This is an optimization exercise on Yosys and OpenROAD, whose aim is small area, not a production implementation. The RTL was checked by simulation tests, not by an equivalence proof against the original design. Not every run is shown, and edits may drop behaviour that the tests do not exercise. Power is estimated from default activity; no workload was simulated.

### config.mk
export PLATFORM = sky130hd
export DESIGN_NAME = CPU
export DESIGN_NICKNAME = CPU
export VERILOG_FILES = /design/flow/design.v
export SDC_FILE = /design/flow/constraint.sdc
export NUM_CORES = 4
export LEC_CHECK = 0
export CAP_MARGIN = 20
export CORE_MARGIN = 2
export CORE_UTILIZATION = 40
export SLEW_MARGIN = 20
### run.sh
#!/bin/bash
# synth_recipe.tcl (not shown) runs the flow's synth.tcl, then flattens the netlist and writes it again
# the make line also repeats each setting of config.mk as NAME=value (left out here)
make -C /OpenROAD-flow-scripts/flow DESIGN_CONFIG=/design/flow/config.mk WORK_HOME=/design/flow/orfs CLKGATE_MAP_FILE= SYNTH_SCRIPT=/design/flow/synth_recipe.tcl finish
### constraint.sdc
create_clock -name core_clock -period 15.0 [get_ports {clk}]
set_input_delay 3.0000 -clock core_clock [delete_from_list [all_inputs] [get_ports {clk}]]
set_output_delay 3.0000 -clock core_clock [all_outputs]
set_load 0.01 [all_outputs]
### design.v
module ALU (
    input [31:0] A,          
    input [31:0] B,          
    input [3:0] ALUControl,  
    output reg [31:0] Result,   
    output reg Zero          
);
    always @ (A, B, ALUControl) begin
        case (ALUControl)
            4'b0000: Result = A + B;           
            4'b0001: Result = A - B;           
            4'b0010: Result = A & B;           
            4'b0011: Result = A | B;           
            4'b0100: Result = A ^ B;           
            4'b0101: Result = ~(A | B);        
            default: Result = 32'b0;           
        endcase
        Zero = (Result == 32'b0);   
    end
endmodule
module RegisterFile (
    input clk,                
    input reset,              
    input [3:0] readReg1,     
    input [3:0] readReg2,     
    input [3:0] writeReg,     
    input [31:0] writeData,   
    input writeEnable,        
    output [31:0] readData1,  
    output [31:0] readData2   
);
    reg [31:0] registers [0:15];
    integer i;
    always @ (posedge clk or posedge reset) begin
        if (reset) begin
            for (i = 0; i < 16; i = i + 1)
                registers[i] = 32'b0;
        end else if (writeEnable) begin
            registers[writeReg] = writeData;   
        end
    end
    assign readData1 = registers[readReg1];
    assign readData2 = registers[readReg2];
endmodule
module CPU (
    input clk,               
    input reset,             
    input [3:0] ALUControl,  
    input [3:0] readReg1,    
    input [3:0] readReg2,    
    input [3:0] writeReg,    
    input [31:0] writeData,  
    input writeEnable,       
    output [31:0] ALUResult,  
    output Zero              
);
    wire [31:0] readData1;
    wire [31:0] readData2;
    RegisterFile regFile (
        .clk(clk),
        .reset(reset),
        .readReg1(readReg1),
        .readReg2(readReg2),
        .writeReg(writeReg),
        .writeData(writeData),
        .writeEnable(writeEnable),
        .readData1(readData1),
        .readData2(readData2)
    );
    ALU alu (
        .A(readData1),
        .B(readData2),
        .ALUControl(ALUControl),
        .Result(ALUResult),
        .Zero(Zero)
    );
endmodule
Run 1, close-up of the layout:
Window x 187 to 237, y 187 to 237 um. Cells in gray, sequential cells in the stronger gray; small squares are vias.
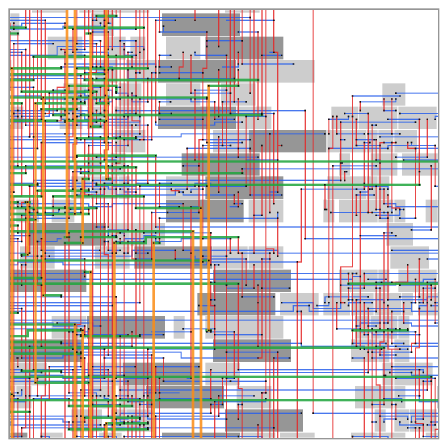
color	layer
orange	metal 4
green	metal 3
red	metal 2
blue	metal 1
sequential cells in the window	19
cells with their middle in the window	109
netlist names of flops here include	regFile.registers (19)
most frequent	dfrtp_1 (19), mux2_2 (18)

Run 1, M3 wires:
(1.5 px per um) Cells faint in the background.
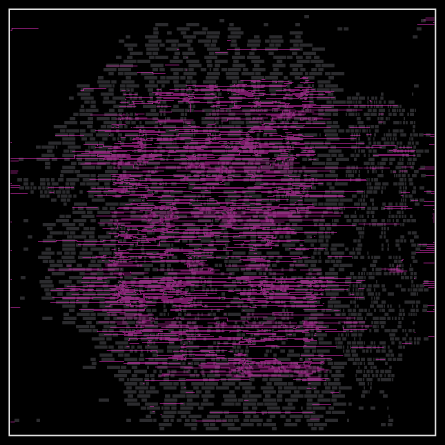
nets with wire on the layer	550
share of all routed wire	13%
wire length on this layer	17500 um
main direction	horizontal
longest straight run	165 um

Run 1, final layout:
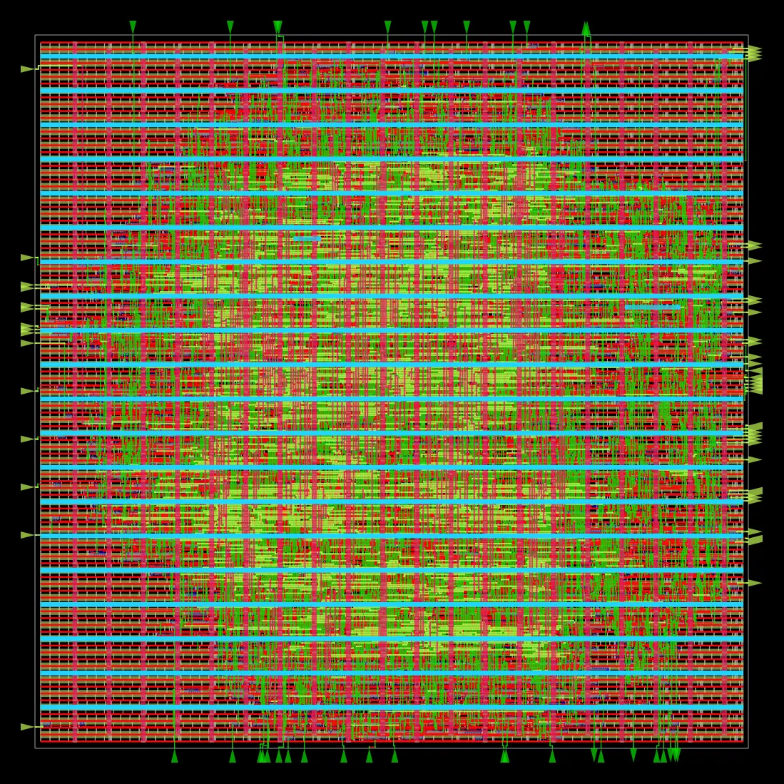
die footprint: 80200 um^2
post-layout util: 45.5%
IO Count: 84
Die W: 283 um
die height: 283 um

Run 1, cells colored by class:
(3 px per um) Fill, decap, tap and diode cells in gray.
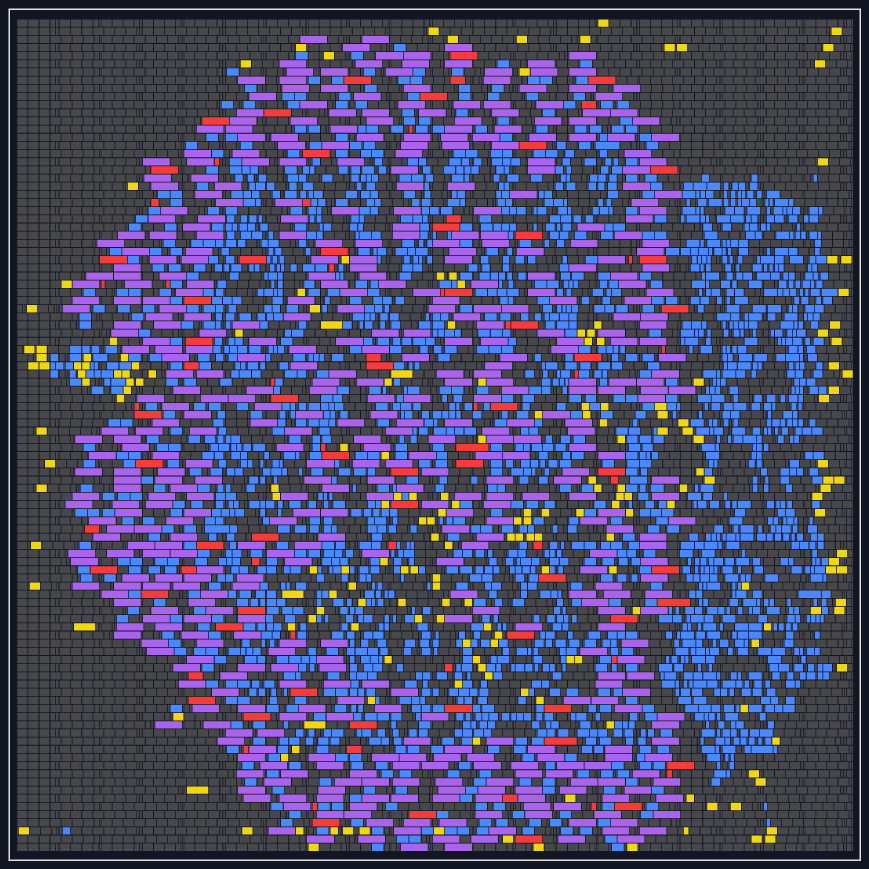
color	class	cells
red	clock drivers and dummy loads	93
yellow	remaining buffers and delay cells	204
blue	combinational and other logic	2161
purple	sequential cells	512

==> notes.md, run 1 <==
worst skew pair latency about 0.62 ns; I/O Buffers 83; Num CTS Buffers 52; area of the multi-input gates 17300 um^2; cell taking the most area after synthesis dfrtp_1; count leader, synth mux2_2; worst-margin pin slew between 1 and 1.5 ns; Critical Path RT ~12 ns; main combinational cell family by area after synthesis multiplexers; final-report setup violation count 0; unrepaired setup endpoints after global routing false; Final TNS setup 0 ns; Final period util approximately 95%; initial antenna violation count 4; Async S/R FF share, synth 100%; Post-Synthesis Cells just under 3000; Worst Path Max Fanout 35; commonest non-fill, non-tap cell in the layout mux2_2; layout filler cell count ~7100; final hold vios 0; Clock power frac 27.6%; syn avg cell area 10.6 um^2; MaxCap Viol Count 0; max reg flops ~510; gpl congestion roughly 1; row count roughly 100; Post-DRT Antenna Nets 0; Synth Net Count between 3000 and 4000; Vias between 20000 and 30000; P_sw 1.70 mW; Inst Count DP 3917; Cell Pwr Density about 140 nW/um^2; Synth Area in XOR/XNOR 1.29%; placed inst area between 30000 and 40000 um^2; Seq pwr share approximately 43%; Longest Clk Path Bufs 3; CTS Root Cell clkbuf_16; top cell type's share of synthesized area about two fifths; Max Clk Rate 70.2 MHz; drt initial violations ~4500; sequential area share after synthesis around two fifths; Worst R2R Setup Slack roughly 14 ns; Sequential Area approximately 13000 um^2; min Tclk post-route between 10 and 15 ns; Hold/Removal Path Class register to register; DRC violations left 0; proportion of synthesized area in mux cells 21.8%; Area Growth Syn to Fin 13.0%; post-detail-place hpwl approximately 85000 um; Int Pwr 3.09 mW; hold buffers post-CTS 0; H-Tree Level Count 2; core area 77300 um^2; Crit-path slowest cell clkdlybuf4s50_1; critical path startpoint category input pin; FF+latch count, synth just over 500; gr ovfl total 0; post-CTS sizing 0; Sink Count just over 500; CP bufs+invs 4; Synth Cell Area slightly above 30000 um^2; Setup Buffers After CTS 0; prevailing post-synth register cell dfrtp_1; drt wl/cell ~33 um; post-route cell area around 35000 um^2; VDD IR max 0.0000779 V; vias in the first global route 27131; first-pass GRT wire length 191000 um; Worst-path clk slew about 0.05 ns; outcome timing/DRC/antenna clean; number of synthesized flops with an enable pin 0; Global Route Usage Sum between 30% and 40%; max-slew headroom at the worst pin a little over an eighth; CP most frequent cell buf_4; Compound-Gate Fraction of Synth Area about a fifth; Routed WL about 130000 um; fin nets ~3000; part of the power in combinational logic between 20% and 30%; layout cells sized above 1 around 28%; Worst setup EP type output pin
==> run 1: through the flow <==
step	hold WS [ns]	worst slack [ns]	power [mW]
2_1_floorplan	0.493	1.89	2.88
5_1_grt	0.550	0.334	4.99
3_3_place_gp	0.512	0.803	3.39
3_5_place_dp	0.518	0.878	3.42
6_report	0.535	0.756	4.79
4_1_cts	0.534	0.875	4.74
==> run 1: final cells by class <==
cell class	count	share of cell area, %
timing repair buffer	204	5.12
clock buffer	72	4.25
inverter	87	0.938
sequential	512	36.4
tap	1040	3.70
multi-input combinational	2074	49.0
antenna	3	0.0213
clock inverter	21	0.565
==> run 1: cell families (layout without fill, tap and decap cells) <==
| kind of cell | after synthesis | in the layout |
|---|---|---|
| other | 0 | 3 |
| buffers and inverters | 349 | 384 |
| adder cells (fa/ha/maj) | 97 | 97 |
| AND/OR/NAND/NOR | 493 | 493 |
| multiplexers | 608 | 608 |
| XOR/XNOR | 46 | 46 |
| flip-flops | 512 | 512 |
| AO/OA/AOI/OAI | 830 | 830 |
==> run 1: layer usage <==
layer | wire length (um) | vias up | track usage, %
met4 | 7880 | 4 | 16.0
met1 | 51600 | 13978 | 42.0
met2 | 54900 | 2153 | 46.0
li1 | - | 11185 | -
met5 | 29 | - | 0
met3 | 17500 | 589 | 11.5
==> run 1: final timing paths <==
check,from,end,cells past startpoint
max reg2reg,regFile.registers[3][25],regFile.registers[3][25],1
min reg2reg,regFile.registers[9][30],regFile.registers[9][30],1
min in group asynchronous,reset,regFile.registers[4][2],2
min,regFile.registers[9][30],regFile.registers[9][30],1
max in group asynchronous,reset,regFile.registers[3][22],5
max,readReg2[1],Zero,25
==> run 1: power by group through the flow <==
| stage | logic [mW] | registers (mW) | clock network [mW] |
|---|---|---|---|
| CTS | 1.37 | 2.04 | 1.33 |
| floorplan | 0.977 | 1.90 | 0 |
| global route | 1.51 | 2.09 | 1.39 |
| detailed placement | 1.36 | 2.06 | 0 |
| finish | 1.40 | 2.07 | 1.32 |
| global placement | 1.33 | 2.06 | 0 |
==> run 2: a larger rewrite; changed files in full <==
removed: run.sh
==> design.v <==
module ALU (
    input [31:0] Ax,
    input [31:0] B,
    input [3:0] ALUControl,
    output [31:0] Result,
    output Zero
);
    wire add = (ALUControl == 4'd0);
    wire sub = (ALUControl == 4'd1);
    wire opand = (ALUControl == 4'd2);
    wire opor  = (ALUControl == 4'd3);
    wire opxor = (ALUControl == 4'd4);
    wire opnor = (ALUControl == 4'd5);
    wire f00 = sub | opnor;
    wire f01 = add | opxor | opor;
    wire f10 = add | opxor | opor;
    wire f11 = sub | opand | opor;
    wire m   = add | sub;
    wire [32:0] cx;    
    wire [31:0] p;
    assign cx[0] = sub;
    genvar i;
    generate
        for (i = 0; i < 32; i = i + 1) begin : bt
            if (i % 2 == 0) begin : ev
                wire k;   
                hc_mux4 pm (.A0(f10), .A1(f00), .A2(f11), .A3(f01), .S0(Ax[i]), .S1(B[i]), .X(p[i]));
                hc_nor2 kg (.A(Ax[i]), .B(~m), .Y(k));
                hc_mux2i cm (.A0(k), .A1(cx[i]), .S(p[i]), .Y(cx[i+1]));
                hc_xor2 sx (.A(p[i]), .B(cx[i]), .X(Result[i]));
            end else begin : od
                wire kn;  
                hc_mux4 pm (.A0(f00), .A1(f10), .A2(f01), .A3(f11), .S0(Ax[i]), .S1(B[i]), .X(p[i]));
                hc_nand2 kg (.A(Ax[i]), .B(m), .Y(kn));
                hc_mux2i cm (.A0(kn), .A1(cx[i]), .S(p[i]), .Y(cx[i+1]));
                hc_xnor2 sx (.A(p[i]), .B(cx[i]), .Y(Result[i]));
            end
        end
    endgenerate
    wire [7:0] z4;
    wire [1:0] z16n;
    generate
        for (i = 0; i < 8; i = i + 1) begin : zq
            hc_nor4 z (.A(Result[4*i]), .B(Result[4*i+1]), .C(Result[4*i+2]), .D(Result[4*i+3]), .Y(z4[i]));
        end
    endgenerate
    hc_nand4 zh0 (.A(z4[0]), .B(z4[1]), .C(z4[2]), .D(z4[3]), .Y(z16n[0]));
    hc_nand4 zh1 (.A(z4[4]), .B(z4[5]), .C(z4[6]), .D(z4[7]), .Y(z16n[1]));
    hc_nor2  zf  (.A(z16n[0]), .B(z16n[1]), .Y(Zero));
endmodule
module RegisterFile (
    input clk,
    input reset,
    input [3:0] readReg1,
    input [3:0] readReg2,
    input [3:0] writeReg,
    input [31:0] writeData,
    input writeEnable,
    output [31:0] readData1x,
    output [31:0] readData2
);
    reg  [15:0] valid;
    wire [15:0] we;      
    wire [15:0] hold;    
    wire [511:0] regs;
    genvar g, b;
    generate
        for (g = 0; g < 16; g = g + 1) begin : row
            reg  [31:0] q;
            wire [31:0] d;
            assign we[g]   = writeEnable & (writeReg == g);
            assign hold[g] = valid[g] & ~we[g];
            for (b = 0; b < 32; b = b + 1) begin : bt
                hc_a22o upd (.A1(q[b]), .A2(hold[g]), .B1(writeData[b]), .B2(we[g]), .X(d[b]));
            end
            always @(posedge clk)
                q <= d;
            assign regs[32*g +: 32] = q;
        end
    endgenerate
    always @(posedge clk or posedge reset) begin
        if (reset)
            valid <= 16'b0;
        else
            valid <= valid | we;
    end
    wire [15:0] sel1 = valid & (16'b1 << readReg1);
    wire [15:0] sel2 = valid & (16'b1 << readReg2);
    generate
        for (b = 0; b < 32; b = b + 1) begin : rbit
            wire [15:0] col;   
            for (g = 0; g < 16; g = g + 1) begin : c
                assign col[g] = regs[32*g + b];
            end
            RegRead #(.INV(b % 2 == 0)) rd1 (.sel(sel1), .d(col), .y(readData1x[b]));
            RegRead #(.INV(0))          rd2 (.sel(sel2), .d(col), .y(readData2[b]));
        end
    endgenerate
endmodule
module RegRead #(parameter INV = 0) (
    input [15:0] sel,
    input [15:0] d,
    output y
);
    genvar i;
    wire [4:0] t;
    generate
        for (i = 0; i < 5; i = i + 1) begin : grp
            hc_a222oi g (.A1(sel[3*i]), .A2(d[3*i]), .B1(sel[3*i+1]), .B2(d[3*i+1]),
                         .C1(sel[3*i+2]), .C2(d[3*i+2]), .Y(t[i]));
        end
        if (INV) begin : inv
            wire u0, u1;
            hc_nand3 n0 (.A(t[0]), .B(t[1]), .C(t[2]), .Y(u0));
            hc_nand2 n1 (.A(t[3]), .B(t[4]), .Y(u1));
            hc_a211oi o (.A1(sel[15]), .A2(d[15]), .B1(u0), .C1(u1), .Y(y));
        end else begin : tru
            wire v0, t5;
            hc_and3  a0 (.A(t[0]), .B(t[1]), .C(t[2]), .X(v0));
            hc_nand2 n5 (.A(sel[15]), .B(d[15]), .Y(t5));
            hc_nand4 o  (.A(v0), .B(t[3]), .C(t[4]), .D(t5), .Y(y));
        end
    endgenerate
endmodule
module CPU (
    input clk,
    input reset,
    input [3:0] ALUControl,
    input [3:0] readReg1,
    input [3:0] readReg2,
    input [3:0] writeReg,
    input [31:0] writeData,
    input writeEnable,
    output [31:0] ALUResult,
    output Zero
);
    wire [31:0] readData1x;   
    wire [31:0] readData2;    
    RegisterFile regFile (
        .clk(clk),
        .reset(reset),
        .readReg1(readReg1),
        .readReg2(readReg2),
        .writeReg(writeReg),
        .writeData(writeData),
        .writeEnable(writeEnable),
        .readData1x(readData1x),
        .readData2(readData2)
    );
    ALU alu (
        .Ax(readData1x),
        .B(readData2),
        .ALUControl(ALUControl),
        .Result(ALUResult),
        .Zero(Zero)
    );
endmodule
module hc_a22o (input A1, input A2, input B1, input B2, output X);
    assign X = (A1 & A2) | (B1 & B2);
endmodule
module hc_a222oi (input A1, input A2, input B1, input B2, input C1, input C2, output Y);
    assign Y = ~((A1 & A2) | (B1 & B2) | (C1 & C2));
endmodule
module hc_a211oi (input A1, input A2, input B1, input C1, output Y);
    assign Y = ~((A1 & A2) | B1 | C1);
endmodule
module hc_and3 (input A, input B, input C, output X);
    assign X = A & B & C;
endmodule
module hc_nand2 (input A, input B, output Y);
    assign Y = ~(A & B);
endmodule
module hc_nand3 (input A, input B, input C, output Y);
    assign Y = ~(A & B & C);
endmodule
module hc_nand4 (input A, input B, input C, input D, output Y);
    assign Y = ~(A & B & C & D);
endmodule
module hc_nor2 (input A, input B, output Y);
    assign Y = ~(A | B);
endmodule
module hc_nor4 (input A, input B, input C, input D, output Y);
    assign Y = ~(A | B | C | D);
endmodule
module hc_xor2 (input A, input B, output X);
    assign X = A ^ B;
endmodule
module hc_xnor2 (input A, input B, output Y);
    assign Y = ~(A ^ B);
endmodule
module hc_mux2i (input A0, input A1, input S, output Y);
    assign Y = ~(S ? A1 : A0);
endmodule
module hc_mux4 (input A0, input A1, input A2, input A3, input S0, input S1, output X);
    assign X = S1 ? (S0 ? A3 : A2) : (S0 ? A1 : A0);
endmodule
==> flow/run.sh <==
#!/bin/bash
# Layout flow: ORFS's synthesis with one added step, then the standard ORFS
# flow from floorplan to finish.
#
# The added step maps the design's hc_* gate modules (plain-logic modules in
# the RTL) straight to the library gates of the same function (flow/cellmap.v)
# before Yosys flattens the design, so ABC only maps the remaining logic.
# Registers are inferred and mapped exactly as in the standard synthesis.
# Each tool's output goes to a log file of its own in this folder.
set -euo pipefail
W=$PWD
mkdir -p $W/mysynth

# standard synthesis, for reference (register names and cells)
make -C $FLOW_HOME DESIGN_CONFIG=$FLOW_CONFIG WORK_HOME=$W/orfs_std CLKGATE_MAP_FILE= \
  SYNTH_SCRIPT=$W/synth_recipe.tcl synth > $W/std_synth.log 2>&1 || true

# ORFS synth.tcl with the cell-mapping step after the first hierarchy command
sed "/^hierarchy -check -top/a techmap -map $W/flow/cellmap.v" \
  $FLOW_HOME/scripts/synth.tcl > $W/mysynth/synth.tcl
grep -q "cellmap.v" $W/mysynth/synth.tcl
sed "s#source \$::env(SCRIPTS_DIR)/synth.tcl#source $W/mysynth/synth.tcl#" \
  $W/synth_recipe.tcl > $W/mysynth/synth_recipe.tcl
grep -q "mysynth/synth.tcl" $W/mysynth/synth_recipe.tcl

make -C $FLOW_HOME DESIGN_CONFIG=$FLOW_CONFIG WORK_HOME=$W/orfs CLKGATE_MAP_FILE= \
  SYNTH_SCRIPT=$W/mysynth/synth_recipe.tcl synth > $W/my_synth.log 2>&1

# compare the registers with the standard synthesis
python3 $W/flow/regs.py $W/orfs_std/results/$FLOW_PLATFORM/CPU/base/1_2_yosys.v \
  $W/orfs/results/$FLOW_PLATFORM/CPU/base/1_2_yosys.v > $W/regs_compare.log 2>&1 || true
[ -n "${FT_SYNTH_ONLY:-}" ] && exit 0

make -C $FLOW_HOME DESIGN_CONFIG=$FLOW_CONFIG WORK_HOME=$W/orfs CLKGATE_MAP_FILE= \
  SYNTH_SCRIPT=$W/mysynth/synth_recipe.tcl \
  BUFFER_PORTS_ARGS="-buffer_cell sky130_fd_sc_hd__buf_1" finish > $W/orfs_flow.log 2>&1

: # left out here: write the final layout as DEF
  $FLOW_OUT/final.def > $W/mysynth/write_def.tcl
openroad -no_init -exit $W/mysynth/write_def.tcl > $W/write_def.log 2>&1
==> flow/cellmap.v <==
// Maps the design's hc_* gate modules to the library gates of the same function.
module hc_a22o (input A1, input A2, input B1, input B2, output X);
    sky130_fd_sc_hd__a22o_1 _TECHMAP_REPLACE_ (.A1(A1), .A2(A2), .B1(B1), .B2(B2), .X(X));
endmodule

module hc_a222oi (input A1, input A2, input B1, input B2, input C1, input C2, output Y);
    sky130_fd_sc_hd__a222oi_1 _TECHMAP_REPLACE_ (.A1(A1), .A2(A2), .B1(B1), .B2(B2), .C1(C1), .C2(C2), .Y(Y));
endmodule

module hc_a211oi (input A1, input A2, input B1, input C1, output Y);
    sky130_fd_sc_hd__a211oi_1 _TECHMAP_REPLACE_ (.A1(A1), .A2(A2), .B1(B1), .C1(C1), .Y(Y));
endmodule

module hc_and3 (input A, input B, input C, output X);
    sky130_fd_sc_hd__and3_1 _TECHMAP_REPLACE_ (.A(A), .B(B), .C(C), .X(X));
endmodule

module hc_nand2 (input A, input B, output Y);
    sky130_fd_sc_hd__nand2_1 _TECHMAP_REPLACE_ (.A(A), .B(B), .Y(Y));
endmodule

module hc_nand3 (input A, input B, input C, output Y);
    sky130_fd_sc_hd__nand3_1 _TECHMAP_REPLACE_ (.A(A), .B(B), .C(C), .Y(Y));
endmodule

module hc_nand4 (input A, input B, input C, input D, output Y);
    sky130_fd_sc_hd__nand4_1 _TECHMAP_REPLACE_ (.A(A), .B(B), .C(C), .D(D), .Y(Y));
endmodule

module hc_nor2 (input A, input B, output Y);
    sky130_fd_sc_hd__nor2_1 _TECHMAP_REPLACE_ (.A(A), .B(B), .Y(Y));
endmodule

module hc_nor4 (input A, input B, input C, input D, output Y);
    sky130_fd_sc_hd__nor4_1 _TECHMAP_REPLACE_ (.A(A), .B(B), .C(C), .D(D), .Y(Y));
endmodule

module hc_xor2 (input A, input B, output X);
    sky130_fd_sc_hd__xor2_1 _TECHMAP_REPLACE_ (.A(A), .B(B), .X(X));
endmodule

module hc_xnor2 (input A, input B, output Y);
    sky130_fd_sc_hd__xnor2_1 _TECHMAP_REPLACE_ (.A(A), .B(B), .Y(Y));
endmodule

module hc_mux2i (input A0, input A1, input S, output Y);
    sky130_fd_sc_hd__mux2i_1 _TECHMAP_REPLACE_ (.A0(A0), .A1(A1), .S(S), .Y(Y));
endmodule

module hc_mux4 (input A0, input A1, input A2, input A3, input S0, input S1, output X);
    sky130_fd_sc_hd__mux4_2 _TECHMAP_REPLACE_ (.A0(A0), .A1(A1), .A2(A2), .A3(A3), .S0(S0), .S1(S1), .X(X));
endmodule
==> flow/regs.py <==
# regs.py STD.v MINE.v: compare flip-flop instances (name -> cell) of two netlists.
import re, sys
def regs(path):
    r = {}
    for m in re.finditer(r'^\s*(sky130_fd_sc_hd__(?:df|edf|sdf|dl)\w*)\s+(\S+)\s*\(', open(path).read(), re.M):
        r[m.group(2)] = re.sub(r'_\d+$', '', m.group(1))
    return r
a, b = regs(sys.argv[1]), regs(sys.argv[2])
print("standard:", len(a), "mine:", len(b))
bad = 0
for k in sorted(set(a) | set(b)):
    if a.get(k) != b.get(k):
        bad += 1
        if bad <= 20: print("DIFF", k, a.get(k), b.get(k))
print("differences:", bad)
sys.exit(1 if bad else 0)
==> standard.sh <==
#!/bin/bash
# synth_recipe.tcl (not shown) runs the flow's synth.tcl, then flattens the netlist and writes it again
# the make line also repeats each setting of config.mk as NAME=value (left out here)
make -C /OpenROAD-flow-scripts/flow DESIGN_CONFIG=/design/flow/config.mk WORK_HOME=/design/flow/orfs CLKGATE_MAP_FILE= SYNTH_SCRIPT=/design/flow/synth_recipe.tcl "${@:-finish}"
==> config.mk <==
export PLATFORM = sky130hd
export DESIGN_NAME = CPU
export DESIGN_NICKNAME = CPU
export VERILOG_FILES = /design/flow/design.v
export SDC_FILE = /design/flow/constraint.sdc
export NUM_CORES = 4
export LEC_CHECK = 0
export CAP_MARGIN = 20
export CORE_MARGIN = 2
export CORE_UTILIZATION = 70
export CTS_BUF_LIST = sky130_fd_sc_hd__clkbuf_4 sky130_fd_sc_hd__clkbuf_8
export SLEW_MARGIN = 20
Run 2, close-up of the layout:
Window x 110 to 160, y 110 to 160 um. Cells in gray, sequential cells in the stronger gray; small squares are vias.
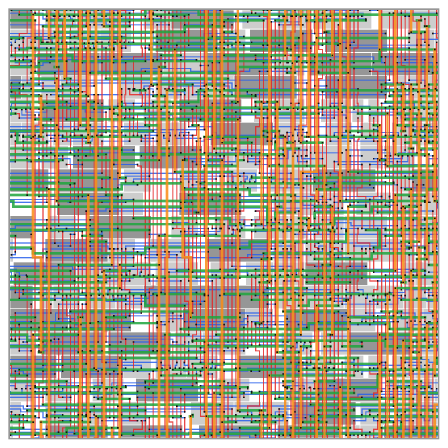
color	layer
blue	metal 1
green	metal 3
red	metal 2
orange	metal 4
sequential cells in the window	46
most frequent	a22o_1 (49), dfxtp_1 (46), a222oi_1 (31)
cells with their middle in the window	185
netlist names of flops here include	regFile.row.q (46)

Run 2, sequential cells colored by netlist name:
(2 px per um) Other cells in gray.
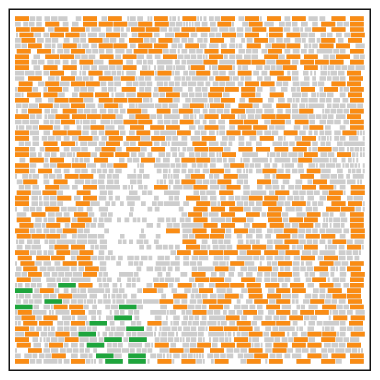
color	signal	flops
orange	regFile.row.q	512
green	regFile.valid	16
Sequential Area: 10700 um^2
Seq area share: 41.1%
sequential power: 1.62 mW

==> notes.md, run 2 <==
outcome complete, but fails checks (was timing/DRC/antenna clean); SO Viols setup timing; I/O Buffers 83 (unchanged); RR Startpoint regFile.valid[1] (was regFile.registers[3][25]); core area 30500 um^2 (was 77300 um^2); Setup Buffers After CTS 21 (was 0); max-slew headroom at the worst pin 10.9% (was 13.3%); IO Count 84 (unchanged); worst r2r path cells 3 (was 1); final-report setup violation count 1 (was 0); Post-Synthesis Cells 1814 (was 2935); CTS Root Cell clkbuf_8 (was clkbuf_16); row count 64 (was 102); met2 wire len 40100 um (was 54900 um); H-Tree Level Count 3 (was 2); Crit-path slowest cell mux4_2 (was clkdlybuf4s50_1); Power, Total 3.48 mW (was 4.79 mW); MaxCap Viol Count 0 (unchanged); r2r endpoint regFile.row[1].q[19] (was regFile.registers[3][25]); met3 WL 20300 um (was 17500 um); die height 180 um (was 283 um); unrepaired setup endpoints after global routing true (was false); gr ovfl total 0 (unchanged); Worst R2R Setup Slack 12.93 ns (was 14.09 ns); fin worst setup slack -0.421 ns (was 0.756 ns); worst skew pair latency 0.68 ns (was 0.62 ns); hold buffers post-CTS 0 (unchanged); Die W 180 um (was 283 um); number of synthesized flops with an enable pin 0 (unchanged); Worst setup EP type output pin (unchanged); max reg flops 512 (unchanged); DRC violations left 0 (unchanged); Final period util 103% (was 95.0%); worst-margin pin slew 1.32 ns (was 1.30 ns); Max Clk Rate 64.8 MHz (was 70.2 MHz); Global Route Usage Sum 59.2% (was 31.9%); prevailing post-synth register cell dfxtp_1 (was dfrtp_1); wl on met1 32100 um (was 51600 um); hold path endpoint regFile.row[15].q[5] (was regFile.registers[9][30]); final hold vios 0 (unchanged); sequential area share after synthesis 49.2% (was 41.1%); min Tclk post-route 15.42 ns (was 14.24 ns)
Run 2, cells colored by class:
(4 px per um) Fill, decap, tap and diode cells in gray.
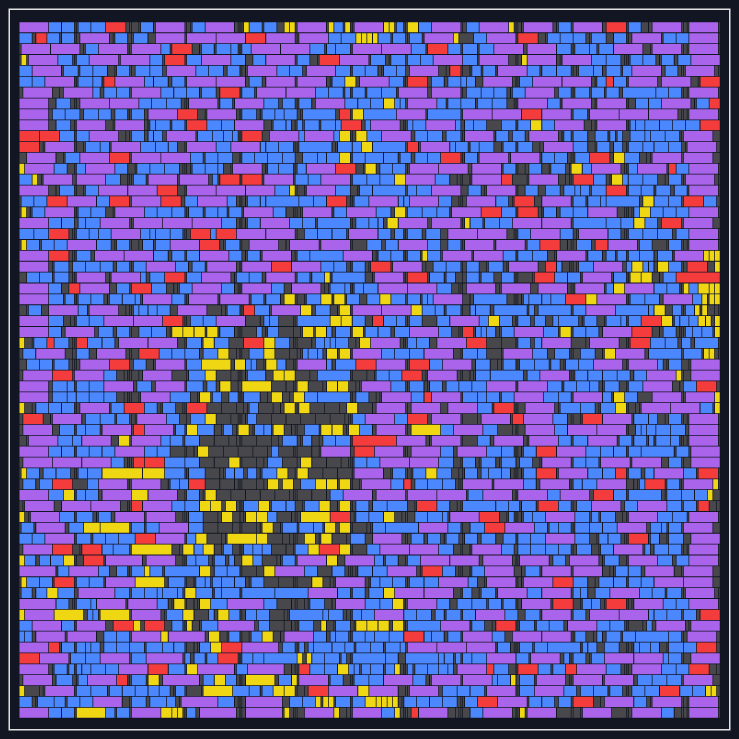
color	class	cells
blue	combinational and other logic	1277
purple	sequential cells	528
red	clock drivers and dummy loads	145
yellow	remaining buffers and delay cells	239

Run 2, M3 wires:
(3 px per um) Cells faint in the background.
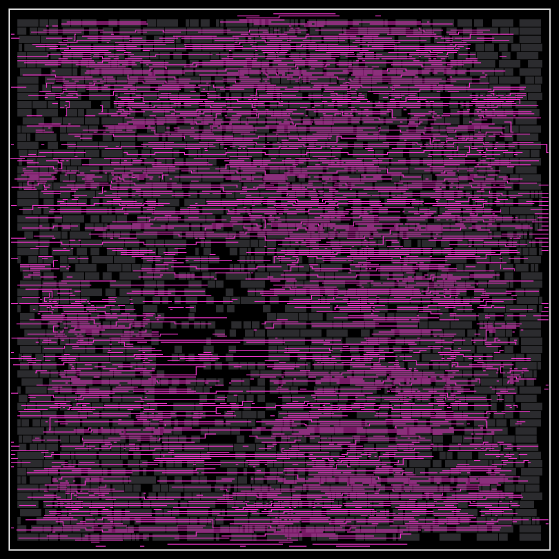
longest straight run	127 um
main direction	horizontal
nets with wire on the layer	793
wire length on this layer	20.3 mm
M3 GR Usage: 30.0%
Routed WL: 105000 um
Vias: 24758

-- run 2: cell types whose count changed in the layout (fill, tap and decap cells not counted), moves of 60 or more --
cell             delta
mux2_2            -539
a22o_1            +450
a22oi_1           -216
dfrtp_1           -496
o21ai_0            -92
a222oi_1          +314
inv_1              -83
dfxtp_1           +512
a21oi_1           -129
clkdlybuf4s50_1    -78
buf_1              +76
ha_1               -96
a221oi_1           -60
clkbuf_8          +101
-- run 2: worst max-delay path by stage --
stage | startpoint | end | cells after the start
2_1_floorplan | readReg2[3] | Zero | 41
3_3_place_gp | readReg1[1] | Zero | 46
3_5_place_dp | readReg1[1] | Zero | 46
4_1_cts | readReg1[1] | Zero | 47
5_1_grt | readReg1[0] | Zero | 47
6_report | readReg1[0] | Zero | 46
-- run 2: logic make-up (layout without fill, tap and decap cells) --
| family | count (synthesis) | count (layout) | share of synthesized area, % |
|---|---|---|---|
| AND/OR/NAND/NOR | 299 | 299 | 7.22 |
| other | 0 | 3 | 0 |
| multiplexers | 63 | 63 | 4.77 |
| XOR/XNOR | 32 | 32 | 1.30 |
| flip-flops | 528 | 528 | 49.2 |
| buffers and inverters | 11 | 386 | 0.237 |
| AO/OA/AOI/OAI | 881 | 881 | 37.2 |
-- run 2: area by class of cell --
cell class	instances	area, um^2
Antenna cell	3	7.51
Clock buffer	131	1680
Clock inverter	14	138
Fill cell	1581	4590
Inverter	2	7.51
Multi-Input combinational cell	1275	11200
Sequential cell	528	10700
Tap cell	396	495
Timing Repair Buffer	239	1710
-- run 2: per-stage QoR --
stage / instance area [um^2] / hold WS, ns / setup slack [ns] / util, %
6_report: 25900 / 0.511 / -0.421 / 84.9
5_1_grt: 25900 / 0.519 / -0.679 / 84.9
4_1_cts: 25400 / 0.507 / 0.00348 / 83.3
3_5_place_dp: 23400 / 0.487 / -0.519 / 76.8
3_3_place_gp: 23400 / 0.483 / 0.168 / 76.7
2_1_floorplan: 21600 / 0.472 / 0.328 / -
-- run 2: power by group --
group / switching, mW / total (mW) / internal (mW)
Sequential: 0.108 / 1.62 / 1.51
Clock: 0.605 / 1.35 / 0.744
Combinational: 0.352 / 0.509 / 0.156
Total: 1.07 / 3.48 / 2.41
-- run 2: routing by layer --
metal / up-vias / global-route usage [%]
li1: 8898 / -
met1: 11159 / 70.8
met2: 3501 / 80.0
met3: 1196 / 30.0
met4: 4 / 46.1
met5: - / 0.741
Run 2, final layout:
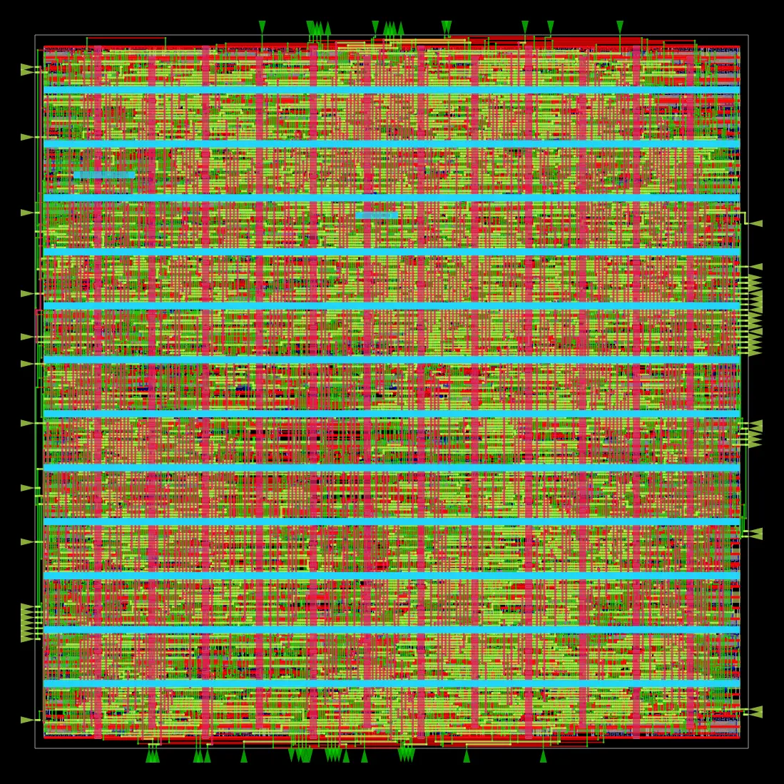

==> run 3: a larger rewrite; changed files in full <==
==> design.v <==
module ALU (
    input [31:0] Ax,
    input [31:0] B,
    input [3:0] ALUControl,
    output [31:0] Result,
    output Zero
);
    wire add = (ALUControl == 4'd0);
    wire sub = (ALUControl == 4'd1);
    wire opand = (ALUControl == 4'd2);
    wire opor  = (ALUControl == 4'd3);
    wire opxor = (ALUControl == 4'd4);
    wire opnor = (ALUControl == 4'd5);
    wire f00 = sub | opnor;
    wire f01 = add | opxor | opor;
    wire f10 = add | opxor | opor;
    wire f11 = sub | opand | opor;
    wire m   = add | sub;
    wire mn  = ~m;
    wire [31:0] p;      
    wire [31:0] kx;     
    wire [32:0] cx;     
    assign cx[0] = sub;
    hc_mux4 pm0 (.A0(f10), .A1(f00), .A2(f11), .A3(f01), .S0(Ax[0]), .S1(B[0]), .X(p[0]));
    hc_nor2 kg0 (.A(Ax[0]), .B(mn), .Y(kx[0]));    
    hc_mux4 pm1 (.A0(f00), .A1(f10), .A2(f01), .A3(f11), .S0(Ax[1]), .S1(B[1]), .X(p[1]));
    hc_nand2 kg1 (.A(Ax[1]), .B(m), .Y(kx[1]));    
    hc_mux4 pm2 (.A0(f10), .A1(f00), .A2(f11), .A3(f01), .S0(Ax[2]), .S1(B[2]), .X(p[2]));
    hc_nor2 kg2 (.A(Ax[2]), .B(mn), .Y(kx[2]));    
    hc_mux4 pm3 (.A0(f00), .A1(f10), .A2(f01), .A3(f11), .S0(Ax[3]), .S1(B[3]), .X(p[3]));
    hc_nand2 kg3 (.A(Ax[3]), .B(m), .Y(kx[3]));    
    hc_mux4 pm4 (.A0(f10), .A1(f00), .A2(f11), .A3(f01), .S0(Ax[4]), .S1(B[4]), .X(p[4]));
    hc_nor2 kg4 (.A(Ax[4]), .B(mn), .Y(kx[4]));    
    hc_mux4 pm5 (.A0(f10), .A1(f00), .A2(f11), .A3(f01), .S0(Ax[5]), .S1(B[5]), .X(p[5]));
    hc_nor2 kg5 (.A(Ax[5]), .B(mn), .Y(kx[5]));    
    hc_mux4 pm6 (.A0(f00), .A1(f10), .A2(f01), .A3(f11), .S0(Ax[6]), .S1(B[6]), .X(p[6]));
    hc_nand2 kg6 (.A(Ax[6]), .B(m), .Y(kx[6]));    
    hc_mux4 pm7 (.A0(f00), .A1(f10), .A2(f01), .A3(f11), .S0(Ax[7]), .S1(B[7]), .X(p[7]));
    hc_nand2 kg7 (.A(Ax[7]), .B(m), .Y(kx[7]));    
    hc_mux4 pm8 (.A0(f10), .A1(f00), .A2(f11), .A3(f01), .S0(Ax[8]), .S1(B[8]), .X(p[8]));
    hc_nor2 kg8 (.A(Ax[8]), .B(mn), .Y(kx[8]));    
    hc_mux4 pm9 (.A0(f10), .A1(f00), .A2(f11), .A3(f01), .S0(Ax[9]), .S1(B[9]), .X(p[9]));
    hc_nor2 kg9 (.A(Ax[9]), .B(mn), .Y(kx[9]));    
    hc_mux4 pm10 (.A0(f00), .A1(f10), .A2(f01), .A3(f11), .S0(Ax[10]), .S1(B[10]), .X(p[10]));
    hc_nand2 kg10 (.A(Ax[10]), .B(m), .Y(kx[10]));    
    hc_mux4 pm11 (.A0(f00), .A1(f10), .A2(f01), .A3(f11), .S0(Ax[11]), .S1(B[11]), .X(p[11]));
    hc_nand2 kg11 (.A(Ax[11]), .B(m), .Y(kx[11]));    
    hc_mux4 pm12 (.A0(f10), .A1(f00), .A2(f11), .A3(f01), .S0(Ax[12]), .S1(B[12]), .X(p[12]));
    hc_nor2 kg12 (.A(Ax[12]), .B(mn), .Y(kx[12]));    
    hc_mux4 pm13 (.A0(f10), .A1(f00), .A2(f11), .A3(f01), .S0(Ax[13]), .S1(B[13]), .X(p[13]));
    hc_nor2 kg13 (.A(Ax[13]), .B(mn), .Y(kx[13]));    
    hc_mux4 pm14 (.A0(f00), .A1(f10), .A2(f01), .A3(f11), .S0(Ax[14]), .S1(B[14]), .X(p[14]));
    hc_nand2 kg14 (.A(Ax[14]), .B(m), .Y(kx[14]));    
    hc_mux4 pm15 (.A0(f00), .A1(f10), .A2(f01), .A3(f11), .S0(Ax[15]), .S1(B[15]), .X(p[15]));
    hc_nand2 kg15 (.A(Ax[15]), .B(m), .Y(kx[15]));    
    hc_mux4 pm16 (.A0(f10), .A1(f00), .A2(f11), .A3(f01), .S0(Ax[16]), .S1(B[16]), .X(p[16]));
    hc_nor2 kg16 (.A(Ax[16]), .B(mn), .Y(kx[16]));    
    hc_mux4 pm17 (.A0(f10), .A1(f00), .A2(f11), .A3(f01), .S0(Ax[17]), .S1(B[17]), .X(p[17]));
    hc_nor2 kg17 (.A(Ax[17]), .B(mn), .Y(kx[17]));    
    hc_mux4 pm18 (.A0(f00), .A1(f10), .A2(f01), .A3(f11), .S0(Ax[18]), .S1(B[18]), .X(p[18]));
    hc_nand2 kg18 (.A(Ax[18]), .B(m), .Y(kx[18]));    
    hc_mux4 pm19 (.A0(f00), .A1(f10), .A2(f01), .A3(f11), .S0(Ax[19]), .S1(B[19]), .X(p[19]));
    hc_nand2 kg19 (.A(Ax[19]), .B(m), .Y(kx[19]));    
    hc_mux4 pm20 (.A0(f10), .A1(f00), .A2(f11), .A3(f01), .S0(Ax[20]), .S1(B[20]), .X(p[20]));
    hc_nor2 kg20 (.A(Ax[20]), .B(mn), .Y(kx[20]));    
    hc_mux4 pm21 (.A0(f10), .A1(f00), .A2(f11), .A3(f01), .S0(Ax[21]), .S1(B[21]), .X(p[21]));
    hc_nor2 kg21 (.A(Ax[21]), .B(mn), .Y(kx[21]));    
    hc_mux4 pm22 (.A0(f00), .A1(f10), .A2(f01), .A3(f11), .S0(Ax[22]), .S1(B[22]), .X(p[22]));
    hc_nand2 kg22 (.A(Ax[22]), .B(m), .Y(kx[22]));    
    hc_mux4 pm23 (.A0(f00), .A1(f10), .A2(f01), .A3(f11), .S0(Ax[23]), .S1(B[23]), .X(p[23]));
    hc_nand2 kg23 (.A(Ax[23]), .B(m), .Y(kx[23]));    
    hc_mux4 pm24 (.A0(f10), .A1(f00), .A2(f11), .A3(f01), .S0(Ax[24]), .S1(B[24]), .X(p[24]));
    hc_nor2 kg24 (.A(Ax[24]), .B(mn), .Y(kx[24]));    
    hc_mux4 pm25 (.A0(f00), .A1(f10), .A2(f01), .A3(f11), .S0(Ax[25]), .S1(B[25]), .X(p[25]));
    hc_nand2 kg25 (.A(Ax[25]), .B(m), .Y(kx[25]));    
    hc_mux4 pm26 (.A0(f10), .A1(f00), .A2(f11), .A3(f01), .S0(Ax[26]), .S1(B[26]), .X(p[26]));
    hc_nor2 kg26 (.A(Ax[26]), .B(mn), .Y(kx[26]));    
    hc_mux4 pm27 (.A0(f00), .A1(f10), .A2(f01), .A3(f11), .S0(Ax[27]), .S1(B[27]), .X(p[27]));
    hc_nand2 kg27 (.A(Ax[27]), .B(m), .Y(kx[27]));    
    hc_mux4 pm28 (.A0(f10), .A1(f00), .A2(f11), .A3(f01), .S0(Ax[28]), .S1(B[28]), .X(p[28]));
    hc_nor2 kg28 (.A(Ax[28]), .B(mn), .Y(kx[28]));    
    hc_mux4 pm29 (.A0(f00), .A1(f10), .A2(f01), .A3(f11), .S0(Ax[29]), .S1(B[29]), .X(p[29]));
    hc_nand2 kg29 (.A(Ax[29]), .B(m), .Y(kx[29]));    
    hc_mux4 pm30 (.A0(f10), .A1(f00), .A2(f11), .A3(f01), .S0(Ax[30]), .S1(B[30]), .X(p[30]));
    hc_nor2 kg30 (.A(Ax[30]), .B(mn), .Y(kx[30]));    
    hc_mux4 pm31 (.A0(f10), .A1(f00), .A2(f11), .A3(f01), .S0(Ax[31]), .S1(B[31]), .X(p[31]));
    assign kx[31] = 1'b0;   
    hc_mux2i cm0 (.A0(kx[0]), .A1(cx[0]), .S(p[0]), .Y(cx[1]));
    hc_mux2i cm1 (.A0(kx[1]), .A1(cx[1]), .S(p[1]), .Y(cx[2]));
    hc_mux2i cm2 (.A0(kx[2]), .A1(cx[2]), .S(p[2]), .Y(cx[3]));
    hc_mux2i cm3 (.A0(kx[3]), .A1(cx[3]), .S(p[3]), .Y(cx[4]));
    hc_mux2i cm4 (.A0(kx[4]), .A1(cx[4]), .S(p[4]), .Y(cx[5]));
    wire g2_4, ppn_4;
    hc_mux2 gm4 (.A0(kx[5]), .A1(kx[4]), .S(p[5]), .X(g2_4));
    hc_nand2 pp4 (.A(p[4]), .B(p[5]), .Y(ppn_4));
    hc_mux2i sm4 (.A0(cx[4]), .A1(g2_4), .S(ppn_4), .Y(cx[6]));
    hc_mux2i cm6 (.A0(kx[6]), .A1(cx[6]), .S(p[6]), .Y(cx[7]));
    wire g2_6, ppn_6;
    hc_mux2 gm6 (.A0(kx[7]), .A1(kx[6]), .S(p[7]), .X(g2_6));
    hc_nand2 pp6 (.A(p[6]), .B(p[7]), .Y(ppn_6));
    hc_mux2i sm6 (.A0(cx[6]), .A1(g2_6), .S(ppn_6), .Y(cx[8]));
    hc_mux2i cm8 (.A0(kx[8]), .A1(cx[8]), .S(p[8]), .Y(cx[9]));
    wire g2_8, ppn_8;
    hc_mux2 gm8 (.A0(kx[9]), .A1(kx[8]), .S(p[9]), .X(g2_8));
    hc_nand2 pp8 (.A(p[8]), .B(p[9]), .Y(ppn_8));
    hc_mux2i sm8 (.A0(cx[8]), .A1(g2_8), .S(ppn_8), .Y(cx[10]));
    hc_mux2i cm10 (.A0(kx[10]), .A1(cx[10]), .S(p[10]), .Y(cx[11]));
    wire g2_10, ppn_10;
    hc_mux2 gm10 (.A0(kx[11]), .A1(kx[10]), .S(p[11]), .X(g2_10));
    hc_nand2 pp10 (.A(p[10]), .B(p[11]), .Y(ppn_10));
    hc_mux2i sm10 (.A0(cx[10]), .A1(g2_10), .S(ppn_10), .Y(cx[12]));
    hc_mux2i cm12 (.A0(kx[12]), .A1(cx[12]), .S(p[12]), .Y(cx[13]));
    wire g2_12, ppn_12;
    hc_mux2 gm12 (.A0(kx[13]), .A1(kx[12]), .S(p[13]), .X(g2_12));
    hc_nand2 pp12 (.A(p[12]), .B(p[13]), .Y(ppn_12));
    hc_mux2i sm12 (.A0(cx[12]), .A1(g2_12), .S(ppn_12), .Y(cx[14]));
    hc_mux2i cm14 (.A0(kx[14]), .A1(cx[14]), .S(p[14]), .Y(cx[15]));
    wire g2_14, ppn_14;
    hc_mux2 gm14 (.A0(kx[15]), .A1(kx[14]), .S(p[15]), .X(g2_14));
    hc_nand2 pp14 (.A(p[14]), .B(p[15]), .Y(ppn_14));
    hc_mux2i sm14 (.A0(cx[14]), .A1(g2_14), .S(ppn_14), .Y(cx[16]));
    hc_mux2i cm16 (.A0(kx[16]), .A1(cx[16]), .S(p[16]), .Y(cx[17]));
    wire g2_16, ppn_16;
    hc_mux2 gm16 (.A0(kx[17]), .A1(kx[16]), .S(p[17]), .X(g2_16));
    hc_nand2 pp16 (.A(p[16]), .B(p[17]), .Y(ppn_16));
    hc_mux2i sm16 (.A0(cx[16]), .A1(g2_16), .S(ppn_16), .Y(cx[18]));
    hc_mux2i cm18 (.A0(kx[18]), .A1(cx[18]), .S(p[18]), .Y(cx[19]));
    wire g2_18, ppn_18;
    hc_mux2 gm18 (.A0(kx[19]), .A1(kx[18]), .S(p[19]), .X(g2_18));
    hc_nand2 pp18 (.A(p[18]), .B(p[19]), .Y(ppn_18));
    hc_mux2i sm18 (.A0(cx[18]), .A1(g2_18), .S(ppn_18), .Y(cx[20]));
    hc_mux2i cm20 (.A0(kx[20]), .A1(cx[20]), .S(p[20]), .Y(cx[21]));
    wire g2_20, ppn_20;
    hc_mux2 gm20 (.A0(kx[21]), .A1(kx[20]), .S(p[21]), .X(g2_20));
    hc_nand2 pp20 (.A(p[20]), .B(p[21]), .Y(ppn_20));
    hc_mux2i sm20 (.A0(cx[20]), .A1(g2_20), .S(ppn_20), .Y(cx[22]));
    hc_mux2i cm22 (.A0(kx[22]), .A1(cx[22]), .S(p[22]), .Y(cx[23]));
    wire g2_22, ppn_22;
    hc_mux2 gm22 (.A0(kx[23]), .A1(kx[22]), .S(p[23]), .X(g2_22));
    hc_nand2 pp22 (.A(p[22]), .B(p[23]), .Y(ppn_22));
    hc_mux2i sm22 (.A0(cx[22]), .A1(g2_22), .S(ppn_22), .Y(cx[24]));
    hc_mux2i cm24 (.A0(kx[24]), .A1(cx[24]), .S(p[24]), .Y(cx[25]));
    hc_mux2i cm25 (.A0(kx[25]), .A1(cx[25]), .S(p[25]), .Y(cx[26]));
    hc_mux2i cm26 (.A0(kx[26]), .A1(cx[26]), .S(p[26]), .Y(cx[27]));
    hc_mux2i cm27 (.A0(kx[27]), .A1(cx[27]), .S(p[27]), .Y(cx[28]));
    hc_mux2i cm28 (.A0(kx[28]), .A1(cx[28]), .S(p[28]), .Y(cx[29]));
    hc_mux2i cm29 (.A0(kx[29]), .A1(cx[29]), .S(p[29]), .Y(cx[30]));
    hc_mux2i cm30 (.A0(kx[30]), .A1(cx[30]), .S(p[30]), .Y(cx[31]));
    assign cx[32] = 1'b0;   
    hc_xor2 sx0 (.A(p[0]), .B(cx[0]), .X(Result[0]));
    hc_xnor2 sx1 (.A(p[1]), .B(cx[1]), .Y(Result[1]));
    hc_xor2 sx2 (.A(p[2]), .B(cx[2]), .X(Result[2]));
    hc_xnor2 sx3 (.A(p[3]), .B(cx[3]), .Y(Result[3]));
    hc_xor2 sx4 (.A(p[4]), .B(cx[4]), .X(Result[4]));
    hc_xnor2 sx5 (.A(p[5]), .B(cx[5]), .Y(Result[5]));
    hc_xnor2 sx6 (.A(p[6]), .B(cx[6]), .Y(Result[6]));
    hc_xor2 sx7 (.A(p[7]), .B(cx[7]), .X(Result[7]));
    hc_xor2 sx8 (.A(p[8]), .B(cx[8]), .X(Result[8]));
    hc_xnor2 sx9 (.A(p[9]), .B(cx[9]), .Y(Result[9]));
    hc_xnor2 sx10 (.A(p[10]), .B(cx[10]), .Y(Result[10]));
    hc_xor2 sx11 (.A(p[11]), .B(cx[11]), .X(Result[11]));
    hc_xor2 sx12 (.A(p[12]), .B(cx[12]), .X(Result[12]));
    hc_xnor2 sx13 (.A(p[13]), .B(cx[13]), .Y(Result[13]));
    hc_xnor2 sx14 (.A(p[14]), .B(cx[14]), .Y(Result[14]));
    hc_xor2 sx15 (.A(p[15]), .B(cx[15]), .X(Result[15]));
    hc_xor2 sx16 (.A(p[16]), .B(cx[16]), .X(Result[16]));
    hc_xnor2 sx17 (.A(p[17]), .B(cx[17]), .Y(Result[17]));
    hc_xnor2 sx18 (.A(p[18]), .B(cx[18]), .Y(Result[18]));
    hc_xor2 sx19 (.A(p[19]), .B(cx[19]), .X(Result[19]));
    hc_xor2 sx20 (.A(p[20]), .B(cx[20]), .X(Result[20]));
    hc_xnor2 sx21 (.A(p[21]), .B(cx[21]), .Y(Result[21]));
    hc_xnor2 sx22 (.A(p[22]), .B(cx[22]), .Y(Result[22]));
    hc_xor2 sx23 (.A(p[23]), .B(cx[23]), .X(Result[23]));
    hc_xor2 sx24 (.A(p[24]), .B(cx[24]), .X(Result[24]));
    hc_xnor2 sx25 (.A(p[25]), .B(cx[25]), .Y(Result[25]));
    hc_xor2 sx26 (.A(p[26]), .B(cx[26]), .X(Result[26]));
    hc_xnor2 sx27 (.A(p[27]), .B(cx[27]), .Y(Result[27]));
    hc_xor2 sx28 (.A(p[28]), .B(cx[28]), .X(Result[28]));
    hc_xnor2 sx29 (.A(p[29]), .B(cx[29]), .Y(Result[29]));
    hc_xor2 sx30 (.A(p[30]), .B(cx[30]), .X(Result[30]));
    hc_xnor2 sx31 (.A(p[31]), .B(cx[31]), .Y(Result[31]));
    wire [7:0] z4;
    wire [1:0] z16n;
    hc_nor4 zq0 (.A(Result[0]), .B(Result[1]), .C(Result[2]), .D(Result[3]), .Y(z4[0]));
    hc_nor4 zq1 (.A(Result[4]), .B(Result[5]), .C(Result[6]), .D(Result[7]), .Y(z4[1]));
    hc_nor4 zq2 (.A(Result[8]), .B(Result[9]), .C(Result[10]), .D(Result[11]), .Y(z4[2]));
    hc_nor4 zq3 (.A(Result[12]), .B(Result[13]), .C(Result[14]), .D(Result[15]), .Y(z4[3]));
    hc_nor4 zq4 (.A(Result[16]), .B(Result[17]), .C(Result[18]), .D(Result[19]), .Y(z4[4]));
    hc_nor4 zq5 (.A(Result[20]), .B(Result[21]), .C(Result[22]), .D(Result[23]), .Y(z4[5]));
    hc_nor4 zq6 (.A(Result[24]), .B(Result[25]), .C(Result[26]), .D(Result[27]), .Y(z4[6]));
    hc_nor4 zq7 (.A(Result[28]), .B(Result[29]), .C(Result[30]), .D(Result[31]), .Y(z4[7]));
    hc_nand4 zh0 (.A(z4[0]), .B(z4[1]), .C(z4[2]), .D(z4[3]), .Y(z16n[0]));
    hc_nand4 zh1 (.A(z4[4]), .B(z4[5]), .C(z4[6]), .D(z4[7]), .Y(z16n[1]));
    hc_nor2  zf  (.A(z16n[0]), .B(z16n[1]), .Y(Zero));
endmodule
module RegisterFile (
    input clk,
    input reset,
    input [3:0] readReg1,
    input [3:0] readReg2,
    input [3:0] writeReg,
    input [31:0] writeData,
    input writeEnable,
    output [31:0] readData1x,
    output [31:0] readData2
);
    reg  [15:0] valid;
    wire [15:0] we;      
    wire [15:0] hold;    
    wire [511:0] regs;
    genvar g, b;
    generate
        for (g = 0; g < 16; g = g + 1) begin : row
            reg  [31:0] q;
            wire [31:0] d;
            assign we[g]   = writeEnable & (writeReg == g);
            assign hold[g] = valid[g] & ~we[g];
            for (b = 0; b < 32; b = b + 1) begin : bt
                hc_a22o upd (.A1(q[b]), .A2(hold[g]), .B1(writeData[b]), .B2(we[g]), .X(d[b]));
            end
            always @(posedge clk)
                q <= d;
            assign regs[32*g +: 32] = q;
        end
    endgenerate
    always @(posedge clk or posedge reset) begin
        if (reset)
            valid <= 16'b0;
        else
            valid <= valid | we;
    end
    localparam [31:0] AINV = 32'hd5333335;
    wire [15:0] sel1 = valid & (16'b1 << readReg1);
    wire [15:0] sel2 = valid & (16'b1 << readReg2);
    generate
        for (b = 0; b < 32; b = b + 1) begin : rbit
            wire [15:0] col;   
            for (g = 0; g < 16; g = g + 1) begin : c
                assign col[g] = regs[32*g + b];
            end
            RegRead #(.INV(AINV[b])) rd1 (.sel(sel1), .d(col), .y(readData1x[b]));
            RegRead #(.INV(0))          rd2 (.sel(sel2), .d(col), .y(readData2[b]));
        end
    endgenerate
endmodule
module RegRead #(parameter INV = 0) (
    input [15:0] sel,
    input [15:0] d,
    output y
);
    genvar i;
    wire [4:0] t;
    generate
        for (i = 0; i < 5; i = i + 1) begin : grp
            hc_a222oi g (.A1(sel[3*i]), .A2(d[3*i]), .B1(sel[3*i+1]), .B2(d[3*i+1]),
                         .C1(sel[3*i+2]), .C2(d[3*i+2]), .Y(t[i]));
        end
        if (INV) begin : inv
            wire u0, u1;
            hc_nand3 n0 (.A(t[0]), .B(t[1]), .C(t[2]), .Y(u0));
            hc_nand2 n1 (.A(t[3]), .B(t[4]), .Y(u1));
            hc_a211oi o (.A1(sel[15]), .A2(d[15]), .B1(u0), .C1(u1), .Y(y));
        end else begin : tru
            wire v0, t5;
            hc_and3  a0 (.A(t[0]), .B(t[1]), .C(t[2]), .X(v0));
            hc_nand2 n5 (.A(sel[15]), .B(d[15]), .Y(t5));
            hc_nand4 o  (.A(v0), .B(t[3]), .C(t[4]), .D(t5), .Y(y));
        end
    endgenerate
endmodule
module CPU (
    input clk,
    input reset,
    input [3:0] ALUControl,
    input [3:0] readReg1,
    input [3:0] readReg2,
    input [3:0] writeReg,
    input [31:0] writeData,
    input writeEnable,
    output [31:0] ALUResult,
    output Zero
);
    wire [31:0] readData1x;   
    wire [31:0] readData2;    
    RegisterFile regFile (
        .clk(clk),
        .reset(reset),
        .readReg1(readReg1),
        .readReg2(readReg2),
        .writeReg(writeReg),
        .writeData(writeData),
        .writeEnable(writeEnable),
        .readData1x(readData1x),
        .readData2(readData2)
    );
    ALU alu (
        .Ax(readData1x),
        .B(readData2),
        .ALUControl(ALUControl),
        .Result(ALUResult),
        .Zero(Zero)
    );
endmodule
module hc_a22o (input A1, input A2, input B1, input B2, output X);
    assign X = (A1 & A2) | (B1 & B2);
endmodule
module hc_a222oi (input A1, input A2, input B1, input B2, input C1, input C2, output Y);
    assign Y = ~((A1 & A2) | (B1 & B2) | (C1 & C2));
endmodule
module hc_a211oi (input A1, input A2, input B1, input C1, output Y);
    assign Y = ~((A1 & A2) | B1 | C1);
endmodule
module hc_and3 (input A, input B, input C, output X);
    assign X = A & B & C;
endmodule
module hc_nand2 (input A, input B, output Y);
    assign Y = ~(A & B);
endmodule
module hc_nand3 (input A, input B, input C, output Y);
    assign Y = ~(A & B & C);
endmodule
module hc_nand4 (input A, input B, input C, input D, output Y);
    assign Y = ~(A & B & C & D);
endmodule
module hc_nor2 (input A, input B, output Y);
    assign Y = ~(A | B);
endmodule
module hc_nor4 (input A, input B, input C, input D, output Y);
    assign Y = ~(A | B | C | D);
endmodule
module hc_xor2 (input A, input B, output X);
    assign X = A ^ B;
endmodule
module hc_xnor2 (input A, input B, output Y);
    assign Y = ~(A ^ B);
endmodule
module hc_mux2i (input A0, input A1, input S, output Y);
    assign Y = ~(S ? A1 : A0);
endmodule
module hc_mux2 (input A0, input A1, input S, output X);
    assign X = S ? A1 : A0;
endmodule
module hc_mux4 (input A0, input A1, input A2, input A3, input S0, input S1, output X);
    assign X = S1 ? (S0 ? A3 : A2) : (S0 ? A1 : A0);
endmodule
==> flow/run.sh <==
#!/bin/bash
# Layout flow: ORFS's synthesis with one added step, then the standard ORFS
# flow from floorplan to finish.
#
# The added step maps the design's hc_* gate modules (plain-logic modules in
# the RTL) straight to the library gates of the same function (flow/cellmap.v)
# before Yosys flattens the design, so ABC only maps the remaining logic.
# Registers are inferred and mapped exactly as in the standard synthesis.
# Each tool's output goes to a log file of its own in this folder.
set -euo pipefail
W=$PWD
mkdir -p $W/mysynth

# clock tree: 8x clock buffers in clusters of at most 16 flip-flops, no dummy loads
CTS_ARGS="-sink_clustering_enable -repair_clock_nets -buf_list sky130_fd_sc_hd__clkbuf_8"
CTS_ARGS="$CTS_ARGS -sink_clustering_size 16 -sink_clustering_max_diameter 50 -dont_use_dummy_load"

# standard synthesis, for reference (register names and cells)
make -C $FLOW_HOME DESIGN_CONFIG=$FLOW_CONFIG WORK_HOME=$W/orfs_std CLKGATE_MAP_FILE= \
  SYNTH_SCRIPT=$W/synth_recipe.tcl synth > $W/std_synth.log 2>&1 || true

# ORFS synth.tcl with the cell-mapping step after the first hierarchy command
sed "/^hierarchy -check -top/a techmap -map $W/flow/cellmap.v" \
  $FLOW_HOME/scripts/synth.tcl > $W/mysynth/synth.tcl
grep -q "cellmap.v" $W/mysynth/synth.tcl
sed "s#source \$::env(SCRIPTS_DIR)/synth.tcl#source $W/mysynth/synth.tcl#" \
  $W/synth_recipe.tcl > $W/mysynth/synth_recipe.tcl
grep -q "mysynth/synth.tcl" $W/mysynth/synth_recipe.tcl

make -C $FLOW_HOME DESIGN_CONFIG=$FLOW_CONFIG WORK_HOME=$W/orfs CLKGATE_MAP_FILE= \
  SYNTH_SCRIPT=$W/mysynth/synth_recipe.tcl synth > $W/my_synth.log 2>&1

# compare the registers with the standard synthesis
python3 $W/flow/regs.py $W/orfs_std/results/$FLOW_PLATFORM/CPU/base/1_2_yosys.v \
  $W/orfs/results/$FLOW_PLATFORM/CPU/base/1_2_yosys.v > $W/regs_compare.log 2>&1 || true
[ -n "${FT_SYNTH_ONLY:-}" ] && exit 0

make -C $FLOW_HOME DESIGN_CONFIG=$FLOW_CONFIG WORK_HOME=$W/orfs CLKGATE_MAP_FILE= \
  SYNTH_SCRIPT=$W/mysynth/synth_recipe.tcl \
  BUFFER_PORTS_ARGS="-buffer_cell sky130_fd_sc_hd__buf_1" \
  CTS_ARGS="$CTS_ARGS" ${FT_TARGET:-finish} > $W/orfs_flow.log 2>&1
[ -n "${FT_TARGET:-}" ] && exit 0

: # left out here: write the final layout as DEF
  $FLOW_OUT/final.def > $W/mysynth/write_def.tcl
openroad -no_init -exit $W/mysynth/write_def.tcl > $W/write_def.log 2>&1
==> flow/cellmap.v <==
// Maps the design's hc_* gate modules to the library gates of the same function.
module hc_a22o (input A1, input A2, input B1, input B2, output X);
    sky130_fd_sc_hd__a22o_1 _TECHMAP_REPLACE_ (.A1(A1), .A2(A2), .B1(B1), .B2(B2), .X(X));
endmodule

module hc_a222oi (input A1, input A2, input B1, input B2, input C1, input C2, output Y);
    sky130_fd_sc_hd__a222oi_1 _TECHMAP_REPLACE_ (.A1(A1), .A2(A2), .B1(B1), .B2(B2), .C1(C1), .C2(C2), .Y(Y));
endmodule

module hc_a211oi (input A1, input A2, input B1, input C1, output Y);
    sky130_fd_sc_hd__a211oi_1 _TECHMAP_REPLACE_ (.A1(A1), .A2(A2), .B1(B1), .C1(C1), .Y(Y));
endmodule

module hc_and3 (input A, input B, input C, output X);
    sky130_fd_sc_hd__and3_1 _TECHMAP_REPLACE_ (.A(A), .B(B), .C(C), .X(X));
endmodule

module hc_nand2 (input A, input B, output Y);
    sky130_fd_sc_hd__nand2_1 _TECHMAP_REPLACE_ (.A(A), .B(B), .Y(Y));
endmodule

module hc_nand3 (input A, input B, input C, output Y);
    sky130_fd_sc_hd__nand3_1 _TECHMAP_REPLACE_ (.A(A), .B(B), .C(C), .Y(Y));
endmodule

module hc_nand4 (input A, input B, input C, input D, output Y);
    sky130_fd_sc_hd__nand4_1 _TECHMAP_REPLACE_ (.A(A), .B(B), .C(C), .D(D), .Y(Y));
endmodule

module hc_nor2 (input A, input B, output Y);
    sky130_fd_sc_hd__nor2_1 _TECHMAP_REPLACE_ (.A(A), .B(B), .Y(Y));
endmodule

module hc_nor4 (input A, input B, input C, input D, output Y);
    sky130_fd_sc_hd__nor4_1 _TECHMAP_REPLACE_ (.A(A), .B(B), .C(C), .D(D), .Y(Y));
endmodule

module hc_xor2 (input A, input B, output X);
    sky130_fd_sc_hd__xor2_1 _TECHMAP_REPLACE_ (.A(A), .B(B), .X(X));
endmodule

module hc_xnor2 (input A, input B, output Y);
    sky130_fd_sc_hd__xnor2_1 _TECHMAP_REPLACE_ (.A(A), .B(B), .Y(Y));
endmodule

module hc_mux2i (input A0, input A1, input S, output Y);
    sky130_fd_sc_hd__mux2i_1 _TECHMAP_REPLACE_ (.A0(A0), .A1(A1), .S(S), .Y(Y));
endmodule

module hc_mux4 (input A0, input A1, input A2, input A3, input S0, input S1, output X);
    sky130_fd_sc_hd__mux4_2 _TECHMAP_REPLACE_ (.A0(A0), .A1(A1), .A2(A2), .A3(A3), .S0(S0), .S1(S1), .X(X));
endmodule

module hc_mux2 (input A0, input A1, input S, output X);
    sky130_fd_sc_hd__mux2_1 _TECHMAP_REPLACE_ (.A0(A0), .A1(A1), .S(S), .X(X));
endmodule
==> config.mk <==
export PLATFORM = sky130hd
export DESIGN_NAME = CPU
export DESIGN_NICKNAME = CPU
export VERILOG_FILES = /design/flow/design.v
export SDC_FILE = /design/flow/constraint.sdc
export NUM_CORES = 4
export LEC_CHECK = 0
export CAP_MARGIN = 20
export CORE_MARGIN = 2
export CORE_UTILIZATION = 70
export SLEW_MARGIN = 20
Run 3, final layout:
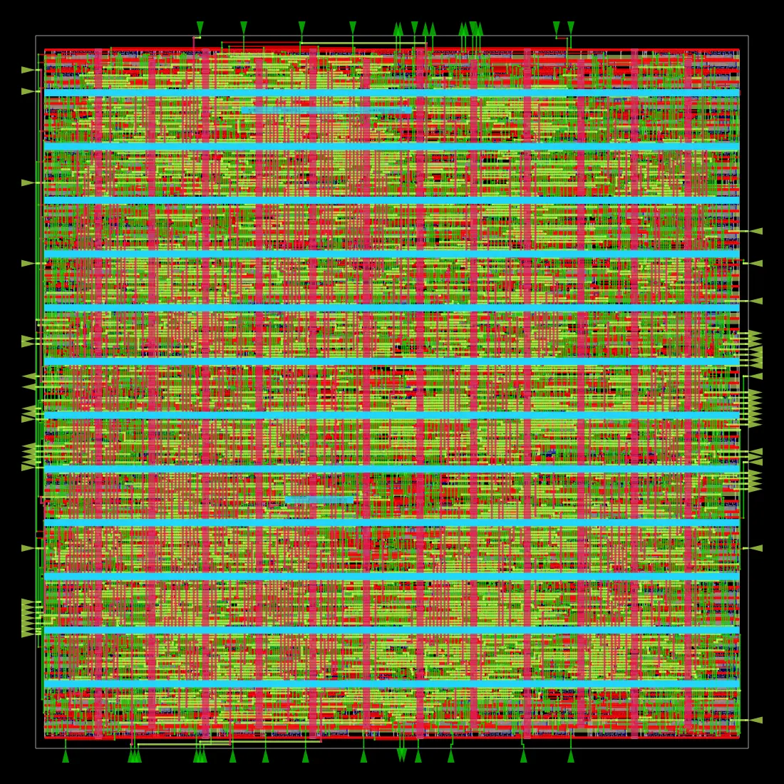
post-layout util: 77.9%
row count: 64
post-route cell area: 23800 um^2
die height: 180 um
Die W: 180 um

Run 3, M3 wires:
(2 px per um) Cells faint in the background.
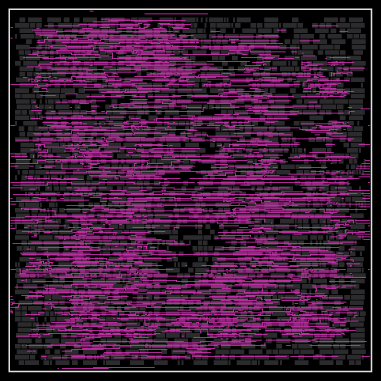
wire length on this layer	17500 um
nets with wire on the layer	581
Routed WL: 93100 um
Vias: 22544
M3 GR Usage: 23.5%

Run 3, close-up of the layout:
Window x 110 to 160, y 110 to 160 um. Cells in gray, sequential cells in the stronger gray; small squares are vias.
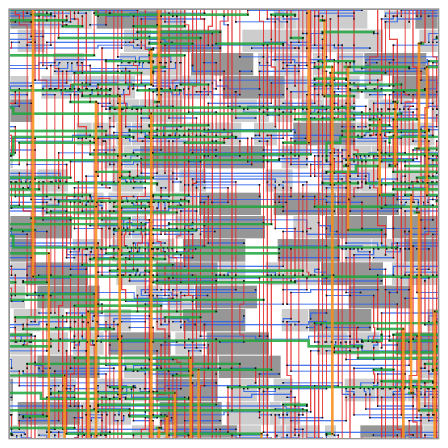
color	layer
orange	metal 4
blue	metal 1
red	metal 2
green	metal 3
netlist names of flops here include	regFile.row.q (38)
most frequent	a22o_1 (43), a222oi_1 (39), dfxtp_1 (38)
cells with their middle in the window	171
sequential cells in the window	38

Run 3, cells colored by class:
(4 px per um) Fill, decap, tap and diode cells in gray.
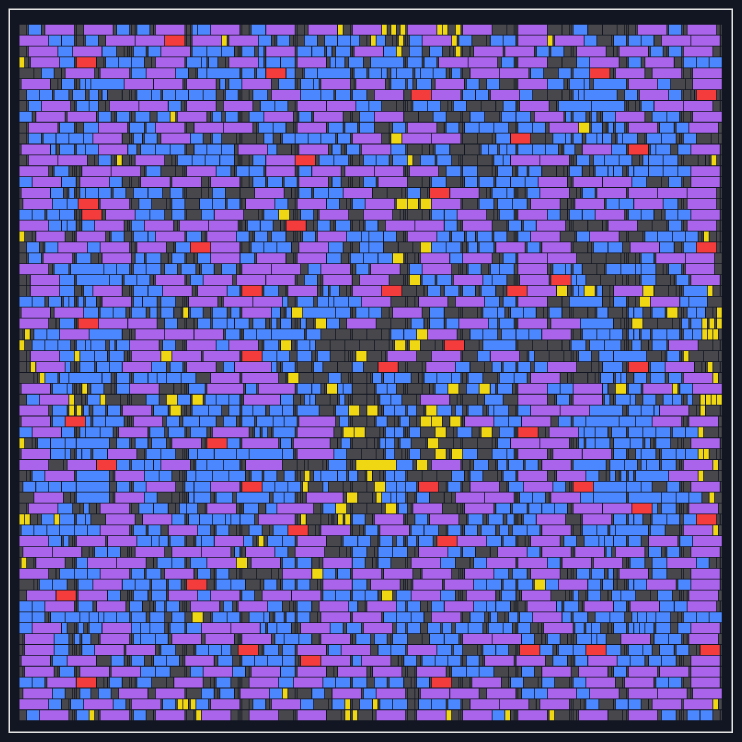
color	class	cells
blue	combinational and other logic	1297
purple	sequential cells	528
red	clock drivers	44
yellow	remaining buffers and delay cells	138
core area: 30600 um^2
Seq area share: 44.7%

==> notes.md, run 3 <==
Cell Pwr Density 117 nW/um^2 (was 134 nW/um^2); drt wl/cell 38.6 um (was 40.5 um); IO Count 84 (unchanged); Num CTS Buffers 44 (was 83); Inst Count DP 2356 (was 2393); P_sw 0.877 mW (was 1.07 mW); switching fraction of total power 31.5% (was 30.7%); fin worst setup slack 0.367 ns (was -0.421 ns); Worst-path clk slew 0.10 ns (was 0.06 ns); part of the power in combinational logic 16.6% (was 14.6%); Int Pwr 1.91 mW (was 2.41 mW); Async S/R FF share, synth 3.03% (unchanged); worst skew pair latency 0.62 ns (was 0.68 ns); first-pass GRT wire length 134000 um (was 145000 um); synth top area cells dfxtp_1, a22o_1, a222oi_1 (unchanged); fin. max-slew vios 0 (unchanged); prevailing post-synth register cell dfxtp_1 (unchanged); I/O Buffers 83 (unchanged); Area Growth Syn to Fin 9.44% (was 19.8%); Clock power frac 25.7% (was 38.8%); Post-DRT Antenna Nets 0 (unchanged); max reg flops 512 (unchanged); max-slew headroom at the worst pin 10.5% (was 10.9%); MaxCap Viol Count 0 (unchanged); critical path startpoint category input pin (unchanged); Final period util 97.6% (was 103%); Warnings, synthesis 1 (unchanged); Critical Path RT 12.00 ns (about the same); Seq pwr share 57.7% (was 46.6%); worst-margin pin slew 1.34 ns (was 1.32 ns); Longest Clk Path Bufs 3 (unchanged); Global Route Usage Sum 54.3% (was 59.2%); VDD IR max 0.000101 V (was 0.000144 V); Synth Net Count 1885 (was 1865); CP most frequent cell mux2i_1 (unchanged); DRT Pass-1 Iters 17 (was 30); Worst setup EP type output pin (unchanged); Hold/Removal Path Class register to register (unchanged); syn avg cell area 11.9 um^2 (about the same); Sink Count 528 (unchanged); Synth Cell Area 21800 um^2 (was 21600 um^2); most frequent cells in the layout a22o_1, dfxtp_1, a222oi_1 (unchanged); die footprint 32500 um^2 (was 32300 um^2); number of synthesized flops with an enable pin 0 (unchanged); Final TNS setup 0 ns (was -0.421 ns); top cell type's share of synthesized area 47.1% (was 47.4%); post-CTS sizing 0 (was 2); layout cells sized above 1 9.57% (was 17.9%); vias in the first global route 21594 (was 23682); gr ovfl total 0 (unchanged); fin nets 2060 (was 2180); Setup Buffers After CTS 0 (was 21); drt initial violations 6454 (was 8936); final hold vios 0 (unchanged); gpl congestion 0.970 (was 1.08); sequential area share after synthesis 48.9% (was 49.2%); Max Clk Rate 68.3 MHz (was 64.8 MHz); cell taking the most area after synthesis dfxtp_1 (unchanged); Initial Util 71.2% (was 70.9%); outcome timing/DRC/antenna clean (was complete, but fails checks); hold buffers post-CTS 0 (unchanged); Arr. time, crit path 11.63 ns (was 12.42 ns); Worst Path Max Fanout 17 (was 16); min Tclk post-route 14.63 ns (was 15.42 ns); initial antenna violation count 6 (was 5); Power, Total 2.79 mW (was 3.48 mW); Post-synth top cells a22o_1, dfxtp_1, a222oi_1, nand2_1, and3_1 (unchanged); Post-Synthesis Cells 1834 (was 1814); DR vias/cell 9.36 (was 9.57); leakage 8.46 nW (was 9.59 nW); DRC violations left 0 (unchanged); FF+latch count, synth 528 (unchanged); H-Tree Level Count 2 (was 3); post-detail-place hpwl 52300 um (was 56900 um); CTS Root Cell clkbuf_8 (unchanged); Netlist cell types 34 (was 33); final-report setup violation count 0 (was 1); largest net degree at the start of global routing 37 (was 34); dpl ws 0.268 ns (was -0.519 ns); Layout Skew 0.0606 ns (was 0.0231 ns); Crit-path slowest cell mux4_2 (unchanged)
==> run 3: cell count changes after synthesis, sizes merged <==
cell    previous run  this run
mux2               0        10
nand3             18        19
and3              72        71
nand2             83        93
a211oi            16        17
nand4             50        49
==> run 3: cell type report <==
class	instances	area (um^2)
Timing Repair Buffer	138	744
Fill cell	2031	6760
Antenna cell	5	12.5
Tap cell	396	495
Inverter	2	7.51
Sequential cell	528	10700
Multi-Input combinational cell	1295	11300
Clock buffer	44	606
==> run 3: final timing paths <==
kind                            depth (start not counted)                    end  slack (ns)                   from
worst max-delay path                                   34                   Zero        0.37            readReg1[0]
worst min-delay path                                    1  regFile.row[15].q[18]        0.52  regFile.row[15].q[18]
worst max register to register                          2   regFile.row[12].q[2]       13.09      regFile.valid[12]
worst min register to register                          1  regFile.row[15].q[18]        0.52  regFile.row[15].q[18]
max in group asynchronous                               2       regFile.valid[0]       12.04                  reset
min in group asynchronous                               2      regFile.valid[14]        2.51                  reset
==> run 3: logic make-up (layout without fill, tap and decap cells) <==
logic type      count (synthesis)  count (layout)  share of synthesized area (%)
other cells                     0               5                              0
buf+inv                        11             184                          0.236
xor+xnor                       32              32                           1.29
compound gates                882             882                           37.0
flops                         528             528                           48.9
simple gates                  308             308                           7.31
mux                            73              73                           5.25
==> run 3: layer usage <==
layer	wire (um)	share of wire, %	global-route usage [%]	up-vias
li1	-	-	-	8626
met1	29800	32	66.7	10441
met2	37300	40	77.1	2709
met3	17500	19	23.5	764
met4	8330	9.0	36.4	4
met5	57	0.061	0.889	-
==> run 3: power groups by stage <==
stage / sequential (mW) / combinational (mW) / clock (mW)
after floorplan: 1.60 / 0.240 / 0
after global placement: 1.62 / 0.408 / 0
after detailed placement: 1.63 / 0.423 / 0
after CTS: 1.60 / 0.423 / 0.701
after global routing: 1.61 / 0.459 / 0.748
final: 1.61 / 0.463 / 0.718
==> run 3: worst max-delay path, delay by kind of cell <==
family,cells,cell delay [ns]
xor+xnor,1,0.12
buf+inv,3,0.46
simple gates,6,1.68
compound gates,2,0.62
mux,22,5.76
==> run 3: through the flow <==
| step | hold slack (ns) | area (um^2) |
|---|---|---|
| finish | 0.517 | 23800 |
| floorplan | 0.472 | 21800 |
| detailed placement | 0.492 | 23100 |
| CTS | 0.513 | 23700 |
| global route | 0.530 | 23800 |
| global placement | 0.484 | 23100 |
Run 3, sequential cells colored by netlist name:
(2 px per um) Other cells in gray.
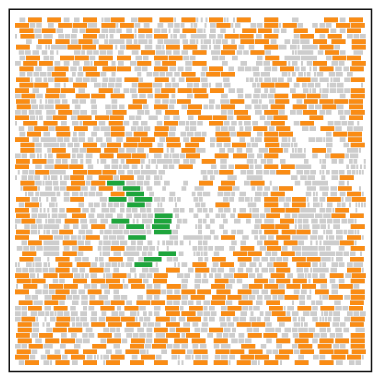

==> run 4, diff against run 3 <==
--- a/design.v
+++ b/design.v
@@ -210,2 +210,6 @@
     wire [511:0] regs;
+    wire [3:0] wlo = {4{writeEnable}} & (4'b1 << writeReg[1:0]);
+    wire [3:0] whi = 4'b1 << writeReg[3:2];
+    wire [15:0] sel1 = valid & (16'b1 << readReg1);
+    wire [15:0] sel2 = valid & (16'b1 << readReg2);
     genvar g, b;
@@ -215,4 +219,4 @@
             wire [31:0] d;
-            assign we[g]   = writeEnable & (writeReg == g);
-            assign hold[g] = valid[g] & ~we[g];
+            hc_and2_4  wdec (.A(wlo[g % 4]), .B(whi[g / 4]), .X(we[g]));
+            hc_and2b_4 hdec (.A_N(we[g]), .B(valid[g]), .X(hold[g]));
             for (b = 0; b < 32; b = b + 1) begin : bt
@@ -232,4 +236,2 @@
     localparam [31:0] AINV = 32'hd5333335;
-    wire [15:0] sel1 = valid & (16'b1 << readReg1);
-    wire [15:0] sel2 = valid & (16'b1 << readReg2);
     generate
@@ -312,2 +314,11 @@
 endmodule
+module hc_and2_4 (input A, input B, output X);
+    assign X = A & B;
+endmodule
+module hc_and2b_4 (input A_N, input B, output X);
+    assign X = ~A_N & B;
+endmodule
+module hc_and3_4 (input A, input B, input C, output X);
+    assign X = A & B & C;
+endmodule
 module hc_and3 (input A, input B, input C, output X);
--- a/flow/cellmap.v
+++ b/flow/cellmap.v
@@ -56 +56,13 @@
 endmodule
+
+module hc_and2_4 (input A, input B, output X);
+    sky130_fd_sc_hd__and2_4 _TECHMAP_REPLACE_ (.A(A), .B(B), .X(X));
+endmodule
+
+module hc_and2b_4 (input A_N, input B, output X);
+    sky130_fd_sc_hd__and2b_4 _TECHMAP_REPLACE_ (.A_N(A_N), .B(B), .X(X));
+endmodule
+
+module hc_and3_4 (input A, input B, input C, output X);
+    sky130_fd_sc_hd__and3_4 _TECHMAP_REPLACE_ (.A(A), .B(B), .C(C), .X(X));
+endmodule
--- a/config.mk
+++ b/config.mk
@@ -10,2 +10,3 @@
 export CORE_UTILIZATION = 70
+export SETUP_SLACK_MARGIN = 0.4
 export SLEW_MARGIN = 20
Run 4, sequential cells colored by netlist name:
(2 px per um) Other cells in gray.
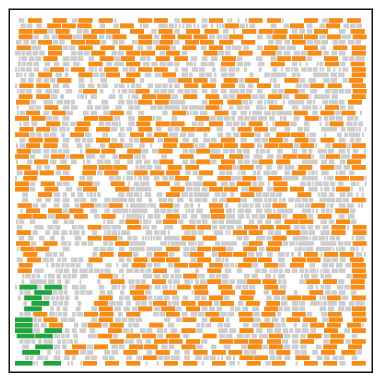
color	signal	flops	where
orange	regFile.row.q	512	all over the die
green	regFile.valid	16	bottom left
sequential power: 1.61 mW
Seq area share: 44.9%

Run 4, final layout:
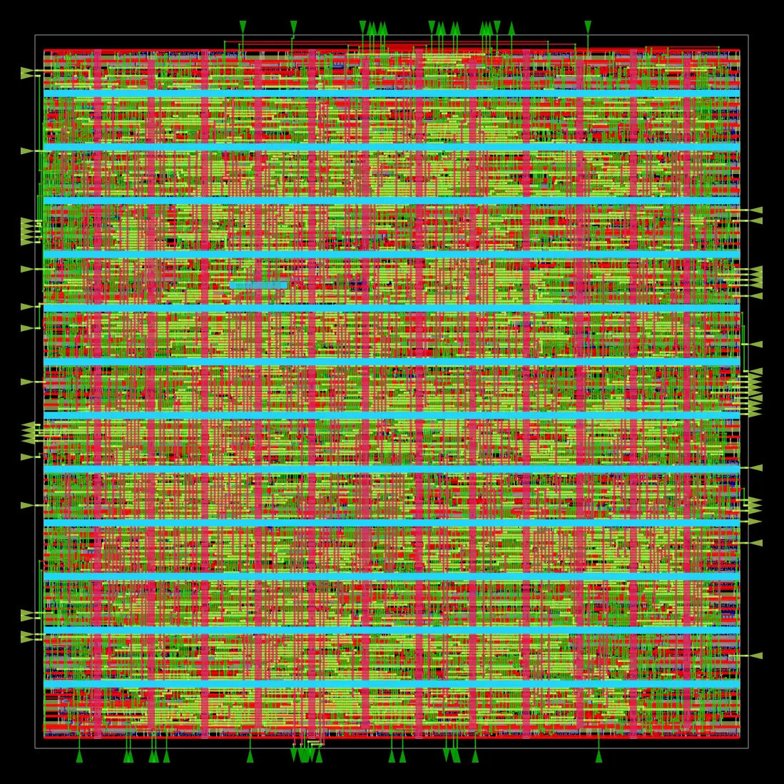
die footprint: 32600 um^2
Die W: 181 um

Run 4, close-up of the layout:
Window x 111 to 161, y 111 to 161 um. Cells in gray, sequential cells in the stronger gray; small squares are vias.
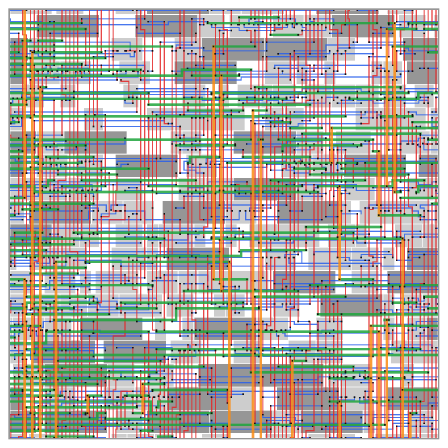
color	layer
orange	metal 4
green	metal 3
blue	metal 1
red	metal 2
netlist names of flops here include	regFile.row.q (34)
cells with their middle in the window	164
most frequent	dfxtp_1 (34), a22o_1 (33), a222oi_1 (25)
sequential cells in the window	34

Run 4, M3 wires:
(2 px per um) Cells faint in the background.
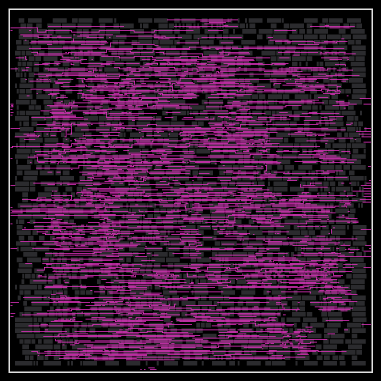
main direction	horizontal
nets with wire on the layer	582
share of all routed wire	19%

==> notes.md, run 4 <==
outcome timing/DRC/antenna clean (unchanged); WS Path Type input pin to output pin (unchanged); worst-margin pin slew 1.09 ns (was 1.34 ns); CP Launch Point readReg1[2] (was readReg1[0]); Vias 22446 (was 22544); critical hold path startpoint regFile.row[15].q[11] (was regFile.row[15].q[18]); Layout Skew 0.0495 ns (was 0.0606 ns); Sequential Area 10700 um^2 (unchanged); Post-synth top cells a22o_1, dfxtp_1, a222oi_1, nand2_1, and3_1 (unchanged); MaxCap Viol Count 0 (unchanged); switching fraction of total power 31.1% (was 31.5%); initial antenna violation count 2 (was 6); max-slew headroom at the worst pin 27.1% (was 10.5%); P_sw 0.865 mW (was 0.877 mW); Worst Path Max Fanout 20 (was 17); Initial Util 71.3% (was 71.2%); post-layout util 77.3% (was 77.9%); IO Count 84 (unchanged); gpl congestion 1.05 (was 0.970); Global Route Usage Sum 52.3% (was 54.3%); final-report setup violation count 0 (unchanged); placed inst area 23000 um^2 (was 23100 um^2); unrepaired setup endpoints after global routing false; Synth Cell Area 21900 um^2 (was 21800 um^2); CP bufs+invs 3 (unchanged); gr ovfl total 0 (unchanged); Num CTS Buffers 44 (unchanged); prevailing post-synth register cell dfxtp_1 (unchanged); Hold/Removal Path Class register to register (unchanged); Top pwr grp registers (unchanged); worst skew pair latency 0.63 ns (was 0.62 ns); max reg flops 512 (unchanged); Area Growth Syn to Fin 8.53% (was 9.44%); CTS Root Cell clkbuf_8 (unchanged); Critical Path RT 12.00 ns (about the same); Crit-path slowest cell mux4_2 (unchanged); CTS tree done (unchanged); max incr delay on CP 0.55 ns (was 0.60 ns); VDD IR max 0.000150 V (was 0.000101 V); Longest Clk Path Bufs 3 (unchanged); Sink Count 528 (unchanged); part of the power in combinational logic 16.5% (was 16.6%); layout filler cell count 2130 (was 2031); CP most frequent cell mux2i_1 (unchanged); final hold vios 0 (unchanged); H-Tree Level Count 2 (unchanged); FF+latch count, synth 528 (unchanged); top cell type's share of synthesized area 46.9% (was 47.1%); Post-DRT Antenna Nets 0 (unchanged); Max Clk Rate 70.1 MHz (was 68.3 MHz); Cell Pwr Density 117 nW/um^2 (about the same); syn avg cell area 12.0 um^2 (was 11.9 um^2); critical path startpoint category input pin (unchanged); Netlist cell types 33 (was 34); sequential area share after synthesis 48.7% (was 48.9%); Inst Count DP 2350 (was 2356); row count 64 (unchanged); area of the multi-input gates 11300 um^2 (about the same); comb pwr 0.458 mW (was 0.463 mW); layout cells sized above 1 10.2% (was 9.57%); Hold WS 0.507 ns (was 0.517 ns); I/O Buffers 83 (unchanged); Warnings, synthesis 1 (unchanged); cell taking the most area after synthesis dfxtp_1 (unchanged); first-pass GRT wire length 131000 um (was 134000 um); Clock power frac 25.7% (about the same); DRT Pass-1 Iters 17 (unchanged); largest net degree at the start of global routing 53 (was 37); post-detail-place hpwl 51500 um (was 52300 um); Routed WL 90100 um (was 93100 um); vias in the first global route 21462 (was 21594); core area 30700 um^2 (was 30600 um^2); number of synthesized flops with an enable pin 0 (unchanged); drt wl/cell 37.6 um (was 38.6 um); DRC violations left 0 (unchanged); fin nets 2053 (was 2060); fin. max-slew vios 0 (unchanged); Worst setup EP type output pin (unchanged); Seq pwr share 57.8% (was 57.7%); synth top area cells dfxtp_1, a22o_1, a222oi_1 (unchanged); drt initial violations 6536 (was 6454); Post-Synthesis Cells 1828 (was 1834); Int Pwr 1.91 mW (about the same); Top delay family on crit path multiplexers (unchanged); Worst-path clk slew 0.05 ns (was 0.10 ns); min Tclk post-route 14.27 ns (was 14.63 ns); Arr. time, crit path 11.27 ns (was 11.63 ns); DR vias/cell 9.36 (about the same); most frequent cells in the layout a22o_1, dfxtp_1, a222oi_1 (unchanged); Synth Net Count 1879 (was 1885); leakage 8.52 nW (was 8.46 nW); Clk power 0.716 mW (was 0.718 mW); post-route cell area 23700 um^2 (was 23800 um^2); Final TNS setup 0 ns (unchanged); RR Startpoint regFile.valid[5] (was regFile.valid[12]); Async S/R FF share, synth 3.03% (unchanged); Cell Count, Final, Fillers Out 2398 (was 2408); Final period util 95.1% (was 97.6%)
==> run 4: cell types whose count changed in the layout (fill, tap and decap cells not counted), moves of 3 or more <==
cell / delta
nor2_4: -16
and2_4: +16
and2b_4: +16
o21bai_1: -16
mux2i_2: +6
diode_2: -3
o21a_2: -14
and3_1: +6
buf_4: -8
or2_2: +15
mux2i_1: -6
==> run 4: cell type report <==
| class | instances | area share [%] |
|---|---|---|
| Clock buffer | 44 | 2.55 |
| Tap cell | 396 | 2.09 |
| Sequential cell | 528 | 44.9 |
| Inverter | 2 | 0.0317 |
| Timing Repair Buffer | 129 | 2.78 |
| Multi-Input combinational cell | 1297 | 47.6 |
| Antenna cell | 2 | 0.0211 |
==> run 4: what timing repair did <==
| item | 4_1_cts | 5_1_grt |
|---|---|---|
| endpoints found under the setup margin | 1 | 2 |
| hold buffers | 0 | 0 |
| resized for setup | 2 | 10 |
| buffers inserted | 0 | 2 |
| gates cloned | 0 | 0 |
==> run 4: path summary, 6_finish.rpt <==
kind | cells past startpoint | to | slack, ns
max in group asynchronous | 2 | regFile.valid[12] | 12.20
min | 1 | regFile.row[15].q[11] | 0.51
max reg2reg | 2 | regFile.row[5].q[13] | 13.53
min reg2reg | 1 | regFile.row[15].q[11] | 0.51
max | 33 | Zero | 0.73
min in group asynchronous | 2 | regFile.valid[6] | 2.42
==> run 4: per-stage QoR <==
stage | total power [mW] | setup slack [ns]
6_report | 2.78 | 0.733
5_1_grt | 2.82 | 0.291
4_1_cts | 2.72 | 0.473
3_5_place_dp | 2.05 | 0.311
3_3_place_gp | 2.03 | 0.634
2_1_floorplan | 1.84 | 1.72
==> run 4: per-layer routing <==
layer / track usage [%] / vias up / wire [um]
met5: 0 / - / 12
met4: 36.5 / 2 / 7960
met3: 19.8 / 749 / 16700
met2: 73.6 / 2726 / 36000
met1: 66.2 / 10396 / 29500
li1: - / 8573 / -
==> run 4: cell families after synthesis <==
| family | synth area share [%] |
|---|---|
| buffers and inverters | 0.0572 |
| flip-flops | 48.7 |
| AND/OR/NAND/NOR | 8.91 |
| multiplexers | 5.23 |
| XOR/XNOR | 1.28 |
| AO/OA/AOI/OAI | 35.8 |
Run 4, cells colored by class:
(4 px per um) Fill, decap, tap and diode cells in gray.
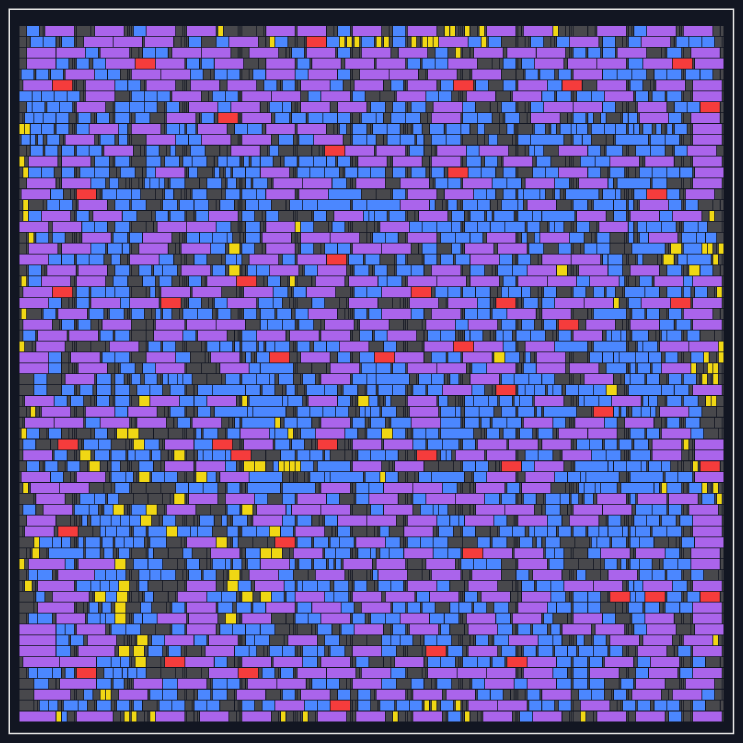

==> run 5, diff against run 4 <==
--- a/design.v
+++ b/design.v
@@ -190,6 +190,6 @@
     hc_nor4 zq6 (.A(Result[24]), .B(Result[25]), .C(Result[26]), .D(Result[27]), .Y(z4[6]));
-    hc_nor4 zq7 (.A(Result[28]), .B(Result[29]), .C(Result[30]), .D(Result[31]), .Y(z4[7]));
+    hc_nor3 zq7 (.A(Result[28]), .B(Result[29]), .C(Result[30]), .Y(z4[7]));
     hc_nand4 zh0 (.A(z4[0]), .B(z4[1]), .C(z4[2]), .D(z4[3]), .Y(z16n[0]));
     hc_nand4 zh1 (.A(z4[4]), .B(z4[5]), .C(z4[6]), .D(z4[7]), .Y(z16n[1]));
-    hc_nor2  zf  (.A(z16n[0]), .B(z16n[1]), .Y(Zero));
+    hc_nor3  zf  (.A(z16n[0]), .B(z16n[1]), .C(Result[31]), .Y(Zero));
 endmodule
@@ -206,3 +206,3 @@
 );
-    reg  [15:0] valid;
+    reg         ready;
     wire [15:0] we;      
@@ -212,4 +212,8 @@
     wire [3:0] whi = 4'b1 << writeReg[3:2];
-    wire [15:0] sel1 = valid & (16'b1 << readReg1);
-    wire [15:0] sel2 = valid & (16'b1 << readReg2);
+    wire [3:0] r1lo = {4{ready}} & (4'b1 << readReg1[1:0]);
+    wire [3:0] r1hi = 4'b1 << readReg1[3:2];
+    wire [3:0] r2lo = {4{ready}} & (4'b1 << readReg2[1:0]);
+    wire [3:0] r2hi = 4'b1 << readReg2[3:2];
+    wire [15:0] sel1;
+    wire [15:0] sel2;
     genvar g, b;
@@ -220,3 +224,5 @@
             hc_and2_4  wdec (.A(wlo[g % 4]), .B(whi[g / 4]), .X(we[g]));
-            hc_and2b_4 hdec (.A_N(we[g]), .B(valid[g]), .X(hold[g]));
+            hc_and2b_4 hdec (.A_N(we[g]), .B(ready), .X(hold[g]));
+            hc_and2_4  s1dec (.A(r1lo[g % 4]), .B(r1hi[g / 4]), .X(sel1[g]));
+            hc_and2_4  s2dec (.A(r2lo[g % 4]), .B(r2hi[g / 4]), .X(sel2[g]));
             for (b = 0; b < 32; b = b + 1) begin : bt
@@ -231,5 +237,5 @@
         if (reset)
-            valid <= 16'b0;
+            ready <= 1'b0;
         else
-            valid <= valid | we;
+            ready <= 1'b1;
     end
@@ -317,5 +323,2 @@
 endmodule
-module hc_and2b_4 (input A_N, input B, output X);
-    assign X = ~A_N & B;
-endmodule
 module hc_and3_4 (input A, input B, input C, output X);
@@ -323,2 +326,5 @@
 endmodule
+module hc_and2b_4 (input A_N, input B, output X);
+    assign X = ~A_N & B;
+endmodule
 module hc_and3 (input A, input B, input C, output X);
@@ -338,2 +344,5 @@
 endmodule
+module hc_nor3 (input A, input B, input C, output Y);
+    assign Y = ~(A | B | C);
+endmodule
 module hc_nor4 (input A, input B, input C, input D, output Y);
--- a/flow/run.sh
+++ b/flow/run.sh
@@ -8,2 +8,3 @@
 # Registers are inferred and mapped exactly as in the standard synthesis.
+# Port buffers are the smallest buffer.
 # Each tool's output goes to a log file of its own in this folder.
--- a/flow/cellmap.v
+++ b/flow/cellmap.v
@@ -61,2 +61,10 @@
 
+module hc_and3_4 (input A, input B, input C, output X);
+    sky130_fd_sc_hd__and3_4 _TECHMAP_REPLACE_ (.A(A), .B(B), .C(C), .X(X));
+endmodule
+
+module hc_nor3 (input A, input B, input C, output Y);
+    sky130_fd_sc_hd__nor3_1 _TECHMAP_REPLACE_ (.A(A), .B(B), .C(C), .Y(Y));
+endmodule
+
 module hc_and2b_4 (input A_N, input B, output X);
@@ -64,5 +72 @@
 endmodule
-
-module hc_and3_4 (input A, input B, input C, output X);
-    sky130_fd_sc_hd__and3_4 _TECHMAP_REPLACE_ (.A(A), .B(B), .C(C), .X(X));
-endmodule
--- a/config.mk
+++ b/config.mk
@@ -7,2 +7,3 @@
 export LEC_CHECK = 0
+export ABC_AREA = 1
 export CAP_MARGIN = 20
Run 5, cells colored by class:
(4 px per um) Fill, decap, tap and diode cells in gray.
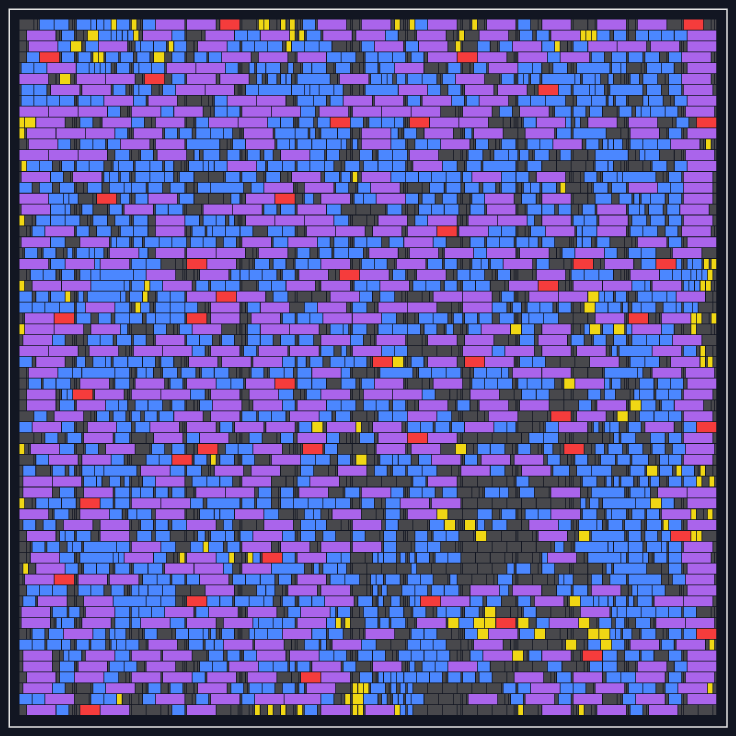
color	class	cells
blue	combinational and other logic	1304
red	clock drivers	43
yellow	remaining buffers and delay cells	122
purple	sequential cells	513
post-layout util: 76.4%
post-route cell area: 23200 um^2
core area: 30300 um^2

Run 5, M3 wires:
(3 px per um) Cells faint in the background.
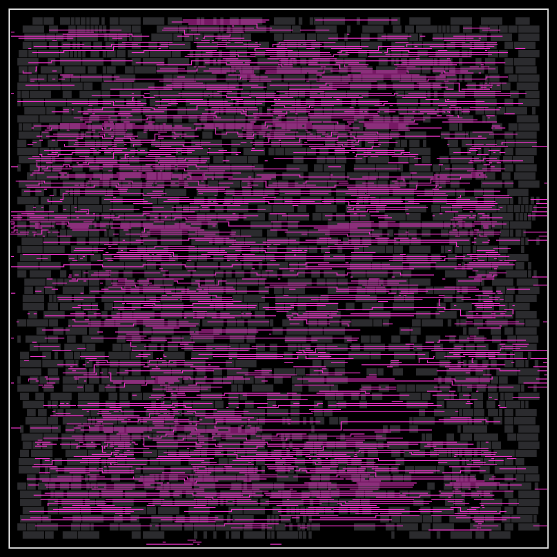
longest straight run	112 um
nets with wire on the layer	526
share of all routed wire	19%
wire length on this layer	17600 um
M3 GR Usage: 26.6%
Vias: 22159
Routed WL: 92000 um

Run 5, wiring by layer:
(3 px per um) Only two layers are drawn.
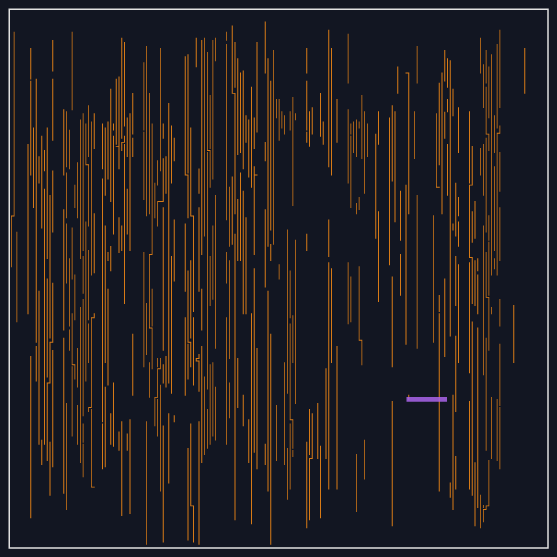
color	layer	wire length
purple	metal 5	12.0 um
orange	metal 4	8890 um
drt wl/cell: 38.6 um
Global Route Usage Sum: 55.6%

Run 5, close-up of the layout:
Window x 109 to 159, y 109 to 159 um. Cells in gray, sequential cells in the stronger gray; small squares are vias.
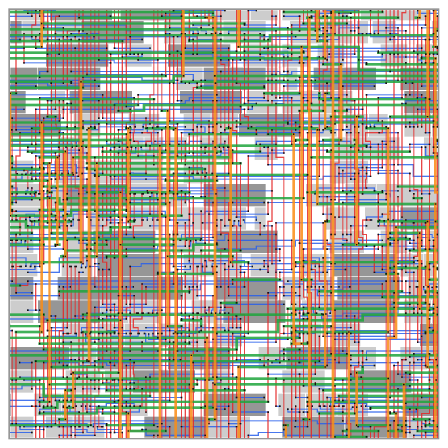
color	layer
red	metal 2
blue	metal 1
green	metal 3
orange	metal 4
netlist names of flops here include	regFile.row.q (37)
sequential cells in the window	37
cells with their middle in the window	157
most frequent	a22o_1 (38), dfxtp_1 (37), a222oi_1 (30)

==> notes.md, run 5 <==
outcome timing/DRC/antenna clean (unchanged); worst-margin pin slew 1.21 ns (was 1.09 ns); Top Layer Used met5 (unchanged); met3 WL 17600 um (was 16700 um); most frequent cells in the layout a22o_1, dfxtp_1, a222oi_1 (unchanged); first-pass GRT wire length 132000 um (was 131000 um); synth top area cells dfxtp_1, a22o_1, a222oi_1 (unchanged); MaxCap Viol Count 0 (unchanged); Arr. time, crit path 11.35 ns (was 11.27 ns); Initial Util 70.7% (was 71.3%); fraction of the mapped netlist area in simple logic gates 8.70% (was 8.91%); layout filler cell count 1994 (was 2130); DRC violations left 0 (unchanged); Sink Count 513 (was 528); min Tclk post-route 14.35 ns (was 14.27 ns); critical hold path startpoint regFile.row[5].q[24] (was regFile.row[15].q[11]); Worst Path Max Fanout 19 (was 20); sequential area share after synthesis 47.9% (was 48.7%); Critical Path RT 12.00 ns (about the same); Power, Total 2.33 mW (was 2.78 mW); Synth Cell Area 21500 um^2 (was 21900 um^2); number of synthesized flops with an enable pin 0 (unchanged); worst r2r path cells 2 (unchanged); wl on met1 29200 um (was 29500 um); final-report setup violation count 0 (unchanged); cell taking the most area after synthesis dfxtp_1 (unchanged); Post-synth top cells a22o_1, dfxtp_1, a222oi_1, nand2_1, nand4_1 (was a22o_1, dfxtp_1, a222oi_1, nand2_1, and3_1); max incr delay on CP 0.57 ns (was 0.55 ns); Worst Hold Depth 1 (unchanged); Num CTS Buffers 43 (was 44); FF+latch count, synth 513 (was 528); max reg flops 512 (unchanged); part of the power in combinational logic 8.9% (was 16.5%); Netlist cell types 23 (was 33); CTS tree done (unchanged); largest net degree at the start of global routing 35 (was 53); Post-DRT Antenna Nets 0 (unchanged); syn avg cell area 11.8 um^2 (was 12.0 um^2); Synth Area in XOR/XNOR 1.31% (was 1.28%); WS Path Type input pin to output pin (unchanged); CTS Root Cell clkbuf_8 (unchanged); P_sw 0.627 mW (was 0.865 mW); DRT Pass-1 Iters 22 (was 17); leakage 8.28 nW (was 8.52 nW); vias in the first global route 20925 (was 21462); Cell Pwr Density 100 nW/um^2 (was 117 nW/um^2); hold path endpoint regFile.row[5].q[24] (was regFile.row[15].q[11]); Worst setup EP type output pin (unchanged); final hold vios 0 (unchanged); Layout Skew 0.0891 ns (was 0.0495 ns); die height 179 um (was 181 um); Synth Net Count 1868 (was 1879); proportion of synthesized area in mux cells 5.33% (was 5.23%); Final period util 95.7% (was 95.1%); top cell type's share of synthesized area 47.8% (was 46.9%); met2 wire len 36400 um (was 36000 um); dpl ws 0.859 ns (was 0.311 ns); Hold WS 0.514 ns (was 0.507 ns); fin nets 2035 (was 2053); placed inst area 22600 um^2 (was 23000 um^2); I/O Buffers 83 (unchanged); RR Startpoint regFile.ready (was regFile.valid[5])
run 5: area by class of cell:
class                      instances  area, um^2  area share (%)
multi-input combinational       1284       11100            48.0
clock buffer                      43         592            2.55
timing repair buffer             122         604            2.61
tap                              396         495            2.14
antenna                            4        10.0          0.0432
sequential                       513       10300            44.3
inverter                          20        75.1           0.324
run 5: timing repair:
item / CTS / global route
endpoints found under the setup margin: 0 / 1
gates resized for setup: 0 / 5
hold buffers: 0 / 0
run 5: critical path: cells and delay by family:
family                    cells  cell delay, ns
xor gates and xnor gates      1            0.13
and+or+nand+nor               7            1.68
AOI/OAI and AO/OA             1            0.18
buffers and inverters         3            0.80
muxes                        20            5.55
run 5: metal layers:
layer	vias to the layer above	global-route usage, %
li1	8469	-
met5	-	0.321
met2	2663	77.4
met1	10217	66.2
met4	2	41.0
met3	808	26.6
run 5: worst max-delay path by stage:
stage          slack, ns    to
4_1_cts             0.82  Zero
3_5_place_dp        0.86  Zero
5_1_grt             0.36  Zero
3_3_place_gp        1.13  Zero
2_1_floorplan       2.91  Zero
6_report            0.65  Zero
run 5: stage by stage:
step           utilization, %  cells
5_1_grt                  76.4   2381
2_1_floorplan               -   1817
3_5_place_dp             74.4   2335
3_3_place_gp             74.4   2335
6_report                 76.4   2382
4_1_cts                  76.3   2378
run 5: cell families (layout without fill, tap and decap cells):
logic type,count (synthesis),count (layout)
DFF,513,513
buffers and inverters,20,185
and+or+nand+nor,329,329
AOI/OAI and AO/OA,849,849
other,1,5
xor gates and xnor gates,32,32
muxes,73,73
run 5: power groups by stage:
| stage | registers (mW) | clock network, mW | logic (mW) |
|---|---|---|---|
| 6_report | 1.42 | 0.702 | 0.208 |
| 5_1_grt | 1.42 | 0.737 | 0.207 |
| 4_1_cts | 1.42 | 0.687 | 0.189 |
| 3_5_place_dp | 1.45 | 0 | 0.189 |
| 3_3_place_gp | 1.45 | 0 | 0.185 |
| 2_1_floorplan | 1.44 | 0 | 0.0970 |
Run 5, final layout:
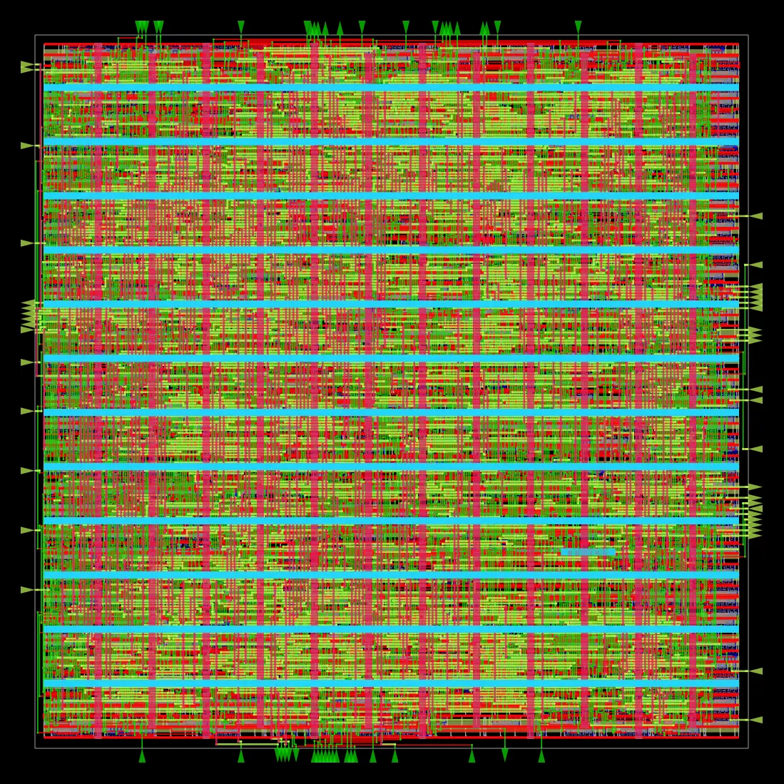

## Run 6: large edit since run 5, in outline
design.v: 365 -> 364 lines; modules unchanged: 20
  ALU: edited, 195 -> 200 lines
  RegisterFile: edited, 58 -> 52 lines
==> module RegisterFile as of run 6 <==
module RegisterFile (
    input clk,
    input reset,
    input [3:0] readReg1,
    input [3:0] readReg2,
    input [3:0] writeReg,
    input [31:0] writeData,
    input writeEnable,
    output [31:0] readData1x,
    output [31:0] readData2
);
    reg  [15:0] valid;
    wire [15:0] we;      
    wire [15:0] hold;    
    wire [511:0] regs;
    wire [3:0] wlo = {4{writeEnable}} & (4'b1 << writeReg[1:0]);
    wire [3:0] whi = 4'b1 << writeReg[3:2];
    wire [15:0] sel1 = valid & (16'b1 << readReg1);
    wire [15:0] sel2 = valid & (16'b1 << readReg2);
    genvar g, b;
    generate
        for (g = 0; g < 16; g = g + 1) begin : row
            reg  [31:0] q;
            wire [31:0] d;
            hc_and2_4  wdec (.A(wlo[g % 4]), .B(whi[g / 4]), .X(we[g]));
            hc_and2b_4 hdec (.A_N(we[g]), .B(valid[g]), .X(hold[g]));
            for (b = 0; b < 32; b = b + 1) begin : bt
                hc_a22o upd (.A1(q[b]), .A2(hold[g]), .B1(writeData[b]), .B2(we[g]), .X(d[b]));
            end
            always @(posedge clk)
                q <= d;
            assign regs[32*g +: 32] = q;
        end
    endgenerate
    always @(posedge clk or posedge reset) begin
        if (reset)
            valid <= 16'b0;
        else
            valid <= valid | we;
    end
    localparam [31:0] AINV = 32'haa3c3c35;
    generate
        for (b = 0; b < 32; b = b + 1) begin : rbit
            wire [15:0] col;   
            for (g = 0; g < 16; g = g + 1) begin : c
                assign col[g] = regs[32*g + b];
            end
            RegRead #(.INV(AINV[b])) rd1 (.sel(sel1), .d(col), .y(readData1x[b]));
            RegRead #(.INV(0))          rd2 (.sel(sel2), .d(col), .y(readData2[b]));
        end
    endgenerate
endmodule
--- a/flow/run.sh
+++ b/flow/run.sh
@@ -7,5 +7,4 @@
 # before Yosys flattens the design, so ABC only maps the remaining logic.
 # Registers are inferred and mapped exactly as in the standard synthesis.
-# Port buffers are the smallest buffer.
 # Each tool's output goes to a log file of its own in this folder.
 set -euo pipefail
--- a/flow/cellmap.v
+++ b/flow/cellmap.v
@@ -60,4 +60,8 @@
 endmodule
 
+module hc_and2b_4 (input A_N, input B, output X);
+    sky130_fd_sc_hd__and2b_4 _TECHMAP_REPLACE_ (.A_N(A_N), .B(B), .X(X));
+endmodule
+
 module hc_and3_4 (input A, input B, input C, output X);
     sky130_fd_sc_hd__and3_4 _TECHMAP_REPLACE_ (.A(A), .B(B), .C(C), .X(X));
@@ -67,6 +71,2 @@
     sky130_fd_sc_hd__nor3_1 _TECHMAP_REPLACE_ (.A(A), .B(B), .C(C), .Y(Y));
 endmodule
-
-module hc_and2b_4 (input A_N, input B, output X);
-    sky130_fd_sc_hd__and2b_4 _TECHMAP_REPLACE_ (.A_N(A_N), .B(B), .X(X));
-endmodule
--- a/config.mk
+++ b/config.mk
@@ -6,8 +6,7 @@
 export NUM_CORES = 4
 export LEC_CHECK = 0
-export ABC_AREA = 1
 export CAP_MARGIN = 20
 export CORE_MARGIN = 2
 export CORE_UTILIZATION = 70
-export SETUP_SLACK_MARGIN = 0.4
+export SETUP_SLACK_MARGIN = 0.2
 export SLEW_MARGIN = 20
Run 6, final layout:
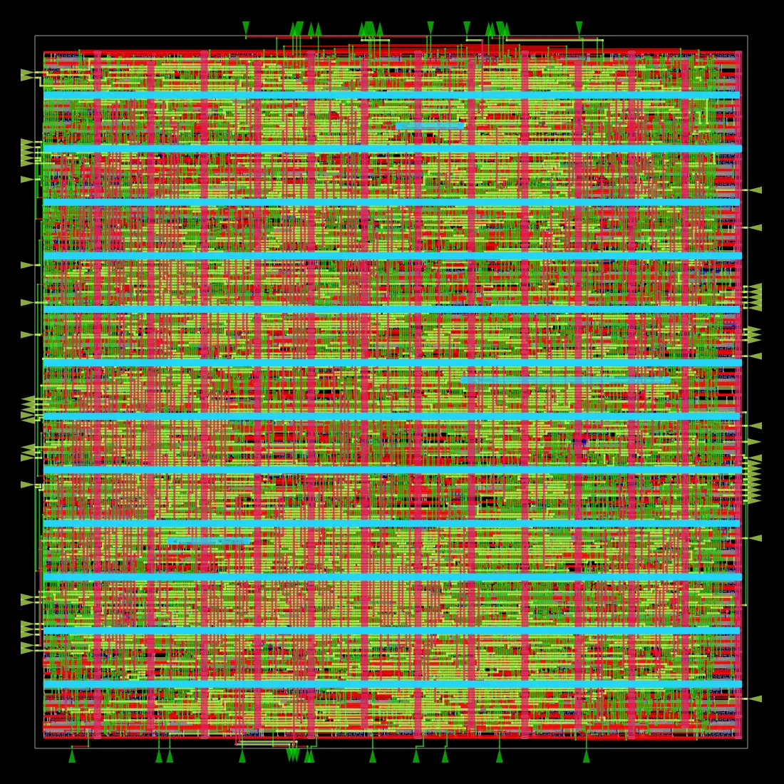
Cell Count, Final, Fillers Out: 2408
die height: 181 um
post-layout util: 77.2%

Run 6, cells colored by class:
(4 px per um) Fill, decap, tap and diode cells in gray.
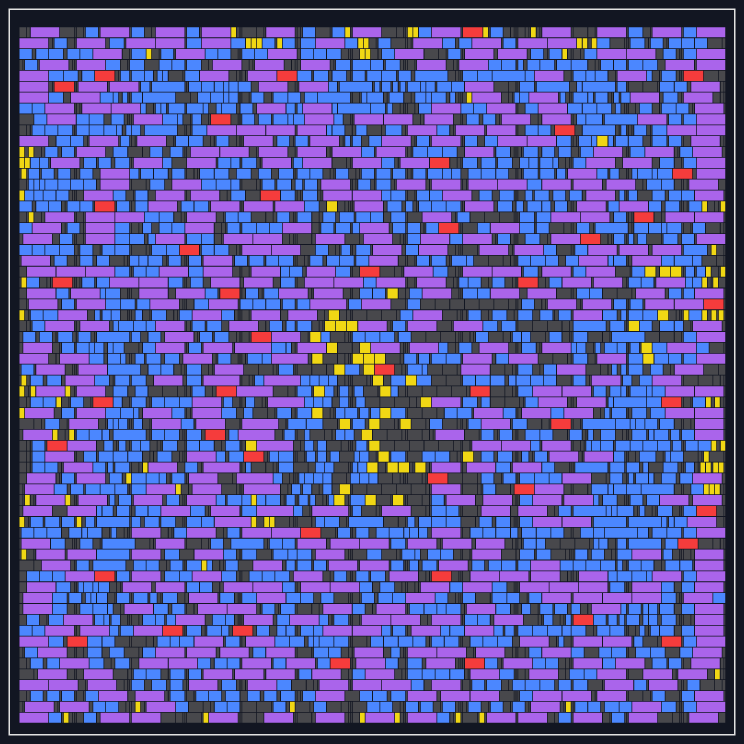
color	class	cells
blue	combinational and other logic	1309
purple	sequential cells	528
yellow	remaining buffers and delay cells	129
red	clock drivers	44
Seq area share: 44.9%
post-route cell area: 23700 um^2
core area: 30700 um^2

Run 6, M3 wires:
(2 px per um) Cells faint in the background.
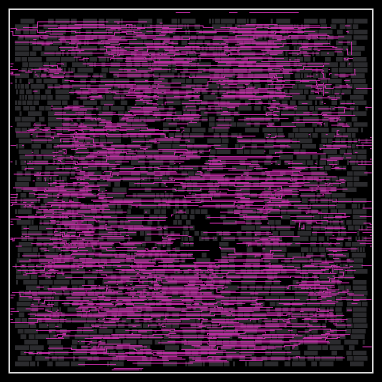
wire length on this layer	17200 um
longest straight run	91.1 um
main direction	horizontal
nets with wire on the layer	506
share of all routed wire	19%
Vias: 22228
Routed WL: 91200 um
M3 GR Usage: 24.4%

Run 6, close-up of the layout:
Window x 111 to 161, y 111 to 161 um. Cells in gray, sequential cells in the stronger gray; small squares are vias.
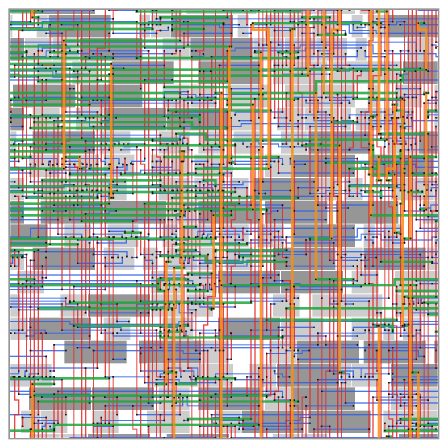
color	layer
orange	metal 4
blue	metal 1
red	metal 2
green	metal 3
netlist names of flops here include	regFile.row.q (44)
most frequent	dfxtp_1 (44), a22o_1 (43), a222oi_1 (24)
sequential cells in the window	44
cells with their middle in the window	160

==> notes.md, run 6 <==
outcome timing/DRC/antenna clean (unchanged); die footprint 32800 um^2 (was 32100 um^2); Post-synth top cells a22o_1, dfxtp_1, a222oi_1, nand2_1, and3_1 (was a22o_1, dfxtp_1, a222oi_1, nand2_1, nand4_1); CTS tree done (unchanged); I/O Buffers 83 (unchanged); prevailing post-synth register cell dfxtp_1 (unchanged); Hold/Removal Path Class register to register (unchanged); vias in the first global route 21534 (was 20925); Setup Buffers After CTS 0 (unchanged); worst-margin pin slew 1.09 ns (was 1.21 ns); min Tclk post-route 13.89 ns (was 14.35 ns); layout cells sized above 1 8.91% (was 9.54%); MaxCap Viol Count 0 (unchanged); worst setup path end Zero (unchanged); final-report setup violation count 0 (unchanged); max reg flops 512 (unchanged); M1 GR Usage 66.3% (was 66.2%); post-detail-place hpwl 50500 um (was 52100 um); hold buffers post-CTS 0 (unchanged); Worst Hold Depth 1 (unchanged); Int Pwr 1.91 mW (was 1.70 mW); Num CTS Buffers 44 (was 43); DR vias/cell 9.23 (was 9.30); Arr. time, crit path 10.89 ns (was 11.35 ns); P_sw 0.860 mW (was 0.627 mW); M2 GR Usage 73.6% (was 77.4%); met3 WL 17200 um (was 17600 um); Worst-path clk slew 0.07 ns (was 0.06 ns); gr ovfl total 0 (unchanged); Seq pwr share 57.8% (was 61.0%); Worst R2R Setup Slack 13.49 ns (was 12.59 ns); Final period util 92.6% (was 95.7%); row count 64 (unchanged); max-slew headroom at the worst pin 26.6% (was 18.5%); Hold WS 0.512 ns (was 0.514 ns); drt wl/cell 37.9 um (was 38.6 um); initial antenna violation count 6 (was 4); Cell Pwr Density 117 nW/um^2 (was 100 nW/um^2); CTS Root Cell clkbuf_8 (unchanged); CP Launch Point readReg1[1] (unchanged); DRC violations left 0 (unchanged); worst r2r path cells 2 (unchanged); Sink Count 528 (was 513); IO Count 84 (unchanged); Synth Net Count 1889 (was 1868); H-Tree Level Count 2 (unchanged); synth top area cells dfxtp_1, a22o_1, a222oi_1 (unchanged); critical path startpoint category input pin (unchanged); part of the power in combinational logic 16.6% (was 8.9%); largest net degree at the start of global routing 35 (unchanged)
run 6: cell types whose count changed after synthesis, sizes merged, moves of 8 or more:
| cell | delta |
|---|---|
| nor2b | +9 |
| nand2 | -8 |
| inv | -18 |
| and2 | -28 |
| nor2 | -13 |
| dfrtp | +15 |
| or2 | +17 |
| and3 | +28 |
run 6: final cells by class:
class | instances | area (um^2)
flip-flops and latches | 528 | 10700
diodes | 2 | 5.00
repair buffers | 129 | 657
clock buffers | 44 | 606
fillers | 2063 | 7010
inverters | 2 | 7.51
multi-input cells | 1307 | 11300
well taps | 396 | 495
run 6: kinds of logic after synthesis:
family / share of synthesized area [%]
compound gates: 35.6
xor+xnor: 1.28
buf+inv: 0.0570
flops: 48.6
mux: 5.44
simple gates: 9.05
run 6: how the worst min path moves through the flow:
stage / slack, ns / endpoint / start
after global placement: 0.48 / regFile.row[3].q[31] / regFile.row[3].q[31]
after global routing: 0.52 / regFile.row[15].q[26] / regFile.row[15].q[26]
after CTS: 0.51 / regFile.row[15].q[26] / regFile.row[15].q[26]
after floorplan: 0.47 / regFile.valid[12] / regFile.valid[12]
after detailed placement: 0.49 / regFile.row[6].q[13] / regFile.row[6].q[13]
final: 0.51 / regFile.row[15].q[10] / regFile.row[15].q[10]
run 6: per-stage QoR:
step | std cells | cell area [um^2]
2_1_floorplan | 1838 | 21900
3_3_place_gp | 2362 | 23100
3_5_place_dp | 2362 | 23100
4_1_cts | 2406 | 23700
5_1_grt | 2407 | 23700
6_report | 2408 | 23700
run 6: power by group through the flow:
stage	clock network, mW	registers (mW)	logic [mW]
after floorplan	0	1.60	0.247
after global placement	0	1.62	0.413
after detailed placement	0	1.63	0.426
after CTS	0.701	1.60	0.426
after global routing	0.755	1.61	0.460
final	0.711	1.60	0.460
run 6: worst max-delay path, cell delays in order:
cell	delay (ns)
buf_1	0.41
nor2_1	0.16
and3_1	0.22
a222oi_1	0.39
nand3_1	0.14
a211oi_1	0.60
mux4_2	0.63
mux2i_1	0.17
mux2i_1	0.25
mux2i_1	0.18
mux2i_1	0.36
mux2i_1	0.24
mux2i_1	0.59
mux2i_1	0.36
mux2i_1	0.60
mux2i_1	0.35
mux2i_1	0.33
mux2i_1	0.16
mux2i_1	0.23
mux2i_1	0.19
mux2i_1	0.26
mux2i_1	0.16
xnor2_1	0.18
nor3_1	0.15
nand4_1	0.11
nor3_1	0.25
buf_1	0.19

-- separate check: timing with driven ports --
The flow's constraints put no driver on any port. The routed layouts listed below were extracted and timed again, unchanged, in two steps.
Step 1 assumes that a clkbuf_16 drives the clock port and a buf_2 every other input.
Step 2, shift: input delay + t, output delay - t, t = (earliest + latest rising clock arrival at the registers) / 2. This alone moves slack from input paths to output paths.
a / b / c = ideal / step 1 / step 2; a / b = the first two.
| run | t (ns) | setup slack, ns | hold WS [ns] |
|---|---|---|---|
| run 1 | 0.685 | 0.756 / 0.708 / 0.708 | 0.535 / 0.535 / 0.535 |
| run 2 | 0.714 | -0.421 / -0.494 / -0.494 | 0.511 / 0.511 / 0.511 |
| run 3 | 0.647 | 0.367 / 0.265 / 0.265 | 0.517 / 0.517 / 0.517 |
| run 4 | 0.647 | 0.733 / 0.705 / 0.705 | 0.507 / 0.507 / 0.507 |
| run 5 | 0.662 | 0.649 / 0.603 / 0.603 | 0.514 / 0.514 / 0.514 |
| run 6 | 0.649 | 1.109 / 1.012 / 1.012 | 0.512 / 0.512 / 0.512 |
For run 3, which loses most, drivers alone change the setup slack by -0.102 ns; drivers and shift together by -0.102 ns.
